Background: an optimization exercise with open tools, aiming at small area and a short achievable clock period. Do not read the settings as production practice.
RTL that was checked went through simulation tests only; none was proved equivalent to the original.
Some runs may be left out. An edit can pass the tests and still lose a function that they never use.
Only the layout flow was run in runs 1 to 6 and 9 to 12; the RTL was not checked for function there.

--- flow/design.v: outline only ---
// module MULTI_32bit: 4117 lines
// module MULTI_32bit_fa: 6 lines
// module MULTI_32bit_enc: 7 lines
// module MULTI_32bit_enc2: 6 lines
// module MULTI_32bit_c42: 9 lines
// module MULTI_32bit_c42n: 8 lines
// module MULTI_32bit_pp: 5 lines
// module MULTI_32bit_xor: 5 lines
// module MULTI_32bit_and: 5 lines
// module MULTI_32bit_ha: 6 lines
module MULTI_32bit(clk, rst, A, B, F);
  // ...
==> flow/flow/run.sh <==
#!/bin/bash
# The standard layout, but with port buffers of a plain buffer cell
# (buffer_ports otherwise picks a delay cell, clkdlybuf4s50_1).
set -euo pipefail
export BUFFER_PORTS_ARGS="-buffer_cell sky130_fd_sc_hd__buf_4"
bash standard.sh > make_finish.log 2>&1
==> flow/standard.sh <==
#!/bin/bash
# synth_recipe.tcl (not shown) runs the flow's synth.tcl, then flattens the netlist and writes it again
# the make line also repeats each setting of config.mk as NAME=value (left out here)
make -C /OpenROAD-flow-scripts/flow DESIGN_CONFIG=/design/flow/config.mk WORK_HOME=/design/flow/orfs CLKGATE_MAP_FILE= SYNTH_SCRIPT=/design/flow/synth_recipe.tcl "${@:-finish}"
==> flow/config.mk <==
export PLATFORM = sky130hd
export DESIGN_NAME = MULTI_32bit
export DESIGN_NICKNAME = MULTI_32bit
export VERILOG_FILES = /design/flow/design.v
export SDC_FILE = /design/flow/constraint.sdc
export NUM_CORES = 4
export LEC_CHECK = 0
export ABC_CLOCK_PERIOD_IN_PS = 2500
export CAP_MARGIN = 20
export CORE_MARGIN = 2
export CORE_UTILIZATION = 40
export CTS_BUF_LIST = sky130_fd_sc_hd__clkbuf_16
export CTS_CLUSTER_DIAMETER = 80
export CTS_CLUSTER_SIZE = 30
export SETUP_SLACK_MARGIN = 4.3
export SLEW_MARGIN = 20
export SYNTH_HIERARCHICAL = 1
export SYNTH_MINIMUM_KEEP_SIZE = 0
==> flow/constraint.sdc <==
create_clock -name core_clock -period 7.0 [get_ports {clk}]
set_input_delay 1.4000 -clock core_clock [delete_from_list [all_inputs] [get_ports {clk}]]
set_output_delay 1.4000 -clock core_clock [all_outputs]
set_load 0.01 [all_outputs]
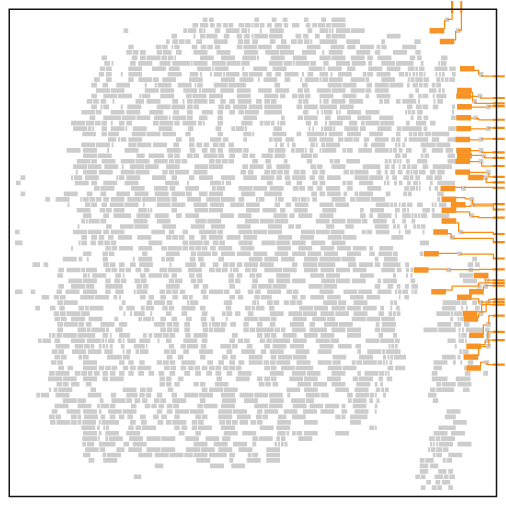
(run_1/io_fan.png)
(2 px per um)
- orange: F (bits 32; direction output; edge 30 right, 2 top; end cells 32; buffers 32; wire 493 um)
IO Pins: 98
number of I/O port buffers: 96

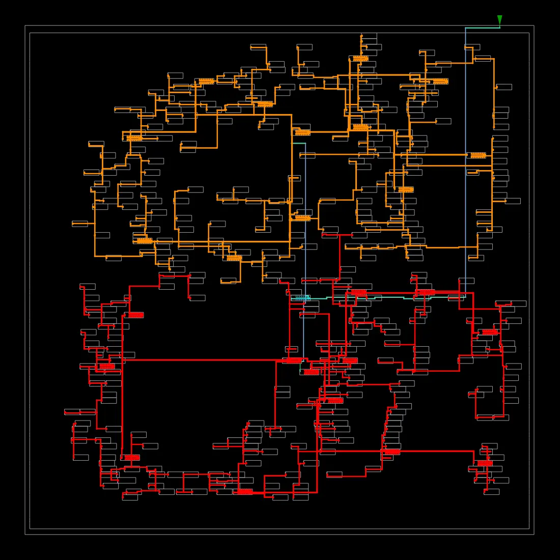
(run_1/clock_tree.png)
Num CTS Buffers: 26
num sequential: 397
Clock Root Buffer: clkbuf_16
H-tree Lvls: 1
# clock sinks: 397

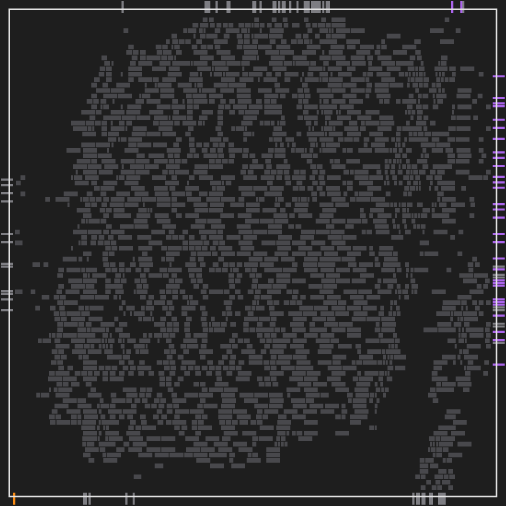
(run_1/io_placement.png)
(2 px per um) Pins as bars across the die edge, other pins in grey.
- purple: F (pins 32; direction output; edge 30 right, 2 top)
- orange: rst (pins 1; direction input; edge bottom)
Chip Width: 242.9 um
Die Ht: 242.9 um

==> key figures, run 1 <==
Placement
  – Routability cong.: 0.8636
  – Dpl cell area: 24320 um^2
  – Dpl ws: 3.463 ns
  – DP HPWL: 45040 um
  – Post-Place Cells: 2729

GRT
  – Largest net degree at the start of global routing: 43
  – Initial antenna violation count: 2
  – Remaining Overflow, GRT: 0
  – First-pass GRT wire length: 91160 um
  – Vias in the first global route: 15460
  – Total GRT Usage: 19.98%

Setup path
  – Most frequent CP cell: o211a_4
  – Worst setup EP type: flip-flop
  – CP max stage cell: dfxtp_4
  – CP Depth: 10
  – Crit path largest cell delay: 0.37 ns
  – Crit Path Max Fanout: 25
  – Critical Path AT: 3.19 ns
  – Worst R2R Path Depth: 10
  – R2R setup slack: 4.29 ns
  – Critical Path RT: 7.48 ns
  – Critical path startpoint category: flip-flop
  – Delay-heaviest family, CP: compound AO/OA/AOI/OAI gates
  – WP buf/inv: 2
  – Crit Path Category: flip-flop to flip-flop
  – Worst-path cell chain: nand4_1 > nor3_2 > o31ai_4 > buf_6 > o211a_4 > o211a_4 > o21a_4 > o211ai_4 > buf_12 > mux2_2

Clocking
  – Max clock buf depth: 3
  – PostCTS Resize Cnt: 49
  – Clock slew at reported path FFs: 0.10 ns
  – CTS tree: yes
  – Skew-Pair Late Insertion Delay: 0.58 ns
  – Hold-fix buffers, CTS: 0
  – Setup repair bufs after CTS: 3

Run status
  – Run status: complete, no violations

Timing
  – Final setup margin: 4.291 ns
  – Final slew viol count: 0
  – Final Setup Violations: 0
  – Tightest Pin Transition: 0.6277 ns
  – RSZ-0062 raised after global routing: true
  – Worst rel slew slack: 58.01%
  – Final hold vios: 0
  – Max Fclk: 0.3691 GHz
  – Final hold slack: 0.3283 ns
  – Worst clock skew: 0.01622 ns
  – Tcrit/Tclk final: 38.70%
  – Setup TNS: 0 ns
  – Crit path time final: 2.709 ns

Detailed routing
  – WL/cell: 21.31 um
  – Drc violations: 0
  – Vias: 14780
  – Vias per inst: 5.299
  – WL final: 59430 um
  – DRT Pass-1 Iters: 5
  – Initial DRC Count: 1082
  – Antenna Nets Post-Route: 0

Floorplanning
  – Rows: 87
  – Full die area: 59000 um^2
  – Starting Density: 40.49%
  – Core region area: 56390 um^2

Layout
  – Fin util: 45.86%
  – Fin area: 25860 um^2
  – # nets final: 2390
  – Layout cell share with drive strength beyond 1: 12.80%
  – Post-Layout Cell Count: 2789
  – Largest register FFs: 32
  – Synth-to-Final Area Change: 13.27%

Synthesis
  – Syn_nets: 2322
  – Mean post-synth cell area: 11.74 um^2
  – Cell Area, Synth: 22830 um^2
  – Syn. warnings: 7
  – Synth Instances: 1944

Hold path
  – Worst hold path type: flip-flop to flip-flop
  – Min-Delay Path Depth: 0

Job
  – Max_cap viols: 0
==> run 1: metal layers <==
metal,GRT usage (%),vias up,wire length [um]
met4,5.143,0,1263
met5,0,-,0
met1,28.64,7535,27970
met2,32.39,350,27550
met3,1.979,55,2636
li1,-,6838,-
==> run 1: cell usage in the layout, fill, tap and decap left out, drive strengths merged, types with 17 or more instances in the layout <==
cell and count:
a21o 17, a21oi 40, a22o 297, and2 58
buf 105, clkbuf 29, dfxtp 397, fa 255
ha 57, inv 103, nand2 57, nand2b 35
nor2 30, o21ai 26, o22ai 30, xnor2 18
xor2 342
==> run 1: area by class of cell <==
type / count / area [um^2]
Antenna cell: 1 / 2.502
Clock buffer: 27 / 675.6
Clock inverter: 21 / 290.3
Fill cell: 5306 / 30530
Inverter: 92 / 355.3
Multi-Input combinational cell: 1388 / 14720
Sequential cell: 397 / 7953
Tap cell: 756 / 945.9
Timing Repair Buffer: 107 / 919.6
--- run 2: outline of the changes from run 1 ---
flow/design.v: 4174 -> 4064 lines; modules unchanged: 9
  MULTI_32bit: edited, 4117 -> 4007 lines
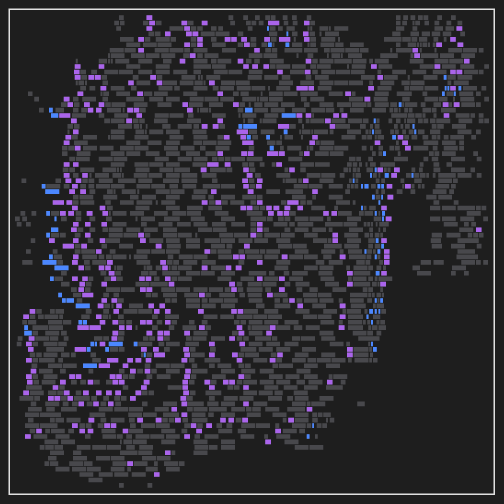
(run_2/logic_types.png)
(2 px per um)
- purple: XOR/XNOR gates (cells 378)
- blue: NAND gates (cells 86)

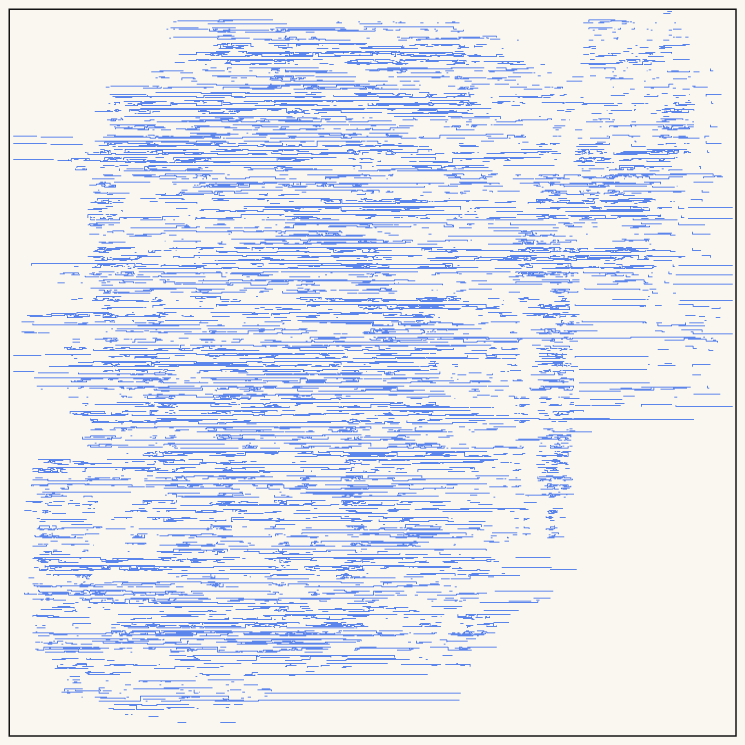
(run_2/layer_met1.png)
(3 px per um)
- share of all routed wire: 48%
- longest straight run: 72.2 um
Vias: 14710
WL final: 57530 um
met1 Use GR: 28.23%

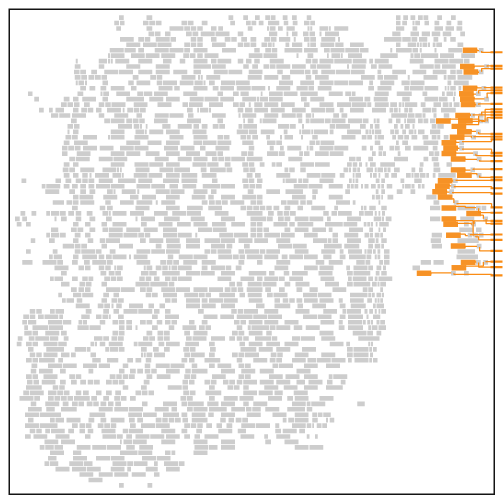
(run_2/io_fan.png)
(2 px per um)
- orange: F (bits 32; direction output; edge right; end cells 32; buffers 32; wire 500 um)

==> run 2 against run 1 <==
Effect of this change:
- highest routed layer unchanged
- still clean on timing, DRC and antenna
- critical path type unchanged
- core utilization hardly changed
- first-iteration DRC count increased by 8.0%
- sequential share of layout area down 1.0 points
==> key figures, run 2 <==
Synthesis
  – Mean post-synth cell area: 11.84 um^2
  – Syn. warnings: 7
  – Sequential area share after synthesis: 33.72%
  – Syn_nets: 2296
  – Commonest cells in the netlist: 381 x dfxtp_1, 336 x xor2_1, 300 x a22o_1
  – Cell Area, Synth: 22620 um^2
  – Largest area contributor in the netlist: dfxtp_1
  – Synth Area in Simple Gates: 4.879%

Layout
  – Commonest non-fill, non-tap cells in the layout: 367 x dfxtp_1, 320 x xor2_1, 300 x a22o_1
  – Fin area: 25770 um^2
  – Fin util: 45.87%
  – Largest register FFs: 32
  – Ant diodes: 0
  – Layout cell share with drive strength beyond 1: 17.28%
  – Commonest non-fill, non-tap cell in the layout: dfxtp_1

Setup path
  – Crit Path Category: flip-flop to flip-flop
  – CP max stage cell: or4_4
  – Crit path largest cell delay: 0.51 ns
  – Worst R2R Path Depth: 8
  – CP Depth: 8
  – Worst setup EP type: flip-flop
  – Critical Path RT: 7.42 ns
  – Critical path startpoint category: flip-flop
  – R2R setup slack: 4.28 ns
  – Crit Path Max Fanout: 6
  – WP buf/inv: 0
  – Worst-path cell chain: nand4_1 > or4_4 > or3b_4 > and4b_4 > nor2_8 > o31ai_4 > or2_4 > mux2_4
  – Delay-heaviest family, CP: simple AND/OR/NAND/NOR gates

GRT
  – Total GRT Usage: 19.47%
  – Largest net degree at the start of global routing: 36
  – Met3 Usage GRT: 2.597%
  – First-pass GRT wire length: 89220 um
  – Remaining Overflow, GRT: 0
  – Initial antenna violation count: 0
  – Grt met2 use: 30.71%

Timing
  – Tcrit/Tclk final: 38.89%
  – Tightest Pin Transition: 0.9199 ns
  – Final hold slack: 0.3191 ns
  – Max Fclk: 0.3674 GHz
  – Worst clock skew: 0.05605 ns
  – Final hold vios: 0
  – Worst rel slew slack: 38.46%
  – Final setup margin: 4.278 ns
  – Final Setup Violations: 0
  – RSZ-0062 raised after global routing: true
  – Final slew viol count: 0

Floorplanning
  – Full die area: 58460 um^2
  – Die Ht: 241.8 um
  – Starting Density: 40.27%
  – Rows: 87
  – IO Pins: 98
  – Chip Width: 241.8 um
  – Core region area: 56170 um^2

Detailed routing
  – Topmost layer with routed signal wires: met4
  – Drc violations: 0
  – DRT Pass-1 Iters: 6
  – M1 wire length: 27480 um
  – WL/cell: 20.94 um
  – Metal2 WL: 25470 um
  – Antenna Nets Post-Route: 0
  – Initial DRC Count: 1169
  – Vias per inst: 5.356

Hold path
  – Worst hold path type: flip-flop to flip-flop
  – Min-Delay Path Depth: 0

Clocking
  – Num CTS Buffers: 23
  – Max clock buf depth: 3
  – Clock Root Buffer: clkbuf_16
  – # clock sinks: 381
  – H-tree Lvls: 1
  – CTS tree: yes
  – Skew-Pair Late Insertion Delay: 0.58 ns
  – Clock slew at reported path FFs: 0.11 ns

Placement
  – DP HPWL: 44050 um
  – Routability cong.: 0.8407
  – Dpl ws: 3.470 ns
  – Dpl cell area: 24390 um^2
  – Post-Place Cells: 2683
  – Number of I/O port buffers: 96

Run status
  – Run status: complete, no violations

Job
  – Max_cap viols: 0
==> run 2: logic make-up after synthesis <==
family | Yosys count
AOI/OAI and AO/OA | 458
xor gates and xnor gates | 378
adders and majority gates | 319
buffers and inverters | 157
DFF | 381
muxes | 17
and+or+nand+nor | 201
==> run 2: layout make-up <==
cell class                 count  area (um^2)
sequential                   381         7655
fill                        5193        30400
multi-input combinational   1377        15140
tap                          756        945.9
clock buffer                  23        575.6
inverter                      75        289.0
timing repair buffer         119        900.9
clock inverter                16        260.3
==> run 2: what timing repair did <==
action,4_1_cts,5_1_grt
hold buffers,0,0
resized for setup,36,45
setup buffers,15,6
pin swaps,8,19
endpoints found under the hold margin,0,0
gates cloned,4,0
setup endpoints to repair,53,63
## Run 3: what changed since run 2
--- a/flow/design.v
+++ b/flow/design.v
@@ -3310,6 +3310,4 @@
   MULTI_32bit_pp u_pp57 (.one(one4), .two(two5), .t0(neg6), .t1(xi56), .pp(pp57));
-  MULTI_32bit_xor u_one1_0 (.a(B[2]), .b(B[1]), .y(one59));
-  MULTI_32bit_enc2 u_enc1_0 (.y2(B[3]), .y1(B[2]), .y0(B[1]), .two(two60), .neg(neg61));
-  MULTI_32bit_xor u_one1_1 (.a(B[2]), .b(B[1]), .y(one62));
-  MULTI_32bit_enc2 u_enc1_1 (.y2(B[3]), .y1(B[2]), .y0(B[1]), .two(two63), .neg(neg64));
+  MULTI_32bit_enc u_enc1_0 (.y2(B[3]), .y1(B[2]), .y0(B[1]), .one(one59), .two(two60), .neg(neg61));
+  MULTI_32bit_enc u_enc1_1 (.y2(B[3]), .y1(B[2]), .y0(B[1]), .one(one62), .two(two63), .neg(neg64));
   MULTI_32bit_pp u_pp66 (.one(one59), .two(two60), .t0(xt65), .t1(neg61), .pp(pp66));
@@ -3339,6 +3337,4 @@
   MULTI_32bit_pp u_pp115 (.one(one62), .two(two63), .t0(neg64), .t1(xi114), .pp(pp115));
-  MULTI_32bit_xor u_one2_0 (.a(B[4]), .b(B[3]), .y(one117));
-  MULTI_32bit_enc2 u_enc2_0 (.y2(B[5]), .y1(B[4]), .y0(B[3]), .two(two118), .neg(neg119));
-  MULTI_32bit_xor u_one2_1 (.a(B[4]), .b(B[3]), .y(one120));
-  MULTI_32bit_enc2 u_enc2_1 (.y2(B[5]), .y1(B[4]), .y0(B[3]), .two(two121), .neg(neg122));
+  MULTI_32bit_enc u_enc2_0 (.y2(B[5]), .y1(B[4]), .y0(B[3]), .one(one117), .two(two118), .neg(neg119));
+  MULTI_32bit_enc u_enc2_1 (.y2(B[5]), .y1(B[4]), .y0(B[3]), .one(one120), .two(two121), .neg(neg122));
   MULTI_32bit_pp u_pp124 (.one(one117), .two(two118), .t0(xt123), .t1(neg119), .pp(pp124));
@@ -3368,6 +3364,4 @@
   MULTI_32bit_pp u_pp173 (.one(one120), .two(two121), .t0(neg122), .t1(xi172), .pp(pp173));
-  MULTI_32bit_xor u_one3_0 (.a(B[6]), .b(B[5]), .y(one175));
-  MULTI_32bit_enc2 u_enc3_0 (.y2(B[7]), .y1(B[6]), .y0(B[5]), .two(two176), .neg(neg177));
-  MULTI_32bit_xor u_one3_1 (.a(B[6]), .b(B[5]), .y(one178));
-  MULTI_32bit_enc2 u_enc3_1 (.y2(B[7]), .y1(B[6]), .y0(B[5]), .two(two179), .neg(neg180));
+  MULTI_32bit_enc u_enc3_0 (.y2(B[7]), .y1(B[6]), .y0(B[5]), .one(one175), .two(two176), .neg(neg177));
+  MULTI_32bit_enc u_enc3_1 (.y2(B[7]), .y1(B[6]), .y0(B[5]), .one(one178), .two(two179), .neg(neg180));
   MULTI_32bit_pp u_pp182 (.one(one175), .two(two176), .t0(xt181), .t1(neg177), .pp(pp182));
@@ -3397,6 +3391,4 @@
   MULTI_32bit_pp u_pp231 (.one(one178), .two(two179), .t0(neg180), .t1(xi230), .pp(pp231));
-  MULTI_32bit_xor u_one4_0 (.a(B[8]), .b(B[7]), .y(one233));
-  MULTI_32bit_enc2 u_enc4_0 (.y2(B[9]), .y1(B[8]), .y0(B[7]), .two(two234), .neg(neg235));
-  MULTI_32bit_xor u_one4_1 (.a(B[8]), .b(B[7]), .y(one236));
-  MULTI_32bit_enc2 u_enc4_1 (.y2(B[9]), .y1(B[8]), .y0(B[7]), .two(two237), .neg(neg238));
+  MULTI_32bit_enc u_enc4_0 (.y2(B[9]), .y1(B[8]), .y0(B[7]), .one(one233), .two(two234), .neg(neg235));
+  MULTI_32bit_enc u_enc4_1 (.y2(B[9]), .y1(B[8]), .y0(B[7]), .one(one236), .two(two237), .neg(neg238));
   MULTI_32bit_pp u_pp240 (.one(one233), .two(two234), .t0(xt239), .t1(neg235), .pp(pp240));
@@ -3426,6 +3418,4 @@
   MULTI_32bit_pp u_pp289 (.one(one236), .two(two237), .t0(neg238), .t1(xi288), .pp(pp289));
-  MULTI_32bit_xor u_one5_0 (.a(B[10]), .b(B[9]), .y(one291));
-  MULTI_32bit_enc2 u_enc5_0 (.y2(B[11]), .y1(B[10]), .y0(B[9]), .two(two292), .neg(neg293));
-  MULTI_32bit_xor u_one5_1 (.a(B[10]), .b(B[9]), .y(one294));
-  MULTI_32bit_enc2 u_enc5_1 (.y2(B[11]), .y1(B[10]), .y0(B[9]), .two(two295), .neg(neg296));
+  MULTI_32bit_enc u_enc5_0 (.y2(B[11]), .y1(B[10]), .y0(B[9]), .one(one291), .two(two292), .neg(neg293));
+  MULTI_32bit_enc u_enc5_1 (.y2(B[11]), .y1(B[10]), .y0(B[9]), .one(one294), .two(two295), .neg(neg296));
   MULTI_32bit_pp u_pp298 (.one(one291), .two(two292), .t0(xt297), .t1(neg293), .pp(pp298));
@@ -3455,6 +3445,4 @@
   MULTI_32bit_pp u_pp347 (.one(one294), .two(two295), .t0(neg296), .t1(xi346), .pp(pp347));
-  MULTI_32bit_xor u_one6_0 (.a(B[12]), .b(B[11]), .y(one349));
-  MULTI_32bit_enc2 u_enc6_0 (.y2(B[13]), .y1(B[12]), .y0(B[11]), .two(two350), .neg(neg351));
-  MULTI_32bit_xor u_one6_1 (.a(B[12]), .b(B[11]), .y(one352));
-  MULTI_32bit_enc2 u_enc6_1 (.y2(B[13]), .y1(B[12]), .y0(B[11]), .two(two353), .neg(neg354));
+  MULTI_32bit_enc u_enc6_0 (.y2(B[13]), .y1(B[12]), .y0(B[11]), .one(one349), .two(two350), .neg(neg351));
+  MULTI_32bit_enc u_enc6_1 (.y2(B[13]), .y1(B[12]), .y0(B[11]), .one(one352), .two(two353), .neg(neg354));
   MULTI_32bit_pp u_pp356 (.one(one349), .two(two350), .t0(xt355), .t1(neg351), .pp(pp356));
@@ -3484,6 +3472,4 @@
   MULTI_32bit_pp u_pp405 (.one(one352), .two(two353), .t0(neg354), .t1(xi404), .pp(pp405));
-  MULTI_32bit_xor u_one7_0 (.a(B[14]), .b(B[13]), .y(one407));
-  MULTI_32bit_enc2 u_enc7_0 (.y2(B[15]), .y1(B[14]), .y0(B[13]), .two(two408), .neg(neg409));
-  MULTI_32bit_xor u_one7_1 (.a(B[14]), .b(B[13]), .y(one410));
-  MULTI_32bit_enc2 u_enc7_1 (.y2(B[15]), .y1(B[14]), .y0(B[13]), .two(two411), .neg(neg412));
+  MULTI_32bit_enc u_enc7_0 (.y2(B[15]), .y1(B[14]), .y0(B[13]), .one(one407), .two(two408), .neg(neg409));
+  MULTI_32bit_enc u_enc7_1 (.y2(B[15]), .y1(B[14]), .y0(B[13]), .one(one410), .two(two411), .neg(neg412));
   MULTI_32bit_pp u_pp414 (.one(one407), .two(two408), .t0(xt413), .t1(neg409), .pp(pp414));
@@ -3513,6 +3499,4 @@
   MULTI_32bit_pp u_pp463 (.one(one410), .two(two411), .t0(neg412), .t1(xi462), .pp(pp463));
-  MULTI_32bit_xor u_one8_0 (.a(B[16]), .b(B[15]), .y(one465));
-  MULTI_32bit_enc2 u_enc8_0 (.y2(B[17]), .y1(B[16]), .y0(B[15]), .two(two466), .neg(neg467));
-  MULTI_32bit_xor u_one8_1 (.a(B[16]), .b(B[15]), .y(one468));
-  MULTI_32bit_enc2 u_enc8_1 (.y2(B[17]), .y1(B[16]), .y0(B[15]), .two(two469), .neg(neg470));
+  MULTI_32bit_enc u_enc8_0 (.y2(B[17]), .y1(B[16]), .y0(B[15]), .one(one465), .two(two466), .neg(neg467));
+  MULTI_32bit_enc u_enc8_1 (.y2(B[17]), .y1(B[16]), .y0(B[15]), .one(one468), .two(two469), .neg(neg470));
   MULTI_32bit_pp u_pp472 (.one(one465), .two(two466), .t0(xt471), .t1(neg467), .pp(pp472));
@@ -3542,6 +3526,4 @@
   MULTI_32bit_pp u_pp521 (.one(one468), .two(two469), .t0(neg470), .t1(xi520), .pp(pp521));
-  MULTI_32bit_xor u_one9_0 (.a(B[18]), .b(B[17]), .y(one523));
-  MULTI_32bit_enc2 u_enc9_0 (.y2(B[19]), .y1(B[18]), .y0(B[17]), .two(two524), .neg(neg525));
-  MULTI_32bit_xor u_one9_1 (.a(B[18]), .b(B[17]), .y(one526));
-  MULTI_32bit_enc2 u_enc9_1 (.y2(B[19]), .y1(B[18]), .y0(B[17]), .two(two527), .neg(neg528));
+  MULTI_32bit_enc u_enc9_0 (.y2(B[19]), .y1(B[18]), .y0(B[17]), .one(one523), .two(two524), .neg(neg525));
+  MULTI_32bit_enc u_enc9_1 (.y2(B[19]), .y1(B[18]), .y0(B[17]), .one(one526), .two(two527), .neg(neg528));
   MULTI_32bit_pp u_pp530 (.one(one523), .two(two524), .t0(xt529), .t1(neg525), .pp(pp530));
@@ -3571,6 +3553,4 @@
   MULTI_32bit_pp u_pp579 (.one(one526), .two(two527), .t0(neg528), .t1(xi578), .pp(pp579));
-  MULTI_32bit_xor u_one10_0 (.a(B[20]), .b(B[19]), .y(one581));
-  MULTI_32bit_enc2 u_enc10_0 (.y2(B[21]), .y1(B[20]), .y0(B[19]), .two(two582), .neg(neg583));
-  MULTI_32bit_xor u_one10_1 (.a(B[20]), .b(B[19]), .y(one584));
-  MULTI_32bit_enc2 u_enc10_1 (.y2(B[21]), .y1(B[20]), .y0(B[19]), .two(two585), .neg(neg586));
+  MULTI_32bit_enc u_enc10_0 (.y2(B[21]), .y1(B[20]), .y0(B[19]), .one(one581), .two(two582), .neg(neg583));
+  MULTI_32bit_enc u_enc10_1 (.y2(B[21]), .y1(B[20]), .y0(B[19]), .one(one584), .two(two585), .neg(neg586));
   MULTI_32bit_pp u_pp588 (.one(one581), .two(two582), .t0(xt587), .t1(neg583), .pp(pp588));
==> run 3 against run 2 <==
Effect of this change:
- cell area increased by 2.2%
- clock skew is 0.040 ns lower
- cell count grew 0.29%
- fmax shrank 0.24%
- setup slack worse by 0.0064 ns
- critical path depth increased by 5
==> key figures, run 3 <==
GRT
  – Initial antenna violation count: 0
  – Grt met2 use: 31.30%
  – Most Crowded Layer GR: met2
  – Vias in the first global route: 15390
  – Largest net degree at the start of global routing: 36
  – Remaining Overflow, GRT: 0
  – Met3 Usage GRT: 2.974%
  – First-pass GRT wire length: 88770 um

Synthesis
  – Sequential area share after synthesis: 33.88%
  – Synth Instances: 1892
  – Syn. warnings: 7
  – Synth Area in Simple Gates: 4.429%
  – Mean post-synth cell area: 11.90 um^2
  – Cell Area, Synth: 22520 um^2
  – Syn_nets: 2297
  – Largest area contributor in the netlist: dfxtp_1
  – Commonest cells in the netlist: 381 x dfxtp_1, 315 x xor2_1, 300 x a22o_1

Timing
  – Worst rel slew slack: 41.70%
  – Final Setup Violations: 0
  – Setup TNS: 0 ns
  – Worst clock skew: 0.01587 ns
  – Final slew viol count: 0
  – RSZ-0062 raised after global routing: true
  – Tightest Pin Transition: 0.8746 ns
  – Crit path time final: 2.729 ns
  – Final hold vios: 0
  – Final setup margin: 4.271 ns
  – Tcrit/Tclk final: 38.98%
  – Final hold slack: 0.3320 ns

Clocking
  – # clock sinks: 381
  – Clock slew at reported path FFs: 0.10 ns
  – Skew-Pair Late Insertion Delay: 0.58 ns
  – H-tree Lvls: 1
  – CTS tree: yes
  – Num CTS Buffers: 24

Setup path
  – Worst setup EP type: flip-flop
  – Crit Path Max Fanout: 4
  – Crit Path Category: flip-flop to flip-flop
  – R2R setup slack: 4.27 ns
  – Worst R2R Path Depth: 13
  – Critical Path RT: 7.45 ns

Placement
  – Post-Place Cells: 2655
  – DP HPWL: 44050 um
  – Routability cong.: 0.8446
  – Number of I/O port buffers: 96

Layout
  – Synth-to-Final Area Change: 17.02%
  – # nets final: 2394
  – Filler cell count: 4927
  – Commonest non-fill, non-tap cell in the layout: dfxtp_1
  – Commonest non-fill, non-tap cells in the layout: 374 x dfxtp_1, 302 x xor2_1, 300 x a22o_1
  – Ant diodes: 0
  – Fin util: 47.54%
  – Layout cell share with drive strength beyond 1: 18.98%
  – Post-Layout Cell Count: 2755
  – Fin area: 26350 um^2

Detailed routing
  – Topmost layer with routed signal wires: met4
  – WL/cell: 20.96 um
  – Metal2 WL: 25800 um
  – Antenna Nets Post-Route: 0
  – Initial DRC Count: 1198
  – Vias per inst: 5.308
  – DRT Pass-1 Iters: 5

Floorplanning
  – Full die area: 58200 um^2
  – Starting Density: 40.63%
  – Core region area: 55420 um^2
  – IO Pins: 98
  – Rows: 86

Hold path
  – Worst hold path type: flip-flop to flip-flop

Run status
  – Run status: complete, no violations

Job
  – Max_cap viols: 0
-- run 3: worst max-delay path: stages (launching register included) --
cell and delay, ns:
dfxtp_2 0.34, a211oi_4 0.37, o21ai_2 0.14, a221oi_4 0.23
buf_6 0.16, o211ai_4 0.09, a31o_4 0.26, a41oi_4 0.20
buf_12 0.17, buf_12 0.11, xnor2_4 0.07, buf_12 0.16
a21o_1 0.17, o311a_1 0.12
-- run 3: final cells by class --
cell class | count | area (um^2) | share of cell area, %
Tap cell | 748 | 935.9 | 3.552
Sequential cell | 381 | 7636 | 28.98
Clock inverter | 20 | 249.0 | 0.9451
Inverter | 77 | 296.5 | 1.126
Clock buffer | 24 | 600.6 | 2.280
Timing Repair Buffer | 149 | 1404 | 5.328
Multi-Input combinational cell | 1356 | 15220 | 57.79
-- run 3: timing repair --
item                                    CTS  global route
gates cloned                              3             0
pin swaps                                13            11
hold buffers                              0             0
endpoints found under the setup margin  110            55
gates resized for setup                  24            31
setup buffers                            44             9
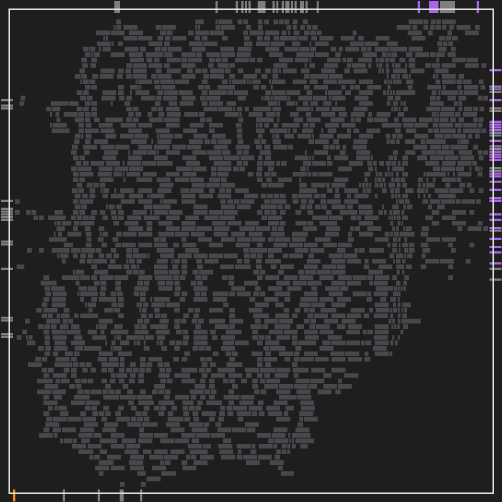
(run_3/io_placement.png)
(2 px per um) Pins as bars across the die edge, other pins in grey.
- purple: F (pins 32; direction output; edge 25 right, 7 top)
- orange: rst (pins 1; direction input; edge bottom)
Die Ht: 241.3 um
Chip Width: 241.3 um

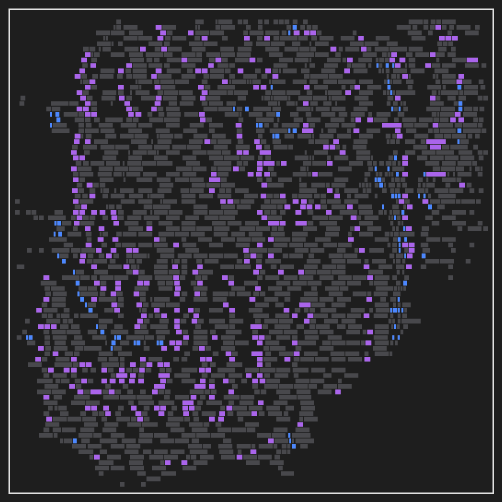
(run_3/logic_types.png)
(2 px per um)
- purple: XOR/XNOR gates (cells 366; where widely spread)
- blue: NAND gates (cells 90)

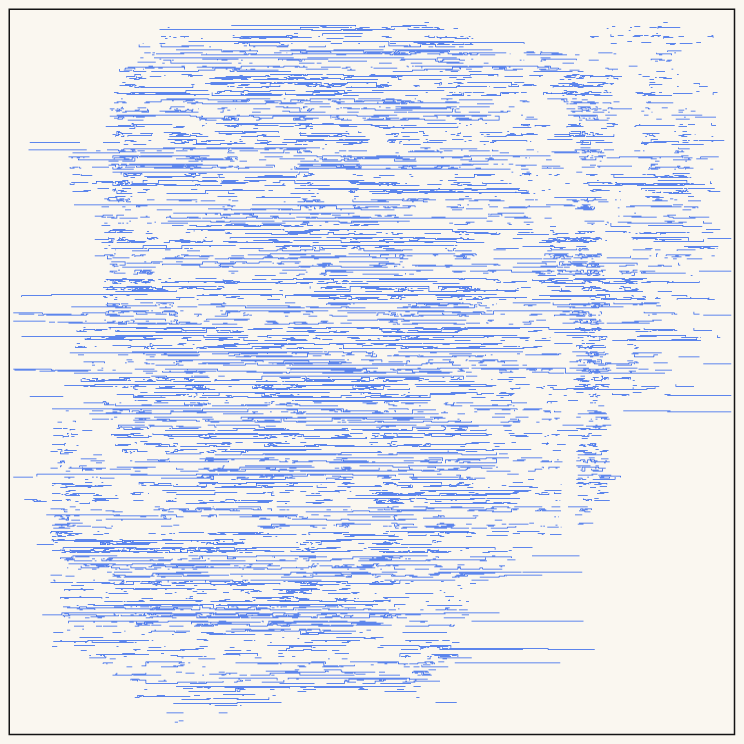
(run_3/layer_met1.png)
(3 px per um)
- longest straight run: 76.4 um
- wire length on this layer: 27.1 mm
- main direction: horizontal
- nets with wire on the layer: 2235
- share of all routed wire: 47%
WL final: 57750 um
Vias: 14620
met1 Use GR: 28.99%

## Run 4: large edit since run 3, in outline
flow/design.v: 4044 -> 4120 lines; modules unchanged: 9
  MULTI_32bit: edited, 3987 -> 4063 lines
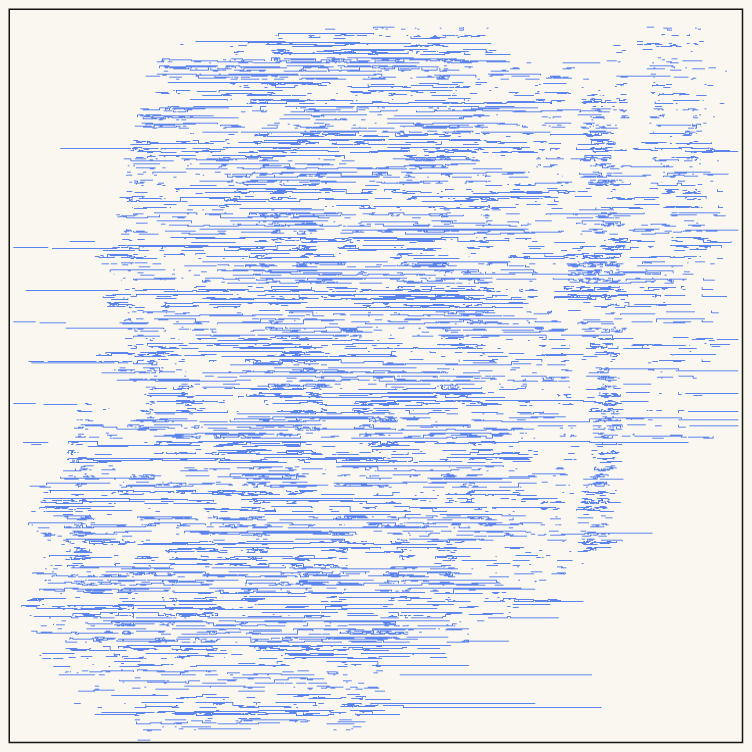
(run_4/layer_met1.png)
(3 px per um)
- share of all routed wire: 46%
- wire length on this layer: 27.0 mm
- longest straight run: 69.9 um
- nets with wire on the layer: 2277
- main direction: horizontal

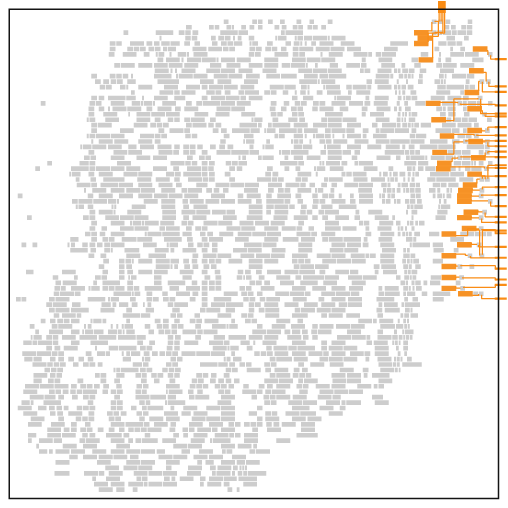
(run_4/io_fan.png)
(2 px per um)
- orange: F (bits 32; direction output; edge 28 right, 4 top; end cells 32; buffers 32; wire 575 um)

==> run 4 against run 3 <==
Effect of this change:
- still clean on timing, DRC and antenna
- first-iteration DRC count grew 1.4%
- clock skew increased by 0.0079 ns
- critical path depth shrank 1
- fmax decreased by 0.44%
- setup slack lost 0.012 ns
- cell count rose by 2.1%
- non-clock buffer count is 16 lower
- flip-flop and latch count unchanged
- worst hold slack worse by 0.011 ns
- largest cell class unchanged
==> key figures, run 4 <==
Timing
  – Max Fclk: 0.3649 GHz
  – Tcrit/Tclk final: 39.15%
  – Worst clock skew: 0.02374 ns
  – Final hold slack: 0.3209 ns
  – Final setup margin: 4.259 ns
  – Tightest Pin Transition: 0.5820 ns
  – RSZ-0062 raised after global routing: true
  – Crit path time final: 2.741 ns
  – Worst rel slew slack: 61.20%
  – Final hold vios: 0
  – Final Setup Violations: 0
  – Final slew viol count: 0
  – Setup TNS: 0 ns

GRT
  – Initial antenna violation count: 1
  – Met1 Use GR: 27.43%
  – Met3 Usage GRT: 3.261%
  – Vias in the first global route: 15480
  – Most Crowded Layer GR: met2
  – Grt met2 use: 32.00%
  – Largest net degree at the start of global routing: 39
  – First-pass GRT wire length: 90780 um
  – Remaining Overflow, GRT: 0
  – Total GRT Usage: 19.88%

Layout
  – Layout cell share with drive strength beyond 1: 17.26%
  – Synth-to-Final Area Change: 16.45%
  – # nets final: 2451
  – Largest register FFs: 32
  – Commonest non-fill, non-tap cell in the layout: dfxtp_1
  – Fin util: 47.36%
  – Commonest non-fill, non-tap cells in the layout: 371 x dfxtp_1, 324 x xor2_1, 300 x a22o_1
  – Fin area: 26810 um^2
  – Post-Layout Cell Count: 2814

Detailed routing
  – Vias: 15040
  – WL/cell: 21.07 um
  – Antenna Nets Post-Route: 0
  – WL final: 59280 um
  – Vias per inst: 5.344
  – Drc violations: 0
  – Initial DRC Count: 1215
  – Metal2 WL: 27360 um
  – DRT Pass-1 Iters: 5
  – M1 wire length: 26990 um
  – Topmost layer with routed signal wires: met4
  – Met3 wire len: 3176 um

Floorplanning
  – Core region area: 56600 um^2
  – Starting Density: 40.67%
  – IO Pins: 98
  – Full die area: 59480 um^2
  – Rows: 87

Synthesis
  – Synth Instances: 1953
  – Distinct cell type count after synthesis: 58
  – Post-synth EDFFs: 0
  – Mean post-synth cell area: 11.79 um^2
  – Count leader, synth: dfxtp_1
  – Syn_nets: 2368
  – Syn. warnings: 7
  – Area fraction of the dominant cell type after synthesis: 33.13%
  – Sequential area share after synthesis: 33.13%
  – Cell Area, Synth: 23020 um^2
  – Top area cells in the synthesized netlist: dfxtp_1 33%, fa_1 22%, xor2_1 12%
  – Commonest cells in the netlist: 381 x dfxtp_1, 325 x xor2_1, 300 x a22o_1
  – Largest area contributor in the netlist: dfxtp_1
  – Flops & latches, synth: 381
  – FFs w/ async S/R, synth: 0%
  – Post-synth top flop: dfxtp_1

Job
  – Max_cap viols: 0

Clocking
  – Max clock buf depth: 3
  – H-tree Lvls: 1
  – Skew-Pair Late Insertion Delay: 0.60 ns
  – Hold-fix buffers, CTS: 0
  – CTS tree: yes
  – Setup repair bufs after CTS: 20
  – Num CTS Buffers: 27
  – PostCTS Resize Cnt: 52
  – # clock sinks: 381
  – Clock Root Buffer: clkbuf_16
  – Clock slew at reported path FFs: 0.09 ns

Setup path
  – Critical Path AT: 3.22 ns
  – Critical path startpoint category: flip-flop
  – Worst setup EP type: flip-flop
  – Worst R2R Path Depth: 12
  – R2R setup slack: 4.26 ns
  – Crit Path Max Fanout: 4
  – Crit Path Category: flip-flop to flip-flop
  – Critical Path RT: 7.48 ns

Placement
  – Number of I/O port buffers: 96
  – Post-Place Cells: 2723
  – Dpl cell area: 24940 um^2
  – DP HPWL: 44850 um
  – Dpl ws: 3.201 ns
  – Routability cong.: 0.8411

Hold path
  – Min-Delay Path Depth: 0
  – Worst hold path type: flip-flop to flip-flop

Run status
  – Run status: complete, no violations
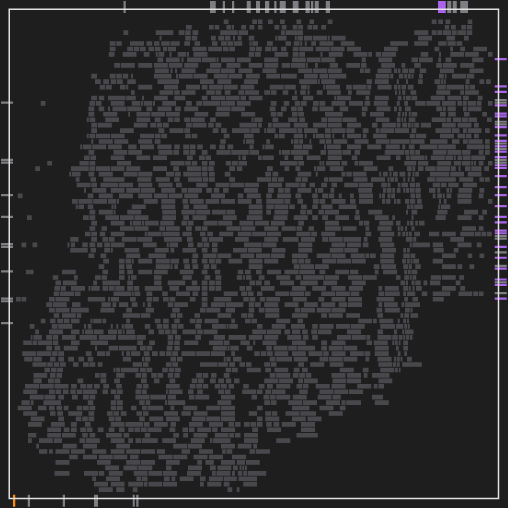
(run_4/io_placement.png)
(2 px per um) Pins as bars across the die edge, other pins in grey.
- orange: rst (pins 1; direction input; edge bottom)
- purple: F (pins 32; direction output; edge 28 right, 4 top)
Die Ht: 243.9 um
Chip Width: 243.9 um

## run 4: critical path: stages (launching register included)
cell and delay, ns:
dfxtp_2 0.34, a211oi_4 0.32, o21ai_2 0.11, a221oi_4 0.26
buf_12 0.16, o211ai_4 0.11, a31o_4 0.26, a41oi_4 0.24
buf_12 0.14, buf_12 0.11, xnor2_4 0.12, buf_6 0.15
mux2_4 0.29
## run 4: layout make-up
type / instances / area [um^2]
diodes: 1 / 2.502
clock buffers: 27 / 675.6
clock inverters: 23 / 331.6
fillers: 5107 / 29800
inverters: 77 / 296.5
multi-input cells: 1416 / 15760
flip-flops and latches: 381 / 7640
well taps: 756 / 945.9
repair buffers: 133 / 1159
## run 4: cells by family after synthesis
kind of cell	Yosys count	synth area share, %
compound gates	453	16.64
xor+xnor	373	14.26
fa+ha+maj	349	27.29
buf+inv	159	2.729
flops	381	33.13
mux	19	0.9131
simple gates	219	5.039
==> run_4/logic_types.png <==
(2 px per um)
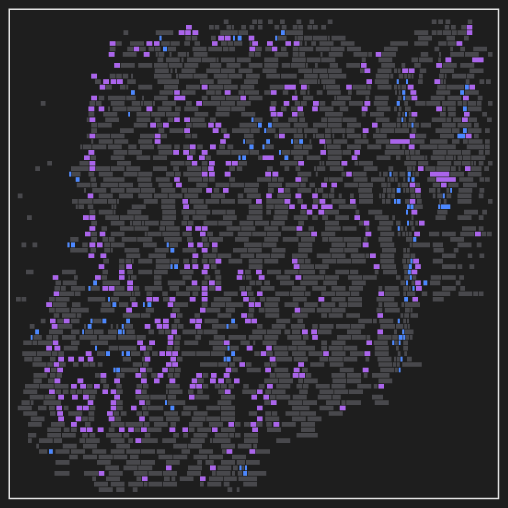

==> run 5: too many edits to list; what changed since run 4 <==
flow/design.v: 4120 -> 3420 lines; modules unchanged: 9
  MULTI_32bit: edited, 4063 -> 3363 lines
--- a/flow/config.mk
+++ b/flow/config.mk
@@ -9,5 +9,5 @@
 export CAP_MARGIN = 20
 export CORE_MARGIN = 2
-export CORE_UTILIZATION = 40
+export CORE_UTILIZATION = 50
 export CTS_BUF_LIST = sky130_fd_sc_hd__clkbuf_16
 export CTS_CLUSTER_DIAMETER = 80
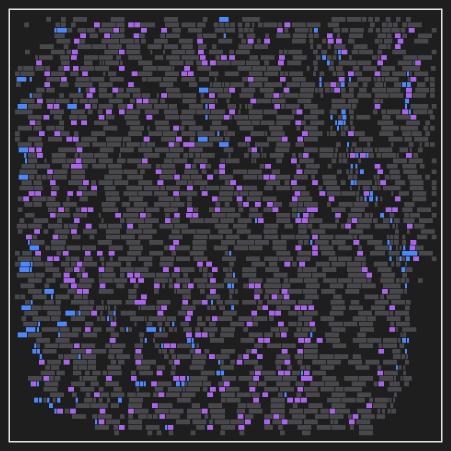
(run_5/logic_types.png)
(2 px per um)
- purple: XOR/XNOR gates (cells 351; where widely spread)
- blue: NAND gates (cells 135; where widely spread)

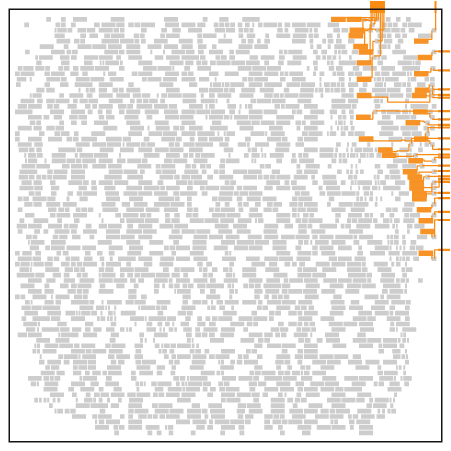
(run_5/io_fan.png)
(2 px per um)
- orange: F (bits 32; direction output; edge 23 right, 9 top; end cells 32; buffers 32; wire 518 um)

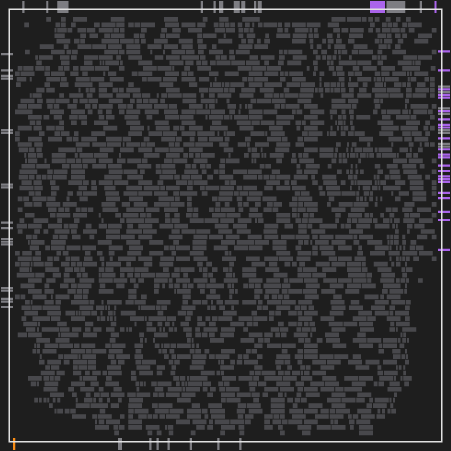
(run_5/io_placement.png)
(2 px per um) Pins as bars across the die edge, other pins in grey.
- purple: F (pins 32; direction output; edge 23 right, 9 top)
- orange: rst (pins 1; direction input; edge bottom)
- all pins by edge: 40 top, 31 right, 18 left, 9 bottom
Chip Width: 215.5 um
Die Ht: 215.5 um

==> run 5 against run 4 <==
Effect of this change:
- sequential share of layout area rose by 0.32 points
- synthesized area is 2.8% lower
- global-route usage grew 6.3 points
- setup slack improved by 0.017 ns
- cell area shrank 1.0%
- first-iteration DRC count down 6.4%
- fmax is 0.63% higher
- clock-buffer cell count shrank 2
- critical path type unchanged
- highest routed layer unchanged
==> key figures, run 5 <==
Layout
  – Post-Layout Cell Count: 2634
  – Nonclk inv count: 61
  – Signal buffers: 176
  – Ant diodes: 0
  – Num sequential: 381
  – Layout cell share with drive strength beyond 1: 24.29%
  – Multi-In Gates: 1380
  – Area used by multi-input combinational logic: 15380 um^2
  – Fin util: 59.99%
  – Clock buffer count: 25
  – FF/Latch Area: 7645 um^2
  – Layout non-clock buf frac: 6.259%
  – Synth-to-Final Area Change: 18.62%
  – Leading cell kind: multi-input combinational cells
  – Commonest non-fill, non-tap cell in the layout: dfxtp_1
  – Clock-cell share: 3.278%

Setup path
  – Critical path startpoint category: flip-flop
  – Crit Path Max Fanout: 12
  – R2R setup slack: 4.28 ns
  – Worst R2R Path Depth: 10
  – Crit Path Category: flip-flop to flip-flop
  – Critical Path AT: 3.20 ns
  – Worst setup EP type: flip-flop

Floorplanning
  – Rows: 77
  – Starting Density: 50.57%
  – Full die area: 46440 um^2

GRT
  – Vias in the first global route: 15360
  – First-pass GRT wire length: 93130 um
  – Largest net degree at the start of global routing: 53

Placement
  – DP HPWL: 42950 um
  – Number of I/O port buffers: 96
  – Post-Place Cells: 2511
  – Dpl ws: 3.370 ns

Synthesis
  – Synth Instances: 1967
  – Synth Area in Simple Gates: 5.701%
  – Largest family of logic cells by synthesized area: adder cells
  – Multiplexer share of the synthesized area: 1.578%
  – Largest area contributor in the netlist: dfxtp_1
  – Count leader, synth: dfxtp_1
  – Cell Area, Synth: 22360 um^2
  – Post-synth top flop: dfxtp_1
  – Post-synthesis xor/xnor area fraction: 13.75%
  – Flops & latches, synth: 381
  – Synth Area in Adders: 27.58%
  – Syn. warnings: 7
  – Post-synth EDFFs: 0

Detailed routing
  – Initial DRC Count: 1137
  – Vias: 14950
  – WL/cell: 23.02 um
  – Antenna Nets Post-Route: 0
  – WL final: 60630 um
  – DRT Pass-1 Iters: 5

Clocking
  – H-tree Lvls: 1
  – Max clock buf depth: 3
  – CTS tree: yes
  – # clock sinks: 381
  – Clock slew at reported path FFs: 0.10 ns
  – Num CTS Buffers: 24

Timing
  – Final setup margin: 4.277 ns
  – Worst clock skew: 0.02476 ns
  – Final hold slack: 0.3348 ns
  – RSZ-0062 raised after global routing: true
  – Final slew viol count: 0
  – Max Fclk: 0.3672 GHz

Job
  – Max_cap viols: 0

Run status
  – Run status: complete, no violations
-- run 5: changes by cell type in the layout (fill, tap and decap cells not counted), sizes merged, moves of 10 or more --
cell	delta
o22ai	-11
inv	-15
o21ai	+13
nand2	+18
buf	+43
xor2	-270
a22oi	+241
a21oi	+10
a22o	-295
xnor2	+246
-- run 5: repair_timing --
item	in CTS	in global routing
setup endpoints to repair	131	93
setup buffers	35	43
gates cloned	1	0
resized for setup	29	42
pin swaps	13	26
-- run 5: critical path, stage by stage, from the launching register on --
cell and delay [ns]:
dfxtp_2 0.34, a211oi_4 0.34, o211ai_1 0.21, a311o_2 0.43, o21ai_4 0.25, a2111oi_4 0.12, a311o_2 0.41, buf_12 0.18
nor2b_1 0.13, o22ai_1 0.15, a21oi_1 0.06
-- run 5: through the flow --
step                instance area [um^2]
floorplan                          24220
global placement                   24450
detailed placement                 24460
CTS                                25850
global route                       26530
finish                             26530
-- run 5: metal layers --
metal | vias up | track usage [%] | part of all wire, %
met5 | - | 0 | 0
met4 | 0 | 6.069 | 2.4
met3 | 70 | 3.665 | 6.2
met2 | 473 | 41.80 | 46
met1 | 7629 | 37.93 | 46
li1 | 6775 | - | -
--- run 6: outline of the changes from run 5 ---
flow/design.v: 3420 -> 2816 lines; modules unchanged: 0
  MULTI_32bit: edited, 3363 -> 2816 lines
  removed: MULTI_32bit_fa, MULTI_32bit_enc, MULTI_32bit_enc2, MULTI_32bit_c42, MULTI_32bit_c42n, MULTI_32bit_pp, MULTI_32bit_xor, MULTI_32bit_and, MULTI_32bit_ha
==> flow/run.sh (new file) <==
#!/bin/bash
# synth_recipe.tcl (not shown) runs the flow's synth.tcl, then flattens the netlist and writes it again
# the make line also repeats each setting of config.mk as NAME=value (left out here)
make -C /OpenROAD-flow-scripts/flow DESIGN_CONFIG=/design/flow/config.mk WORK_HOME=/design/flow/orfs CLKGATE_MAP_FILE= SYNTH_SCRIPT=/design/flow/synth_recipe.tcl finish
==> flow/config.mk (replaced) <==
export PLATFORM = sky130hd
export DESIGN_NAME = MULTI_32bit
export DESIGN_NICKNAME = MULTI_32bit
export VERILOG_FILES = /design/flow/design.v
export SDC_FILE = /design/flow/constraint.sdc
export NUM_CORES = 4
export LEC_CHECK = 0
export ABC_CLOCK_PERIOD_IN_PS = 2500
export CAP_MARGIN = 20
export CORE_MARGIN = 2
export CORE_UTILIZATION = 40
export SETUP_SLACK_MARGIN = 4.5
export SLEW_MARGIN = 20
removed: flow/flow/run.sh
removed: flow/standard.sh
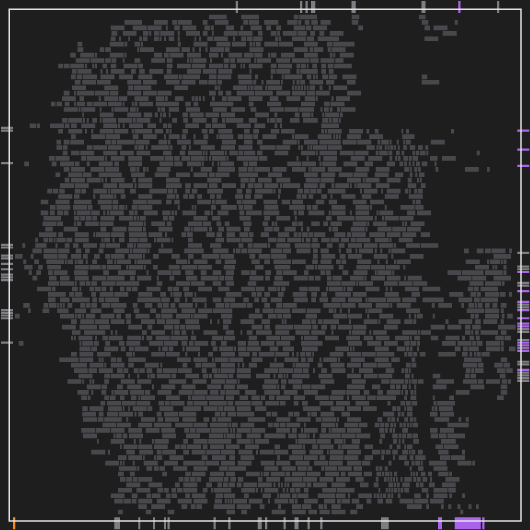
(run_6/io_placement.png)
(2 px per um) Pins as bars across the die edge, other pins in grey.
- purple: F (pins 32; direction output; edge 17 bottom, 14 right, 1 top)
- orange: rst (pins 1; direction input; edge bottom)
- all pins by edge: 39 bottom, 31 right, 17 left, 11 top

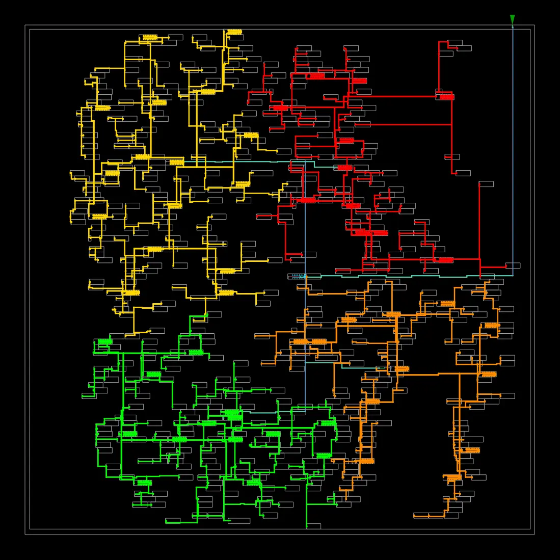
(run_6/clock_tree.png)
num sequential: 502
Num CTS Buffers: 54
# clock sinks: 502
H-tree Lvls: 2

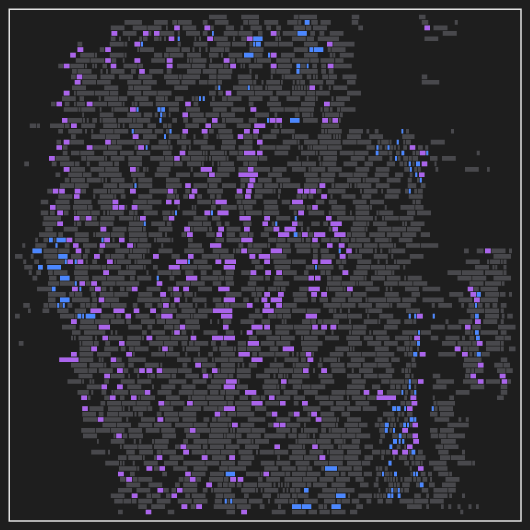
(run_6/logic_types.png)
(2 px per um)
- blue: NAND gates (cells 128; where widely spread)
- purple: XOR/XNOR gates (cells 334)
commonest non-fill, non-tap cell in the layout: dfxtp_1
Post-Layout Cell Count: 3333
multi-input combinational area share: 46.61%

==> run 6 against run 5 <==
Effect of this change:
- non-clock buffer count is 60 higher
- first-iteration DRC count is 28% higher
- synthesized cell count is 17% higher
- synthesized area is 13% higher
- worst hold slack worse by 0.010 ns
- clock skew is 0.012 ns higher
- cell area is 21% higher
- flip-flop and latch count is 121 higher
- still clean on timing, DRC and antenna
- routed wire length is 30% higher
- core utilization is 8.9 points lower
- sequential share of layout area is 2.6 points higher
==> key figures, run 6 <==
Run status
  – Run status: complete, no violations

Timing
  – Crit path time final: 3.807 ns
  – RSZ-0062 raised after global routing: true
  – Final hold vios: 0
  – Final setup margin: 3.193 ns
  – Final slew viol count: 0
  – Max Fclk: 0.2627 GHz
  – Final Setup Violations: 0
  – Tcrit/Tclk final: 54.38%
  – Worst clock skew: 0.03649 ns
  – Final hold slack: 0.3243 ns
  – Tightest Pin Transition: 0.9507 ns
  – Worst rel slew slack: 36.61%
  – Setup TNS: 0 ns

Clocking
  – CTS tree: yes
  – Clock slew at reported path FFs: 0.06 ns
  – PostCTS Resize Cnt: 351
  – Setup repair bufs after CTS: 70
  – Clock Root Buffer: clkbuf_16
  – Hold-fix buffers, CTS: 0
  – Skew-Pair Late Insertion Delay: 0.64 ns
  – Max clock buf depth: 3

Setup path
  – Crit Path Max Fanout: 11
  – Worst-path cell chain: inv_1 > fa_1 > inv_2 > ha_4 > nand4_1 > a221oi_2 > o211ai_1 > a2111o_1 > a31o_4 > a22oi_4 > o21ai_4 > xnor2_4 > buf_12 > clkbuf_16 > mux2_2
  – CP max stage cell: fa_1
  – WP buf/inv: 4
  – CP Depth: 15
  – Critical Path AT: 4.30 ns
  – Crit path largest cell delay: 0.55 ns
  – Worst setup EP type: flip-flop
  – Critical Path RT: 7.49 ns
  – Delay-heaviest family, CP: compound AO/OA/AOI/OAI gates
  – Worst R2R Path Depth: 15
  – R2R setup slack: 3.19 ns
  – Crit Path Category: flip-flop to flip-flop
  – Critical path startpoint category: flip-flop

GRT
  – First-pass GRT wire length: 112300 um
  – Vias in the first global route: 18180
  – Initial antenna violation count: 0
  – Largest net degree at the start of global routing: 45
  – Total GRT Usage: 23.53%
  – Remaining Overflow, GRT: 0

Synthesis
  – Synth Instances: 2296
  – Mean post-synth cell area: 10.98 um^2
  – Largest area contributor in the netlist: dfxtp_1
  – Syn_nets: 2725
  – Syn. warnings: 1
  – Count leader, synth: dfxtp_1
  – Distinct cell type count after synthesis: 53
  – Cell Area, Synth: 25220 um^2
  – Post-synth top flop: dfxtp_1
  – Commonest cells in the netlist: 502 x dfxtp_1, 311 x inv_1, 269 x xnor2_1
  – Top area cells in the synthesized netlist: dfxtp_1 40%, fa_1 20%, xnor2_1 9.3%
  – Area fraction of the dominant cell type after synthesis: 39.85%
  – Sequential area share after synthesis: 39.85%
  – Flops & latches, synth: 502
  – Post-synth EDFFs: 0
  – FFs w/ async S/R, synth: 0%

Layout
  – Filler cell count: 5462
  – # nets final: 2870
  – Fin util: 51.05%
  – Commonest non-fill, non-tap cells in the layout: 496 x dfxtp_1, 305 x inv_1, 227 x fa_1
  – Ant diodes: 0
  – Fin area: 32030 um^2
  – Largest register FFs: 32
  – Synth-to-Final Area Change: 27.00%
  – Layout cell share with drive strength beyond 1: 23.04%

Detailed routing
  – Antenna Nets Post-Route: 0
  – WL/cell: 23.59 um
  – DRT Pass-1 Iters: 5
  – Vias per inst: 5.217
  – Initial DRC Count: 1454
  – Drc violations: 0
  – Vias: 17390
  – WL final: 78640 um

Placement
  – Dpl ws: 2.673 ns
  – DP HPWL: 45940 um
  – Dpl cell area: 28080 um^2
  – Routability cong.: 0.8102
  – Post-Place Cells: 3117
  – Number of I/O port buffers: 96

Hold path
  – Worst hold path type: flip-flop to flip-flop
  – Min-Delay Path Depth: 0

Floorplanning
  – Core region area: 62740 um^2
  – Rows: 92
  – Die Ht: 255.1 um
  – IO Pins: 98
  – Full die area: 65070 um^2
  – Starting Density: 40.20%
  – Chip Width: 255.1 um

Job
  – Max_cap viols: 0
[run 6: cells by family (layout without fill, tap and decap cells)]
family	after synthesis	count (layout)	synth area share (%)
compound gates	427	430	11.58
xor+xnor	334	334	11.67
fa+ha+maj	363	363	25.69
buf+inv	474	662	7.119
flops	502	502	39.85
mux	15	15	0.6599
simple gates	181	181	3.428
[run 6: final cells by class]
type / instances / area (um^2) / area share, %
Clock buffer: 66 / 1476 / 4.610
Clock inverter: 36 / 508.0 / 1.586
Inverter: 321 / 1368 / 4.270
Multi-Input combinational cell: 1323 / 14930 / 46.61
Sequential cell: 502 / 10060 / 31.40
Tap cell: 846 / 1059 / 3.305
Timing Repair Buffer: 236 / 2608 / 8.141
Timing Repair inverter: 3 / 26.28 / 0.08203
[run 6: per-layer routing]
layer	vias to the layer above	global-route usage, %	wire length (um)
met5	-	0	0
met4	0	10.04	3299
met3	176	4.912	6008
met2	732	38.30	36680
met1	8770	30.42	32650
li1	7711	-	-
==> run 7: too many edits to list; what changed since run 6 <==
flow/design.v: 2816 -> 2728 lines; modules unchanged: 0
  MULTI_32bit: edited, 2816 -> 2728 lines
==> flow/flow/run.sh (new file) <==
#!/bin/bash
# The standard layout, but with port buffers of a plain buffer cell
# (buffer_ports otherwise picks a delay cell, clkdlybuf4s50_1).
set -euo pipefail
export BUFFER_PORTS_ARGS="-buffer_cell sky130_fd_sc_hd__buf_4"
bash standard.sh > make_finish.log 2>&1
==> flow/standard.sh (new file) <==
#!/bin/bash
# synth_recipe.tcl (not shown) runs the flow's synth.tcl, then flattens the netlist and writes it again
# the make line also repeats each setting of config.mk as NAME=value (left out here)
make -C /OpenROAD-flow-scripts/flow DESIGN_CONFIG=/design/flow/config.mk WORK_HOME=/design/flow/orfs CLKGATE_MAP_FILE= SYNTH_SCRIPT=/design/flow/synth_recipe.tcl "${@:-finish}"
removed: flow/run.sh
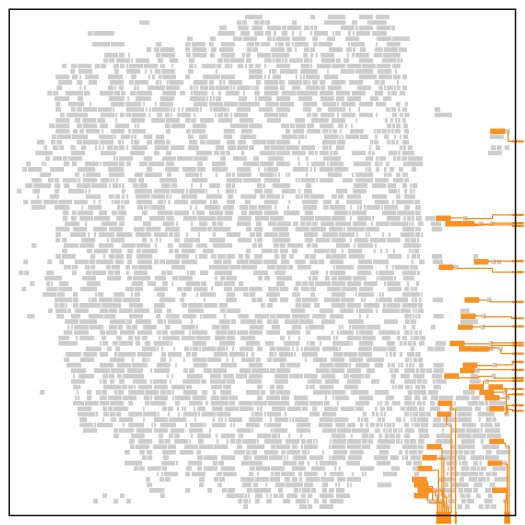
(run_7/io_fan.png)
(2 px per um)
- orange: F (bits 32; direction output; edge 20 right, 12 bottom; end cells 32; buffers 32; wire 724 um)

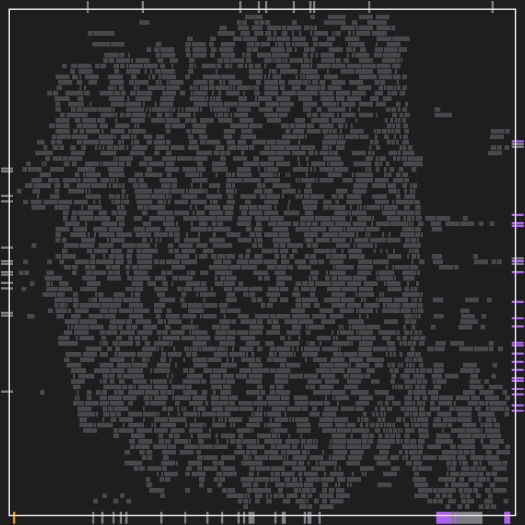
(run_7/io_placement.png)
(2 px per um) Pins as bars across the die edge, other pins in grey.
- orange: rst (pins 1; direction input; edge bottom)
- purple: F (pins 32; direction output; edge 20 right, 12 bottom)
- all pins by edge: 50 bottom, 24 right, 14 left, 10 top
Chip Width: 252.4 um
Die Ht: 252.4 um

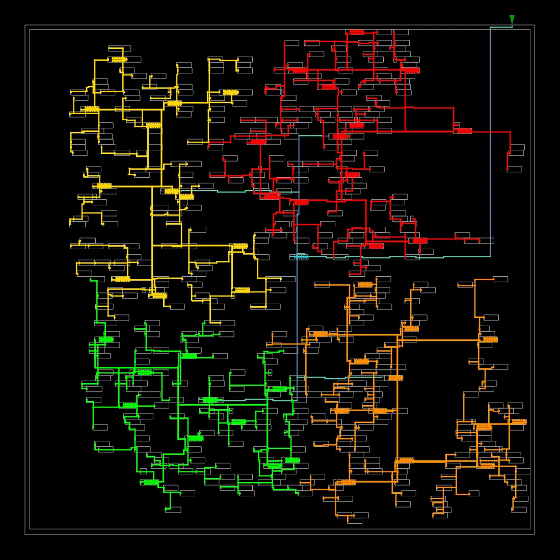
(run_7/clock_tree.png)
# clock sinks: 458
Num CTS Buffers: 50
num sequential: 458

==> run 7 against run 6 <==
Effect of this change:
- fmax up 32%
- via count down 1.4%
- critical path type unchanged
- synthesized area down 2.1%
- critical path depth down 3
- largest cell class unchanged
- worst hold slack worse by 0.0021 ns
- clock skew down 0.019 ns
==> key figures, run 7 <==
Run status
  – Run status: complete, no violations

Synthesis
  – Cell Area, Synth: 24680 um^2
  – Distinct cell type count after synthesis: 65
  – FFs w/ async S/R, synth: 0%
  – Flops & latches, synth: 458
  – Syn. warnings: 1
  – Synth Instances: 2291
  – Area fraction of the dominant cell type after synthesis: 37.15%
  – Post-synth EDFFs: 0
  – Commonest cells in the netlist: 458 x dfxtp_1, 346 x inv_1, 274 x xnor2_1
  – Largest area contributor in the netlist: dfxtp_1
  – Post-synth top flop: dfxtp_1
  – Sequential area share after synthesis: 37.15%

Placement
  – Dpl ws: 3.225 ns
  – Dpl cell area: 27340 um^2
  – Routability cong.: 0.8140
  – DP HPWL: 45540 um

Setup path
  – Worst setup EP type: flip-flop
  – Worst R2R Path Depth: 12
  – Critical path startpoint category: flip-flop
  – R2R setup slack: 4.12 ns
  – Critical Path AT: 3.35 ns
  – Crit Path Category: flip-flop to flip-flop
  – Crit Path Max Fanout: 13
  – Critical Path RT: 7.47 ns

GRT
  – Grt met2 use: 38.83%
  – Most Crowded Layer GR: met2
  – Remaining Overflow, GRT: 0
  – Total GRT Usage: 23.25%
  – First-pass GRT wire length: 110900 um
  – Met3 Usage GRT: 4.037%
  – Vias in the first global route: 18170
  – Met1 Use GR: 30.87%

Timing
  – Final Setup Violations: 0
  – Final hold vios: 0
  – Max Fclk: 0.3473 GHz
  – Crit path time final: 2.879 ns
  – Setup TNS: 0 ns
  – Final slew viol count: 0
  – Tcrit/Tclk final: 41.14%
  – Final hold slack: 0.3222 ns
  – Worst clock skew: 0.01711 ns

Layout
  – Post-Layout Cell Count: 3209
  – Fin area: 30790 um^2
  – Layout cell share with drive strength beyond 1: 29.31%
  – Commonest non-fill, non-tap cell in the layout: dfxtp_1
  – Filler cell count: 5317
  – Synth-to-Final Area Change: 24.77%
  – Fin util: 50.17%

Floorplanning
  – Full die area: 63700 um^2
  – Core region area: 61370 um^2
  – Starting Density: 40.21%

Detailed routing
  – WL final: 74680 um
  – DRT Pass-1 Iters: 5
  – M1 wire length: 32050 um
  – Drc violations: 0
  – Topmost layer with routed signal wires: met4
  – Antenna Nets Post-Route: 0
  – WL/cell: 23.27 um
  – Metal2 WL: 35120 um
  – Vias: 17150
  – Met3 wire len: 5235 um

Clocking
  – Max clock buf depth: 3
  – PostCTS Resize Cnt: 143
  – Hold-fix buffers, CTS: 0

Hold path
  – Worst hold path type: flip-flop to flip-flop

Job
  – Max_cap viols: 0
==> run 7: logic make-up (layout without fill, tap and decap cells) <==
family                   Yosys count  in the layout  synth area share, %
buffers and inverters            497            623                7.640
flip-flops                       458            458                37.15
AO/OA/AOI/OAI                    443            445                12.44
adder cells (fa/ha/maj)          363            363                26.25
XOR/XNOR                         336            336                11.92
AND/OR/NAND/NOR                  174            174                3.594
multiplexers                      20             20                1.004
==> run 7: cell type report <==
| class | count | area (um^2) | area share [%] |
|---|---|---|---|
| Clock buffer | 69 | 1424 | 4.624 |
| Tap cell | 790 | 988.4 | 3.210 |
| Multi-Input combinational cell | 1338 | 15700 | 50.97 |
| Timing Repair inverter | 1 | 8.758 | 0.02844 |
| Timing Repair Buffer | 176 | 1680 | 5.457 |
| Sequential cell | 458 | 9221 | 29.95 |
| Clock inverter | 21 | 316.6 | 1.028 |
| Inverter | 356 | 1458 | 4.734 |
==> run 7: critical path, cell delays in order, from the launching register on <==
cell	delay [ns]
dfxtp_1	0.31
ha_1	0.38
and4_4	0.29
nand4_1	0.14
a211o_1	0.35
nand3_4	0.15
nor2b_4	0.06
nor3_4	0.20
buf_4	0.16
o211a_4	0.20
nor2_4	0.06
buf_12	0.15
mux2_4	0.30
## Run 8: what changed since run 7
==> flow/run.sh (new file) <==
#!/bin/bash
# synth_recipe.tcl (not shown) runs the flow's synth.tcl, then flattens the netlist and writes it again
# the make line also repeats each setting of config.mk as NAME=value (left out here)
make -C /OpenROAD-flow-scripts/flow DESIGN_CONFIG=/design/flow/config.mk WORK_HOME=/design/flow/orfs CLKGATE_MAP_FILE= SYNTH_SCRIPT=/design/flow/synth_recipe.tcl finish
removed: flow/flow/run.sh
removed: flow/standard.sh
==> run 8 against run 7 <==
Effect of this change:
- critical path type unchanged
- flip-flop and latch count is the same
- register-to-register slack gained 0.02 ns
- critical path depth is the same
- first-iteration DRC count grew 22%
- cell count grew 3.0%
- synthesized area is the same
- largest cell class unchanged
- critical endpoint is now F[9]
- die area is the same
- fmax grew 0.72%
==> key figures, run 8 <==
Hold path
  – Worst hold path type: flip-flop to flip-flop

Synthesis
  – Post-synthesis xor/xnor area fraction: 11.92%
  – Top area cells in the synthesized netlist: dfxtp_1 37%, fa_1 21%, xnor2_1 9.7%
  – Area fraction of the dominant cell type after synthesis: 37.15%
  – Post-synth EDFFs: 0
  – Multiplexer share of the synthesized area: 1.004%
  – Syn_nets: 2720
  – Largest area contributor in the netlist: dfxtp_1
  – Mean post-synth cell area: 10.77 um^2
  – Synth Instances: 2291
  – Syn. warnings: 1
  – Compound-cell area share of the yosys netlist: 12.44%
  – FFs w/ async S/R, synth: 0%
  – Count leader, synth: dfxtp_1
  – Flops & latches, synth: 458
  – Synth Area in Adders: 26.25%
  – Post-synth top flop: dfxtp_1
  – Commonest cells in the netlist: 458 x dfxtp_1, 346 x inv_1, 274 x xnor2_1
  – Largest family of logic cells by synthesized area: adder cells

Timing
  – Max Fclk: 0.3498 GHz
  – Setup TNS: 0 ns
  – Final hold slack: 0.3277 ns
  – RSZ-0062 raised after global routing: true
  – Tcrit/Tclk final: 40.84%
  – Final Setup Violations: 0
  – Crit path time final: 2.859 ns
  – Final hold vios: 0
  – Tightest Pin Transition: 0.9141 ns

Layout
  – FF/Latch Area: 9213 um^2
  – Layout cell share with drive strength beyond 1: 31.30%
  – Ant diodes: 0
  – Area used by multi-input combinational logic: 15850 um^2
  – Commonest non-fill, non-tap cells in the layout: 423 x dfxtp_1, 320 x inv_1, 219 x xnor2_1
  – Fin area: 32210 um^2
  – Synth-to-Final Area Change: 30.53%
  – Largest register FFs: 32
  – Commonest non-fill, non-tap cell in the layout: dfxtp_1

Floorplanning
  – Full die area: 63700 um^2
  – Starting Density: 40.21%
  – Rows: 91
  – Core region area: 61370 um^2

Detailed routing
  – WL final: 79860 um
  – Met3 wire len: 6040 um
  – Vias: 17640
  – DRT Pass-1 Iters: 5
  – Metal2 WL: 37210 um
  – Antenna Nets Post-Route: 0
  – Vias per inst: 5.340
  – Drc violations: 0
  – Topmost layer with routed signal wires: met5
  – Initial DRC Count: 1522

Job
  – Max_cap viols: 0

Clocking
  – Clock slew at reported path FFs: 0.06 ns
  – Clock Root Buffer: clkbuf_16
  – Hold-fix buffers, CTS: 0
  – # clock sinks: 458
  – Skew-Pair Late Insertion Delay: 0.60 ns
  – PostCTS Resize Cnt: 497
  – Setup repair bufs after CTS: 106

GRT
  – Met3 Usage GRT: 4.583%
  – Initial antenna violation count: 5
  – Remaining Overflow, GRT: 0
  – Total GRT Usage: 24.93%
  – Vias in the first global route: 18970
  – First-pass GRT wire length: 118100 um

Setup path
  – Worst setup EP type: flip-flop
  – Delay-heaviest family, CP: compound AO/OA/AOI/OAI gates
  – Critical path startpoint category: flip-flop
  – R2R setup slack: 4.14 ns
  – Worst-path cell chain: ha_4 > nand4_1 > a2111o_1 > a211o_4 > nand3_4 > nor2b_4 > nor3_4 > buf_6 > o211a_4 > nor2_4 > buf_12 > mux2_4
  – Critical Path RT: 7.48 ns
  – Crit Path Max Fanout: 7
  – Crit path largest cell delay: 0.48 ns
  – Worst R2R Path Depth: 12
  – Critical Path AT: 3.34 ns
  – CP max stage cell: a2111o_1
  – CP Depth: 12
  – WP buf/inv: 2

Run status
  – Run status: complete, no violations

Placement
  – Post-Place Cells: 3064
  – Dpl ws: 2.691 ns
  – Dpl cell area: 27690 um^2
  – Routability cong.: 0.8441
  – DP HPWL: 46600 um
[run 8: cell types whose count changed in the layout (fill, tap and decap cells not counted), moves of 9 or more]
| cell | previous run | this run |
|---|---|---|
| buf_4 | 136 | 87 |
| buf_6 | 17 | 31 |
| bufbuf_16 | 0 | 9 |
| buf_12 | 14 | 35 |
| buf_2 | 0 | 43 |
| clkdlybuf4s50_1 | 0 | 14 |
| dlygate4sd2_1 | 0 | 10 |
| xnor2_2 | 41 | 51 |
| xnor2_1 | 229 | 219 |
[run 8: kinds of logic after synthesis]
logic type	count (synthesis)
buffers and inverters	497
DFF	458
AOI/OAI and AO/OA	443
adders and majority gates	363
xor gates and xnor gates	336
and+or+nand+nor	174
muxes	20
[run 8: area by class of cell]
class	count	area share (%)
clock buffers	68	4.564
multi-input cells	1340	49.21
repair inverters	3	0.08156
inverters	356	4.556
clock inverters	24	0.7380
repair buffers	265	9.182
flip-flops and latches	458	28.60
well taps	790	3.068
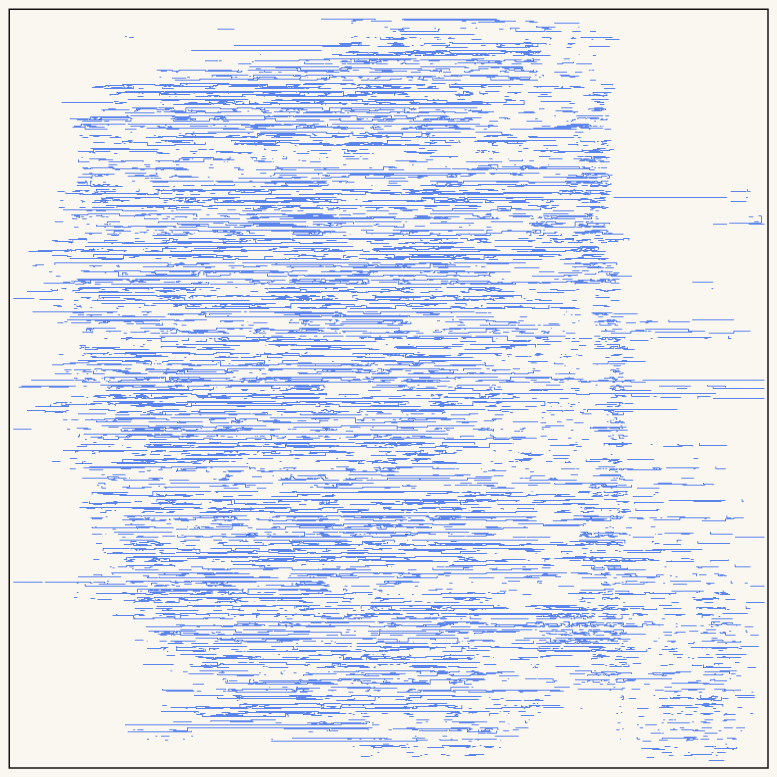
(run_8/layer_met1.png)
(3 px per um)
- nets with wire on the layer: 2722
- share of all routed wire: 42%

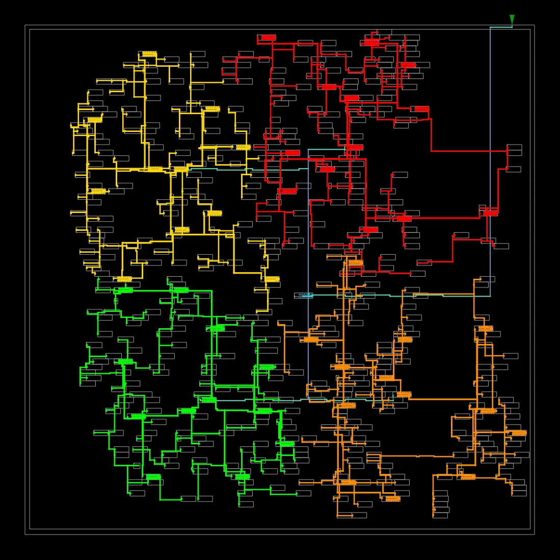
(run_8/clock_tree.png)

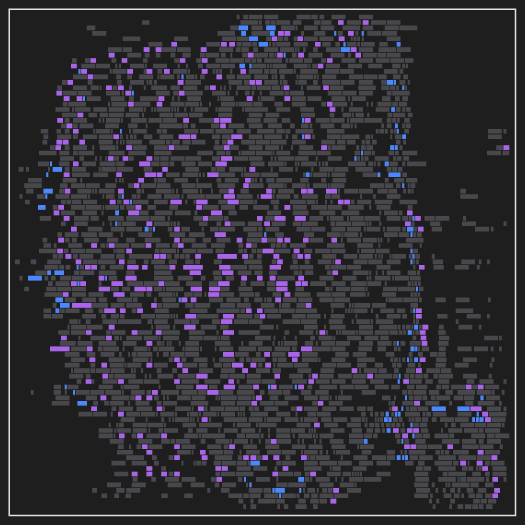
(run_8/logic_types.png)
(2 px per um)
- blue: NAND gates (cells 112; where widely spread)
- purple: XOR/XNOR gates (cells 336; where widely spread)
multi-input combinational area share: 49.21%
Post-Layout Cell Count: 3304

==> run_8/io_placement.png <==
(2 px per um) Pins as bars across the die edge, other pins in grey.
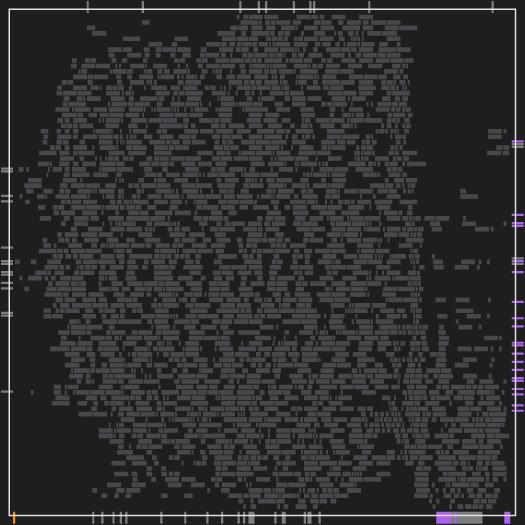

--- run 9: outline of the changes from run 8 ---
flow/design.v: 2728 -> 3816 lines; modules unchanged: 0
  MULTI_32bit: edited, 2728 -> 3816 lines
==> flow/flow/run.sh (new file) <==
#!/bin/bash
# The standard layout, but with port buffers of a plain buffer cell
# (buffer_ports otherwise picks a delay cell, clkdlybuf4s50_1).
set -euo pipefail
export BUFFER_PORTS_ARGS="-buffer_cell sky130_fd_sc_hd__buf_4"
bash standard.sh > make_finish.log 2>&1
==> flow/standard.sh (new file) <==
#!/bin/bash
# synth_recipe.tcl (not shown) runs the flow's synth.tcl, then flattens the netlist and writes it again
# the make line also repeats each setting of config.mk as NAME=value (left out here)
make -C /OpenROAD-flow-scripts/flow DESIGN_CONFIG=/design/flow/config.mk WORK_HOME=/design/flow/orfs CLKGATE_MAP_FILE= SYNTH_SCRIPT=/design/flow/synth_recipe.tcl "${@:-finish}"
removed: flow/run.sh
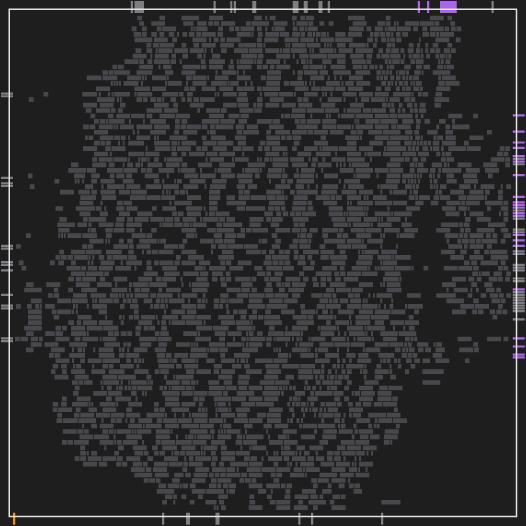
(run_9/io_placement.png)
(2 px per um) Pins as bars across the die edge, other pins in grey.
- orange: rst (pins 1; direction input; edge bottom)
- purple: F (pins 32; direction output; edge 21 right, 11 top)
Die Ht: 252.9 um
Chip Width: 252.9 um

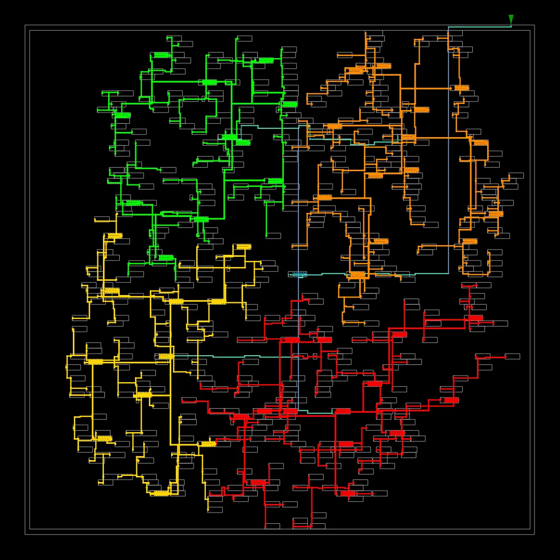
(run_9/clock_tree.png)
num sequential: 456
Num CTS Buffers: 51
# clock sinks: 456

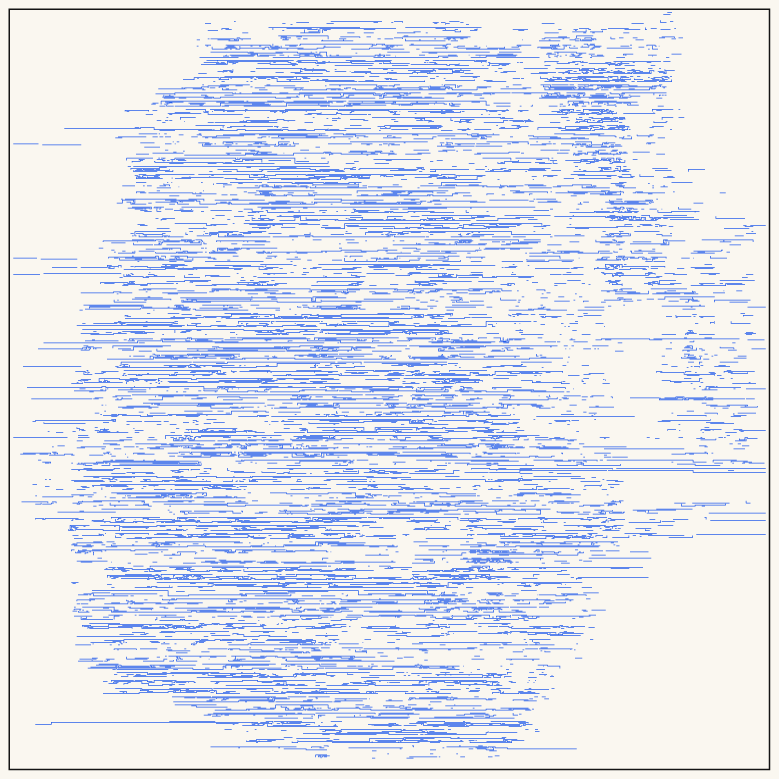
(run_9/layer_met1.png)
(3 px per um)
- main direction: horizontal
- wire length on this layer: 31.5 mm
- nets with wire on the layer: 2659
- longest straight run: 92.5 um
WL final: 75070 um
met1 Use GR: 29.84%

==> run 9 against run 8 <==
Effect of this change:
- via count is 1.0% lower
- first-iteration DRC count fell by 15%
- cell area down 3.0%
- register-to-register slack improved by 0.09 ns
- clock skew barely moved
- flip-flop and latch count decreased by 2
- clock-buffer cell count is 10 higher
- cell count down 0.51%
- worst hold slack worse by 0.0011 ns
- critical path type unchanged
==> key figures, run 9 <==
Job
  – Max_cap viols: 0

Synthesis
  – Commonest cells in the netlist: 456 x dfxtp_1, 373 x inv_1, 267 x xnor2_1
  – Syn_nets: 2790
  – Distinct cell type count after synthesis: 63
  – Post-synth top flop: dfxtp_1
  – Area fraction of the dominant cell type after synthesis: 36.84%
  – Sequential area share after synthesis: 36.84%
  – Cell Area, Synth: 24780 um^2
  – Syn. warnings: 1
  – Mean post-synth cell area: 10.50 um^2
  – Synth Instances: 2361
  – Top area cells in the synthesized netlist: dfxtp_1 37%, fa_1 21%, xnor2_1 9.4%
  – Largest area contributor in the netlist: dfxtp_1
  – FFs w/ async S/R, synth: 0%
  – Post-synth EDFFs: 0
  – Count leader, synth: dfxtp_1

Layout
  – # nets final: 2886
  – Largest register FFs: 32
  – Post-Layout Cell Count: 3287
  – Synth-to-Final Area Change: 26.04%
  – Commonest non-fill, non-tap cell in the layout: dfxtp_1
  – Commonest non-fill, non-tap cells in the layout: 371 x dfxtp_1, 284 x inv_1, 220 x xnor2_1
  – Ant diodes: 0
  – Fin util: 50.80%
  – Layout cell share with drive strength beyond 1: 34.20%

Timing
  – Final slew viol count: 0
  – Final setup margin: 4.229 ns
  – Crit path time final: 2.771 ns
  – Worst clock skew: 0.01691 ns
  – Setup TNS: 0 ns
  – RSZ-0062 raised after global routing: true
  – Final hold vios: 0
  – Final Setup Violations: 0
  – Worst rel slew slack: 36.30%
  – Max Fclk: 0.3609 GHz
  – Final hold slack: 0.3267 ns
  – Tcrit/Tclk final: 39.58%
  – Tightest Pin Transition: 0.9553 ns

Clocking
  – Max clock buf depth: 3
  – PostCTS Resize Cnt: 206
  – Clock slew at reported path FFs: 0.06 ns
  – Hold-fix buffers, CTS: 0
  – H-tree Lvls: 2
  – Setup repair bufs after CTS: 38
  – CTS tree: yes
  – Clock Root Buffer: clkbuf_16
  – Skew-Pair Late Insertion Delay: 0.60 ns

Setup path
  – Crit Path Max Fanout: 1
  – R2R setup slack: 4.23 ns
  – Delay-heaviest family, CP: adder cells
  – WP buf/inv: 2
  – Critical path startpoint category: flip-flop
  – Critical Path RT: 7.50 ns
  – Crit path largest cell delay: 0.62 ns
  – Worst R2R Path Depth: 7
  – Worst-path cell chain: fa_1 > inv_2 > fa_2 > fa_2 > fa_1 > inv_2 > ha_4
  – Critical Path AT: 3.27 ns
  – Worst setup EP type: flip-flop
  – Crit Path Category: flip-flop to flip-flop
  – CP Depth: 7
  – CP max stage cell: fa_1

Detailed routing
  – Initial DRC Count: 1301
  – Topmost layer with routed signal wires: met4
  – Vias per inst: 5.314
  – M1 wire length: 31480 um
  – Antenna Nets Post-Route: 0
  – WL/cell: 22.84 um
  – Drc violations: 0
  – DRT Pass-1 Iters: 5
  – Vias: 17470
  – Metal2 WL: 35400 um
  – Met3 wire len: 5865 um

Floorplanning
  – Core region area: 61480 um^2
  – IO Pins: 98
  – Starting Density: 40.31%
  – Rows: 91
  – Full die area: 63960 um^2

GRT
  – Remaining Overflow, GRT: 0
  – Vias in the first global route: 18160
  – Grt met2 use: 37.52%
  – Met3 Usage GRT: 5.150%
  – First-pass GRT wire length: 109600 um
  – Total GRT Usage: 22.96%
  – Largest net degree at the start of global routing: 46
  – Initial antenna violation count: 0

Run status
  – Run status: complete, no violations

Placement
  – DP HPWL: 45090 um
  – Number of I/O port buffers: 96
  – Post-Place Cells: 3107
  – Dpl cell area: 27410 um^2
  – Dpl ws: 3.365 ns
  – Routability cong.: 0.8536

Hold path
  – Min-Delay Path Depth: 0
-- run 9: cell count changes after synthesis, moves of 8 or more --
cell      before  now
xor2_1        62   45
a21o_1        28   16
nand3_1       12   31
nand2b_1      21   29
o21ai_0       28   41
mux2_2        10    0
mux2i_1        3   16
inv_1        346  373
a21oi_1       76   68
nand2_1       65   81
clkbuf_1     118  127
-- run 9: cell families after synthesis --
logic type / after synthesis / synth area share (%)
multiplexers: 17 / 0.7068
adder cells (fa/ha/maj): 363 / 26.11
AO/OA/AOI/OAI: 442 / 12.44
XOR/XNOR: 313 / 11.09
buffers and inverters: 536 / 8.169
flip-flops: 456 / 36.84
AND/OR/NAND/NOR: 234 / 4.645
-- run 9: layout make-up --
class                           count  area [um^2]
Clock buffer                       78         1498
Clock inverter                     15        205.2
Fill cell                        5366        30250
Inverter                          383         1554
Multi-Input combinational cell   1370        15780
Sequential cell                   456         9243
Tap cell                          790        988.4
Timing Repair Buffer              193         1953
Timing Repair inverter              2        17.52
## Run 10: what changed since run 9
--- a/flow/design.v
+++ b/flow/design.v
@@ -734,27 +734,2 @@
   reg r2_p22;
-  reg r2_p23;
-  reg r2_p24;
-  reg r2_p25;
-  reg r2_p26;
-  reg r2_p27;
-  reg r2_p28;
-  reg r2_p29;
-  reg r2_p30;
-  reg r2_p31;
-  reg r2_p32;
-  reg r2_p33;
-  reg r2_p34;
-  reg r2_p35;
-  reg r2_p36;
-  reg r2_p37;
-  reg r2_p38;
-  reg r2_p39;
-  reg r2_p40;
-  reg r2_p41;
-  reg r2_p42;
-  reg r2_p43;
-  reg r2_p44;
-  reg r2_p45;
-  reg r2_p46;
-  reg r2_p47;
   always @(posedge clk) begin
@@ -857,27 +832,2 @@
     r2_p22 <= h963;
-    r2_p23 <= h964;
-    r2_p24 <= h965;
-    r2_p25 <= h966;
-    r2_p26 <= h967;
-    r2_p27 <= h968;
-    r2_p28 <= h969;
-    r2_p29 <= h970;
-    r2_p30 <= h971;
-    r2_p31 <= h972;
-    r2_p32 <= h973;
-    r2_p33 <= h974;
-    r2_p34 <= h975;
-    r2_p35 <= h976;
-    r2_p36 <= h977;
-    r2_p37 <= h978;
-    r2_p38 <= h979;
-    r2_p39 <= h980;
-    r2_p40 <= h981;
-    r2_p41 <= h982;
-    r2_p42 <= h983;
-    r2_p43 <= h984;
-    r2_p44 <= h985;
-    r2_p45 <= h986;
-    r2_p46 <= h987;
-    r2_p47 <= h988;
   end
@@ -3426,52 +3376,52 @@
   assign P1079 = r2_p22 & r2_p21;
-  assign G1080 = r2_g23 | (r2_p23 & r2_g22);
-  assign P1081 = r2_p23 & r2_p22;
-  assign G1082 = r2_g24 | (r2_p24 & r2_g23);
-  assign P1083 = r2_p24 & r2_p23;
-  assign G1084 = r2_g25 | (r2_p25 & r2_g24);
-  assign P1085 = r2_p25 & r2_p24;
-  assign G1086 = r2_g26 | (r2_p26 & r2_g25);
-  assign P1087 = r2_p26 & r2_p25;
-  assign G1088 = r2_g27 | (r2_p27 & r2_g26);
-  assign P1089 = r2_p27 & r2_p26;
-  assign G1090 = r2_g28 | (r2_p28 & r2_g27);
-  assign P1091 = r2_p28 & r2_p27;
-  assign G1092 = r2_g29 | (r2_p29 & r2_g28);
-  assign P1093 = r2_p29 & r2_p28;
-  assign G1094 = r2_g30 | (r2_p30 & r2_g29);
-  assign P1095 = r2_p30 & r2_p29;
-  assign G1096 = r2_g31 | (r2_p31 & r2_g30);
-  assign P1097 = r2_p31 & r2_p30;
-  assign G1098 = r2_g32 | (r2_p32 & r2_g31);
-  assign P1099 = r2_p32 & r2_p31;
-  assign G1100 = r2_g33 | (r2_p33 & r2_g32);
-  assign P1101 = r2_p33 & r2_p32;
-  assign G1102 = r2_g34 | (r2_p34 & r2_g33);
-  assign P1103 = r2_p34 & r2_p33;
-  assign G1104 = r2_g35 | (r2_p35 & r2_g34);
-  assign P1105 = r2_p35 & r2_p34;
-  assign G1106 = r2_g36 | (r2_p36 & r2_g35);
-  assign P1107 = r2_p36 & r2_p35;
-  assign G1108 = r2_g37 | (r2_p37 & r2_g36);
-  assign P1109 = r2_p37 & r2_p36;
-  assign G1110 = r2_g38 | (r2_p38 & r2_g37);
-  assign P1111 = r2_p38 & r2_p37;
-  assign G1112 = r2_g39 | (r2_p39 & r2_g38);
-  assign P1113 = r2_p39 & r2_p38;
-  assign G1114 = r2_g40 | (r2_p40 & r2_g39);
-  assign P1115 = r2_p40 & r2_p39;
-  assign G1116 = r2_g41 | (r2_p41 & r2_g40);
-  assign P1117 = r2_p41 & r2_p40;
-  assign G1118 = r2_g42 | (r2_p42 & r2_g41);
-  assign P1119 = r2_p42 & r2_p41;
-  assign G1120 = r2_g43 | (r2_p43 & r2_g42);
-  assign P1121 = r2_p43 & r2_p42;
-  assign G1122 = r2_g44 | (r2_p44 & r2_g43);
-  assign P1123 = r2_p44 & r2_p43;
-  assign G1124 = r2_g45 | (r2_p45 & r2_g44);
-  assign P1125 = r2_p45 & r2_p44;
-  assign G1126 = r2_g46 | (r2_p46 & r2_g45);
-  assign P1127 = r2_p46 & r2_p45;
-  assign G1128 = r2_g47 | (r2_p47 & r2_g46);
-  assign P1129 = r2_p47 & r2_p46;
+  assign G1080 = r2_g23 | (r2_h23 & r2_g22);
+  assign P1081 = r2_h23 & r2_p22;
+  assign G1082 = r2_g24 | (r2_h24 & r2_g23);
+  assign P1083 = r2_h24 & r2_h23;
+  assign G1084 = r2_g25 | (r2_h25 & r2_g24);
+  assign P1085 = r2_h25 & r2_h24;
+  assign G1086 = r2_g26 | (r2_h26 & r2_g25);
+  assign P1087 = r2_h26 & r2_h25;
+  assign G1088 = r2_g27 | (r2_h27 & r2_g26);
+  assign P1089 = r2_h27 & r2_h26;
+  assign G1090 = r2_g28 | (r2_h28 & r2_g27);
+  assign P1091 = r2_h28 & r2_h27;
+  assign G1092 = r2_g29 | (r2_h29 & r2_g28);
+  assign P1093 = r2_h29 & r2_h28;
+  assign G1094 = r2_g30 | (r2_h30 & r2_g29);
+  assign P1095 = r2_h30 & r2_h29;
+  assign G1096 = r2_g31 | (r2_h31 & r2_g30);
+  assign P1097 = r2_h31 & r2_h30;
+  assign G1098 = r2_g32 | (r2_h32 & r2_g31);
+  assign P1099 = r2_h32 & r2_h31;
+  assign G1100 = r2_g33 | (r2_h33 & r2_g32);
+  assign P1101 = r2_h33 & r2_h32;
+  assign G1102 = r2_g34 | (r2_h34 & r2_g33);
+  assign P1103 = r2_h34 & r2_h33;
+  assign G1104 = r2_g35 | (r2_h35 & r2_g34);
+  assign P1105 = r2_h35 & r2_h34;
+  assign G1106 = r2_g36 | (r2_h36 & r2_g35);
+  assign P1107 = r2_h36 & r2_h35;
+  assign G1108 = r2_g37 | (r2_h37 & r2_g36);
+  assign P1109 = r2_h37 & r2_h36;
+  assign G1110 = r2_g38 | (r2_h38 & r2_g37);
+  assign P1111 = r2_h38 & r2_h37;
+  assign G1112 = r2_g39 | (r2_h39 & r2_g38);
+  assign P1113 = r2_h39 & r2_h38;
+  assign G1114 = r2_g40 | (r2_h40 & r2_g39);
+  assign P1115 = r2_h40 & r2_h39;
+  assign G1116 = r2_g41 | (r2_h41 & r2_g40);
+  assign P1117 = r2_h41 & r2_h40;
+  assign G1118 = r2_g42 | (r2_h42 & r2_g41);
+  assign P1119 = r2_h42 & r2_h41;
+  assign G1120 = r2_g43 | (r2_h43 & r2_g42);
+  assign P1121 = r2_h43 & r2_h42;
+  assign G1122 = r2_g44 | (r2_h44 & r2_g43);
+  assign P1123 = r2_h44 & r2_h43;
+  assign G1124 = r2_g45 | (r2_h45 & r2_g44);
+  assign P1125 = r2_h45 & r2_h44;
+  assign G1126 = r2_g46 | (r2_h46 & r2_g45);
+  assign P1127 = r2_h46 & r2_h45;
+  assign G1128 = r2_g47 | (r2_h47 & r2_g46);
+  assign P1129 = r2_h47 & r2_h46;
   assign G1130 = G1038 | (P1039 & r2_g0);
--- a/flow/config.mk
+++ b/flow/config.mk
@@ -11,3 +11,3 @@
 export CORE_UTILIZATION = 40
-export SETUP_SLACK_MARGIN = 4.5
+export SETUP_SLACK_MARGIN = 4.8
 export SLEW_MARGIN = 20
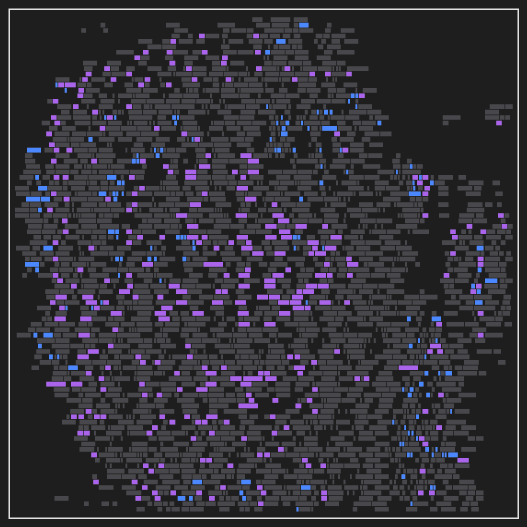
(run_10/logic_types.png)
(2 px per um)
- blue: NAND gates (cells 148; where widely spread)
- purple: XOR/XNOR gates (cells 313; where widely spread)

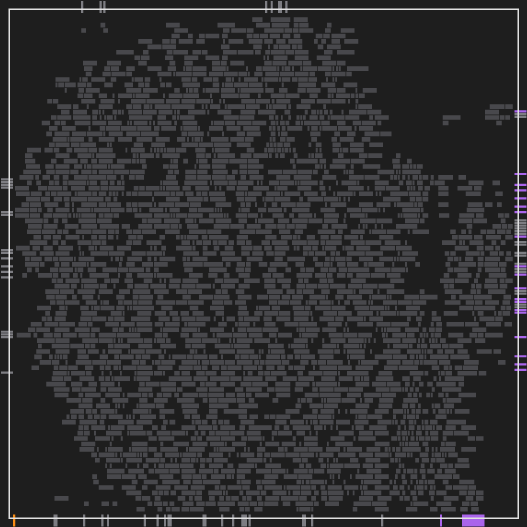
(run_10/io_placement.png)
(2 px per um) Pins as bars across the die edge, other pins in grey.
- purple: F (pins 32; direction output; edge 19 right, 13 bottom)
- orange: rst (pins 1; direction input; edge bottom)

==> run 10 against run 9 <==
Effect of this change:
- still clean
- worst hold slack got worse by 0.0045 ns
- clock-buffer cell count shrank 12
- register-to-register slack worse by 0.06 ns
- critical path depth stayed put
- core utilization increased by 5.6 points
==> key figures, run 10 <==
Layout
  – Layout cell share with drive strength beyond 1: 47.40%
  – Synth-to-Final Area Change: 39.48%
  – Ant diodes: 0
  – Largest register FFs: 32
  – # nets final: 3006
  – Fin util: 56.37%
  – Commonest non-fill, non-tap cell in the layout: dfxtp_1
  – Post-Layout Cell Count: 3453
  – Fin area: 34790 um^2
  – Commonest non-fill, non-tap cells in the layout: 322 x dfxtp_1, 274 x inv_1, 181 x xnor2_1

Timing
  – RSZ-0062 raised after global routing: true
  – Worst clock skew: 0.02709 ns
  – Final Setup Violations: 0
  – Tightest Pin Transition: 0.6186 ns
  – Final setup margin: 4.172 ns
  – Max Fclk: 0.3536 GHz
  – Worst rel slew slack: 58.76%
  – Setup TNS: 0 ns
  – Crit path time final: 2.828 ns
  – Final hold slack: 0.3221 ns
  – Tcrit/Tclk final: 40.40%
  – Final slew viol count: 0
  – Final hold vios: 0

Floorplanning
  – Rows: 91
  – Die Ht: 253.7 um
  – Chip Width: 253.7 um
  – Full die area: 64360 um^2
  – IO Pins: 98
  – Starting Density: 40.41%
  – Core region area: 61710 um^2

Setup path
  – CP max stage cell: fa_2
  – Worst-path cell chain: fa_2 > inv_2 > fa_2 > fa_2 > fa_1 > inv_1 > ha_2
  – Critical Path AT: 3.32 ns
  – Most frequent CP cell: fa_2
  – Worst setup EP type: flip-flop
  – Critical Path RT: 7.49 ns
  – Critical path startpoint category: flip-flop
  – Worst R2R Path Depth: 7
  – R2R setup slack: 4.17 ns
  – Crit Path Max Fanout: 1
  – Crit path largest cell delay: 0.59 ns
  – Crit Path Category: flip-flop to flip-flop

Job
  – Max_cap viols: 0

Detailed routing
  – Met3 wire len: 6332 um
  – Vias per inst: 5.264
  – Vias: 18180
  – Topmost layer with routed signal wires: met4
  – Initial DRC Count: 1323
  – M1 wire length: 34470 um
  – DRT Pass-1 Iters: 5
  – WL final: 83260 um
  – Drc violations: 0
  – Antenna Nets Post-Route: 0
  – Metal2 WL: 39250 um
  – WL/cell: 24.11 um

Clocking
  – # clock sinks: 456
  – Num CTS Buffers: 50
  – Clock slew at reported path FFs: 0.06 ns
  – Hold-fix buffers, CTS: 0
  – Setup repair bufs after CTS: 135
  – H-tree Lvls: 2
  – Clock Root Buffer: clkbuf_16
  – PostCTS Resize Cnt: 452
  – Skew-Pair Late Insertion Delay: 0.60 ns
  – CTS tree: yes
  – Max clock buf depth: 3

Synthesis
  – Cell Area, Synth: 24940 um^2
  – Flops & latches, synth: 456
  – Syn_nets: 2795
  – Count leader, synth: dfxtp_1
  – Distinct cell type count after synthesis: 70
  – Post-synth EDFFs: 0
  – Post-synth top flop: dfxtp_1
  – Synth Instances: 2366
  – Top area cells in the synthesized netlist: dfxtp_1 37%, fa_1 21%, xnor2_1 9.3%
  – Area fraction of the dominant cell type after synthesis: 36.60%
  – Syn. warnings: 1
  – Commonest cells in the netlist: 456 x dfxtp_1, 375 x inv_1, 264 x xnor2_1
  – Mean post-synth cell area: 10.54 um^2
  – FFs w/ async S/R, synth: 0%
  – Largest area contributor in the netlist: dfxtp_1
  – Sequential area share after synthesis: 36.60%

GRT
  – Met1 Use GR: 33.60%
  – Most Crowded Layer GR: met2
  – Met3 Usage GRT: 5.060%
  – Initial antenna violation count: 0
  – First-pass GRT wire length: 123000 um
  – Total GRT Usage: 26.10%
  – Remaining Overflow, GRT: 0
  – Grt met2 use: 43.43%
  – Largest net degree at the start of global routing: 43
  – Vias in the first global route: 19140

Placement
  – DP HPWL: 45960 um
  – Number of I/O port buffers: 96
  – Dpl cell area: 28290 um^2
  – Post-Place Cells: 3158
  – Routability cong.: 0.8122
  – Dpl ws: 3.440 ns

Run status
  – Run status: complete, no violations

Hold path
  – Min-Delay Path Depth: 0
  – Worst hold path type: flip-flop to flip-flop
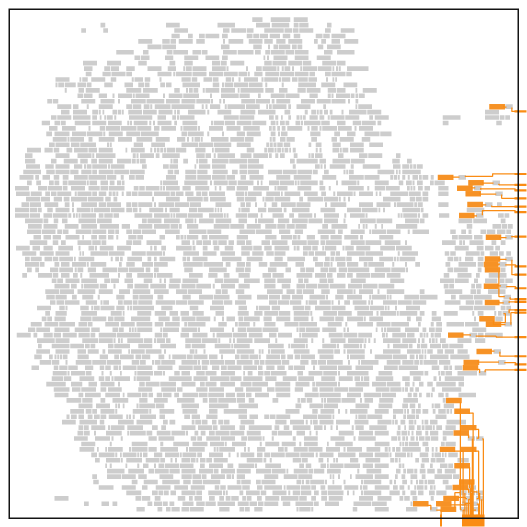
(run_10/io_fan.png)
(2 px per um)
- orange: F (bits 32; direction output; edge 19 right, 13 bottom; end cells 32; buffers 32; wire 708 um)

## run 10: layout make-up
cell class | count | area [um^2]
tap | 837 | 1047
inverter | 385 | 1624
timing repair inverter | 9 | 83.83
clock inverter | 25 | 349.1
clock buffer | 66 | 1383
timing repair buffer | 304 | 3929
multi-input combinational | 1371 | 17060
sequential | 456 | 9311
fill | 5045 | 26930
## run 10: critical path: cells and delay by family, from the launching register on
family | cells | cell delay, ns
buffers and inverters | 2 | 0.14
adder cells (fa/ha/maj) | 5 | 2.25
flip-flops | 1 | 0.33
## run 10: cell families (layout without fill, tap and decap cells)
group / after synthesis / count (layout) / share of synthesized area, %
AOI/OAI and AO/OA: 433 / 433 / 12.34
muxes: 25 / 25 / 1.074
and+or+nand+nor: 237 / 237 / 4.701
DFF: 456 / 456 / 36.60
xor gates and xnor gates: 313 / 313 / 11.07
adders and majority gates: 363 / 363 / 25.95
buffers and inverters: 539 / 789 / 8.263
==> run_10/clock_tree.png <==
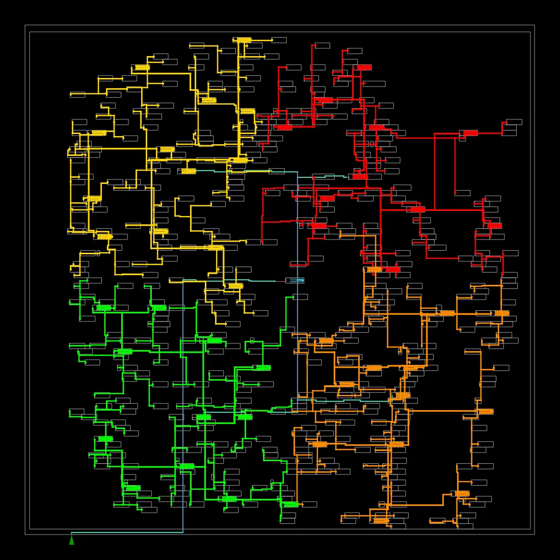

## Run 11: what changed since run 10
--- a/flow/config.mk
+++ b/flow/config.mk
@@ -11,3 +11,3 @@
 export CORE_UTILIZATION = 40
-export SETUP_SLACK_MARGIN = 4.8
+export SETUP_SLACK_MARGIN = 4.0
 export SLEW_MARGIN = 20
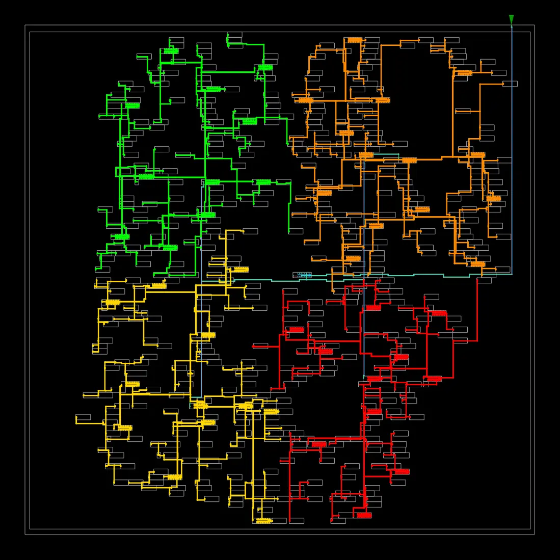
(run_11/clock_tree.png)
Num CTS Buffers: 49

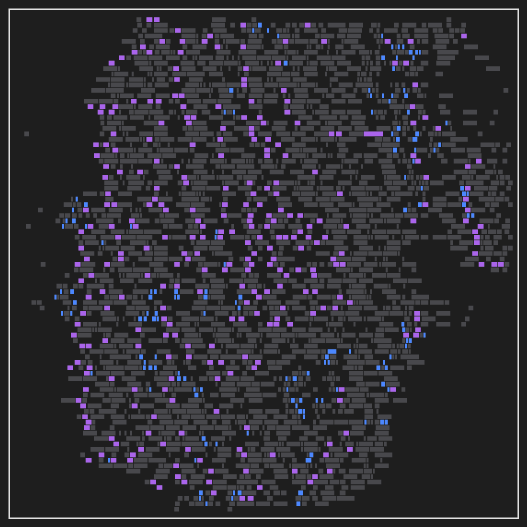
(run_11/logic_types.png)
(2 px per um)
- blue: NAND gates (cells 148; where widely spread)
- purple: XOR/XNOR gates (cells 313)

==> run 11 against run 10 <==
Effect of this change:
- critical path type is now input pin to flip-flop
- non-clock buffer count down 186
- via count down 7.2%
- register-to-register slack worse by 0.12 ns
- synthesized area unchanged
- cell area down 19%
- largest cell class unchanged
- setup slack worse by 0.15 ns
==> key figures, run 11 <==
Detailed routing
  – Antenna Nets Post-Route: 0
  – WL/cell: 20.97 um
  – Vias per inst: 5.177
  – DRT Pass-1 Iters: 6
  – WL final: 68360 um
  – Initial DRC Count: 1269
  – Vias: 16870
  – Drc violations: 0

Clocking
  – Clock slew at reported path FFs: 0.06 ns
  – CTS tree: yes
  – # clock sinks: 456
  – Max clock buf depth: 3
  – Clock Root Buffer: clkbuf_16
  – Skew-Pair Late Insertion Delay: 0.61 ns
  – Hold-fix buffers, CTS: 0
  – H-tree Lvls: 2

Layout
  – Synth-to-Final Area Change: 12.64%
  – Commonest non-fill, non-tap cell in the layout: dfxtp_1
  – Fin area: 28090 um^2
  – Largest register FFs: 32
  – Commonest non-fill, non-tap cells in the layout: 456 x dfxtp_1, 375 x inv_1, 264 x xnor2_1
  – Fin util: 45.52%
  – Layout cell share with drive strength beyond 1: 10.57%
  – Post-Layout Cell Count: 3259
  – # nets final: 2810

Placement
  – Post-Place Cells: 3167
  – Routability cong.: 0.8488
  – DP HPWL: 44810 um
  – Dpl ws: 3.134 ns
  – Dpl cell area: 26300 um^2
  – Number of I/O port buffers: 96

Floorplanning
  – IO Pins: 98
  – Full die area: 64360 um^2
  – Core region area: 61710 um^2
  – Rows: 91
  – Starting Density: 40.41%

Synthesis
  – Post-synth EDFFs: 0
  – Commonest cells in the netlist: 456 x dfxtp_1, 375 x inv_1, 264 x xnor2_1
  – Sequential area share after synthesis: 36.60%
  – Post-synth top flop: dfxtp_1
  – FFs w/ async S/R, synth: 0%
  – Count leader, synth: dfxtp_1
  – Synth Instances: 2366
  – Distinct cell type count after synthesis: 70
  – Cell Area, Synth: 24940 um^2
  – Syn. warnings: 1
  – Flops & latches, synth: 456
  – Area fraction of the dominant cell type after synthesis: 36.60%
  – Mean post-synth cell area: 10.54 um^2
  – Top area cells in the synthesized netlist: dfxtp_1 37%, fa_1 21%, xnor2_1 9.3%
  – Syn_nets: 2795
  – Largest area contributor in the netlist: dfxtp_1

GRT
  – Remaining Overflow, GRT: 0
  – Largest net degree at the start of global routing: 46
  – Vias in the first global route: 17950
  – Initial antenna violation count: 1
  – Met1 Use GR: 28.34%
  – First-pass GRT wire length: 104900 um
  – Grt met2 use: 35.81%
  – Most Crowded Layer GR: met2
  – Met3 Usage GRT: 3.104%
  – Total GRT Usage: 21.55%

Timing
  – Final setup margin: 4.018 ns
  – Final Setup Violations: 0
  – Crit path time final: 2.982 ns
  – Worst clock skew: 0.03026 ns
  – Tightest Pin Transition: 0.9416 ns
  – Setup TNS: 0 ns
  – RSZ-0062 raised after global routing: false
  – Worst rel slew slack: 37.22%
  – Final hold slack: 0.3164 ns
  – Final slew viol count: 0
  – Tcrit/Tclk final: 42.59%
  – Max Fclk: 0.3354 GHz
  – Final hold vios: 0

Setup path
  – Crit Path Max Fanout: 24
  – Crit Path Category: input pin to flip-flop
  – Worst R2R Path Depth: 7
  – Critical Path AT: 3.46 ns
  – R2R setup slack: 4.05 ns
  – Worst setup EP type: flip-flop
  – Critical Path RT: 7.48 ns
  – Critical path startpoint category: input pin

Job
  – Max_cap viols: 0

Run status
  – Run status: complete, no violations

Hold path
  – Min-Delay Path Depth: 0
  – Worst hold path type: flip-flop to flip-flop
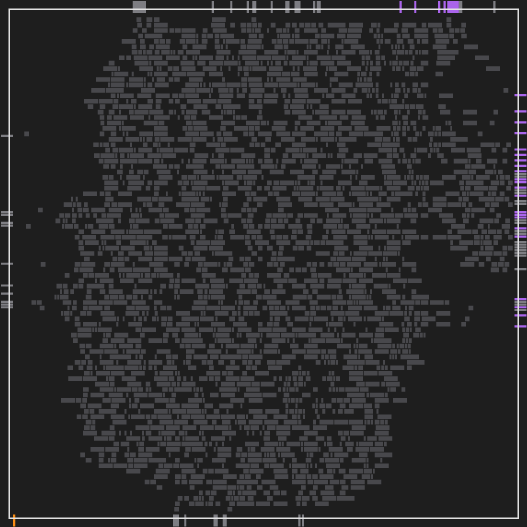
(run_11/io_placement.png)
(2 px per um) Pins as bars across the die edge, other pins in grey.
- orange: rst (pins 1; direction input; edge bottom)
- purple: F (pins 32; direction output; edge 22 right, 10 top)
- all pins by edge: 42 right, 34 top, 11 bottom, 11 left
Die Ht: 253.7 um
Chip Width: 253.7 um

run 11: cell counts after synthesis:
Identical to the previous run, type by type.
run 11: critical path, cell delays in order:
cell and delay [ns]:
buf_4 0.13, ha_1 0.19, nand2b_1 0.32, inv_2 0.73
xnor2_1 0.21, fa_1 0.46
run 11: cell type report:
type                    instances  area (um^2)
diodes                          1        2.502
clock buffers                  65         1386
clock inverters                26        350.3
fillers                      5704        33620
inverters                     385         1468
multi-input cells            1371        13810
flip-flops and latches        456         9129
well taps                     837         1047
repair buffers                118        893.4
run 11: timing repair:
item | CTS | global route
buffers inserted | 0 | 0
gates resized for setup | 8 | 15
setup endpoints to repair | 44 | 37
pin swaps | 0 | 6
run 11: layer usage:
layer	vias to the layer above	share of wire [%]
met3	170	6.8
met2	641	47
met1	8412	43
li1	7649	-
met5	-	0
met4	0	3.7
run 11: cell families after synthesis:
| logic type | count (synthesis) | synth area share [%] |
|---|---|---|
| AND/OR/NAND/NOR | 237 | 4.701 |
| flip-flops | 456 | 36.60 |
| AO/OA/AOI/OAI | 433 | 12.34 |
| multiplexers | 25 | 1.074 |
| buffers and inverters | 539 | 8.263 |
| adder cells (fa/ha/maj) | 363 | 25.95 |
| XOR/XNOR | 313 | 11.07 |
==> run 12: too many edits to list; what changed since run 11 <==
flow/design.v: 3766 -> 3814 lines; modules unchanged: 0
  MULTI_32bit: edited, 3766 -> 3814 lines
--- a/flow/config.mk
+++ b/flow/config.mk
@@ -10,4 +10,4 @@
 export CORE_MARGIN = 2
 export CORE_UTILIZATION = 40
-export SETUP_SLACK_MARGIN = 4.0
+export SETUP_SLACK_MARGIN = 4.5
 export SLEW_MARGIN = 20
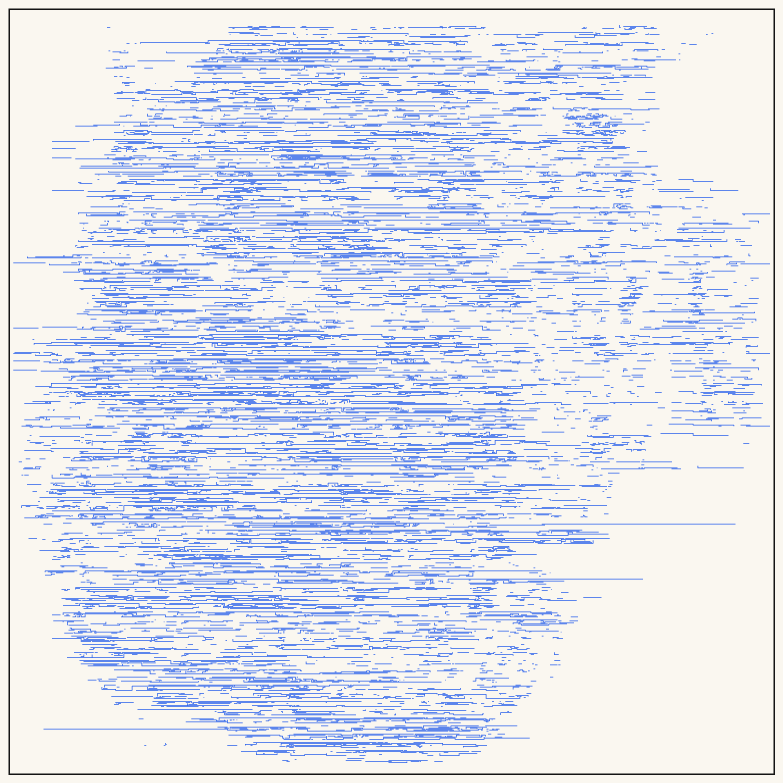
(run_12/layer_met1.png)
(3 px per um)
- nets with wire on the layer: 2626
- wire length on this layer: 32.6 mm

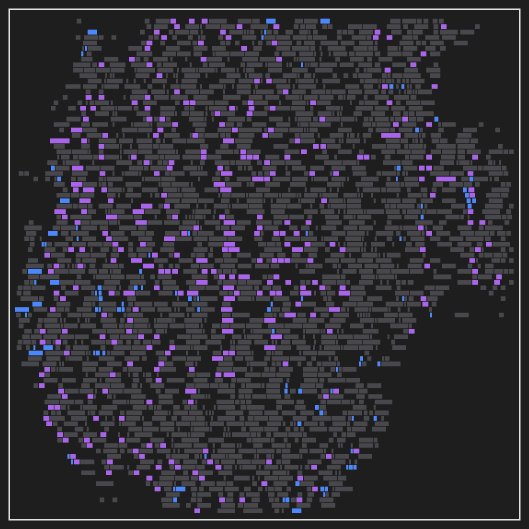
(run_12/logic_types.png)
(2 px per um)
- blue: NAND gates (cells 98; where widely spread)
- purple: XOR/XNOR gates (cells 319; where widely spread)
multi-input combinational area share: 49.19%
Post-Layout Cell Count: 3302

==> run 12 against run 11 <==
Effect of this change:
- non-clock buffer count grew 88
- synthesized cell count decreased by 2.5%
- worst hold slack improved by 0.0093 ns
- register-to-register slack hardly changed
- global-route usage up 1.4 points
- fmax up 1.6%
==> key figures, run 12 <==
Placement
  – Number of I/O port buffers: 96
  – Dpl cell area: 27990 um^2
  – Post-Place Cells: 3106
  – Dpl ws: 3.236 ns
  – Routability cong.: 0.8305
  – DP HPWL: 44940 um

Synthesis
  – Syn_nets: 2736
  – FFs w/ async S/R, synth: 0%
  – Area fraction of the dominant cell type after synthesis: 38.29%
  – Sequential area share after synthesis: 38.29%
  – Commonest cells in the netlist: 480 x dfxtp_1, 372 x inv_1, 268 x xnor2_1
  – Syn. warnings: 1
  – Largest family of logic cells by synthesized area: adder cells
  – Flops & latches, synth: 480
  – Cell Area, Synth: 25100 um^2
  – Count leader, synth: dfxtp_1
  – Largest area contributor in the netlist: dfxtp_1
  – Mean post-synth cell area: 10.88 um^2
  – Post-synth top flop: dfxtp_1
  – Multiplexer share of the synthesized area: 1.381%
  – Synth Area in Adders: 25.79%
  – Distinct cell type count after synthesis: 49
  – Synth Instances: 2307
  – Post-synth EDFFs: 0
  – Post-synthesis xor/xnor area fraction: 11.17%
  – Top area cells in the synthesized netlist: dfxtp_1 38%, fa_1 21%, xnor2_1 9.4%
  – Synth Area in Simple Gates: 3.784%
  – Compound-cell area share of the yosys netlist: 11.60%

Layout
  – # nets final: 2856
  – Filler cell count: 5353
  – Synth-to-Final Area Change: 26.96%
  – Fin area: 31860 um^2
  – Largest register FFs: 32
  – Commonest non-fill, non-tap cells in the layout: 416 x dfxtp_1, 268 x inv_1, 224 x xnor2_1
  – Fin util: 51.53%
  – Layout cell share with drive strength beyond 1: 34.78%
  – Commonest non-fill, non-tap cell in the layout: dfxtp_1

GRT
  – Largest net degree at the start of global routing: 42
  – Met3 Usage GRT: 4.552%
  – Vias in the first global route: 18180
  – Remaining Overflow, GRT: 0
  – Grt met2 use: 37.65%
  – First-pass GRT wire length: 110100 um
  – Met1 Use GR: 30.24%
  – Most Crowded Layer GR: met2
  – Total GRT Usage: 22.96%
  – Initial antenna violation count: 1

Setup path
  – Worst setup EP type: flip-flop
  – Critical Path AT: 3.40 ns
  – Worst R2R Path Depth: 8
  – Worst-path cell chain: fa_2 > inv_2 > fa_2 > fa_2 > fa_1 > inv_1 > ha_4 > a21o_1
  – Delay-heaviest family, CP: adder cells
  – WP buf/inv: 2
  – CP Depth: 8
  – Most frequent CP cell: fa_2
  – Critical Path RT: 7.47 ns
  – R2R setup slack: 4.06 ns
  – Crit Path Max Fanout: 3
  – CP max stage cell: fa_2
  – Crit Path Category: flip-flop to flip-flop
  – Critical path startpoint category: flip-flop
  – Crit path largest cell delay: 0.56 ns

Floorplanning
  – Die Ht: 254.5 um
  – Core region area: 61830 um^2
  – Chip Width: 254.5 um
  – IO Pins: 98
  – Rows: 91
  – Starting Density: 40.59%
  – Full die area: 64760 um^2

Clocking
  – Hold-fix buffers, CTS: 0
  – Max clock buf depth: 3
  – Clock slew at reported path FFs: 0.06 ns
  – H-tree Lvls: 2
  – # clock sinks: 480
  – Clock Root Buffer: clkbuf_16
  – Num CTS Buffers: 53
  – Skew-Pair Late Insertion Delay: 0.61 ns
  – CTS tree: yes

Detailed routing
  – Initial DRC Count: 1350
  – Topmost layer with routed signal wires: met4
  – Met3 wire len: 5625 um
  – Vias per inst: 5.188
  – Drc violations: 0
  – WL/cell: 23.14 um
  – M1 wire length: 32590 um
  – Antenna Nets Post-Route: 0
  – DRT Pass-1 Iters: 5
  – Vias: 17130
  – WL final: 76420 um
  – Metal2 WL: 36040 um

Timing
  – Setup TNS: 0 ns
  – Max Fclk: 0.3407 GHz
  – Final hold vios: 0
  – Worst clock skew: 0.02263 ns
  – Final slew viol count: 0
  – Worst rel slew slack: 33.94%
  – Tcrit/Tclk final: 41.93%
  – Final setup margin: 4.065 ns
  – Tightest Pin Transition: 0.9908 ns
  – Final hold slack: 0.3258 ns
  – Crit path time final: 2.935 ns
  – RSZ-0062 raised after global routing: true
  – Final Setup Violations: 0

Hold path
  – Worst hold path type: flip-flop to flip-flop
  – Min-Delay Path Depth: 0

Job
  – Max_cap viols: 0

Run status
  – Run status: complete, no violations
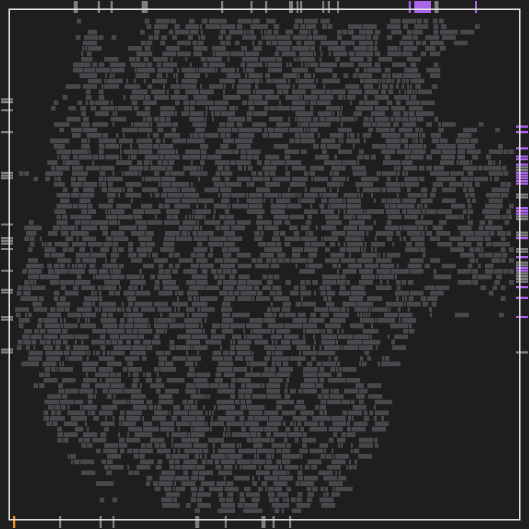
(run_12/io_placement.png)
(2 px per um) Pins as bars across the die edge, other pins in grey.
- orange: rst (pins 1; direction input; edge bottom)
- purple: F (pins 32; direction output; edge 21 right, 11 top)

run 12: cell type report:
| type | instances | area, um^2 | area share (%) |
|---|---|---|---|
| Sequential cell | 480 | 9689 | 30.41 |
| Antenna cell | 1 | 2.502 | 0.007854 |
| Multi-Input combinational cell | 1301 | 15670 | 49.19 |
| Tap cell | 837 | 1047 | 3.287 |
| Clock buffer | 83 | 1632 | 5.121 |
| Inverter | 382 | 1549 | 4.862 |
| Timing Repair Buffer | 206 | 2163 | 6.790 |
| Timing Repair inverter | 3 | 26.28 | 0.08247 |
| Clock inverter | 9 | 80.08 | 0.2513 |
run 12: what timing repair did:
item,4_1_cts,5_1_grt
cloned,9,8
pin swaps,90,89
endpoints found under the hold margin,0,0
endpoints found under the setup margin,201,145
buffers inserted,31,55
gates resized for setup,222,130

-- separate check: timing with driven ports --
The results above use ideal ports. As a check the final layouts listed here were re-extracted and re-timed, cells and wires unchanged.
Step 1: set_driving_cell puts a clkbuf_16 on clk and a buf_2 on each other input, an assumption about the parent block.
Step 2 also shifts input and output timing later by t, the mid clock arrival at the registers, as if the neighbouring blocks saw the same clock.
Slacks: ideal ports / drivers / drivers and shift; pairs: ideal ports / drivers.
run | t (ns) | setup WS [ns] | worst setup path at the end | latest minus earliest clock arrival (ns) | worst data-port slew with drivers (ns)
run 1 | 0.637 | 4.291 / 4.291 / 3.716 | input to register | 0.022 / 0.021 | 0.09
run 2 | 0.614 | 4.278 / 4.278 / 3.752 | input to register | 0.069 / 0.070 | 0.07
run 3 | 0.626 | 4.271 / 4.271 / 3.718 | input to register | 0.020 / 0.020 | 0.08
run 4 | 0.648 | 4.259 / 4.259 / 3.734 | input to register | 0.024 / 0.024 | 0.09
run 5 | 0.632 | 4.277 / 4.277 / 3.719 | input to register | 0.027 / 0.026 | 0.07
run 6 | 0.675 | 3.193 / 3.193 / 3.193 | register to register | 0.042 / 0.042 | 0.04
run 7 | 0.641 | 4.121 / 4.121 / 3.796 | input to register | 0.026 / 0.025 | 0.17
run 8 | 0.654 | 4.141 / 4.141 / 3.888 | input to register | 0.017 / 0.018 | 0.05
run 9 | 0.659 | 4.229 / 4.229 / 3.848 | input to register | 0.018 / 0.019 | 0.08
run 10 | 0.651 | 4.172 / 4.172 / 3.855 | input to register | 0.027 / 0.028 | 0.18
run 11 | 0.655 | 4.018 / 4.050 / 3.397 | input to register | 0.032 / 0.031 | 0.10
run 12 | 0.657 | 4.065 / 4.065 / 3.796 | input to register | 0.025 / 0.025 | 0.15
After both steps setup and hold are still met in every run listed. For run 11, which loses most, drivers alone change the setup slack by +0.032 ns; drivers and shift together by -0.621 ns.
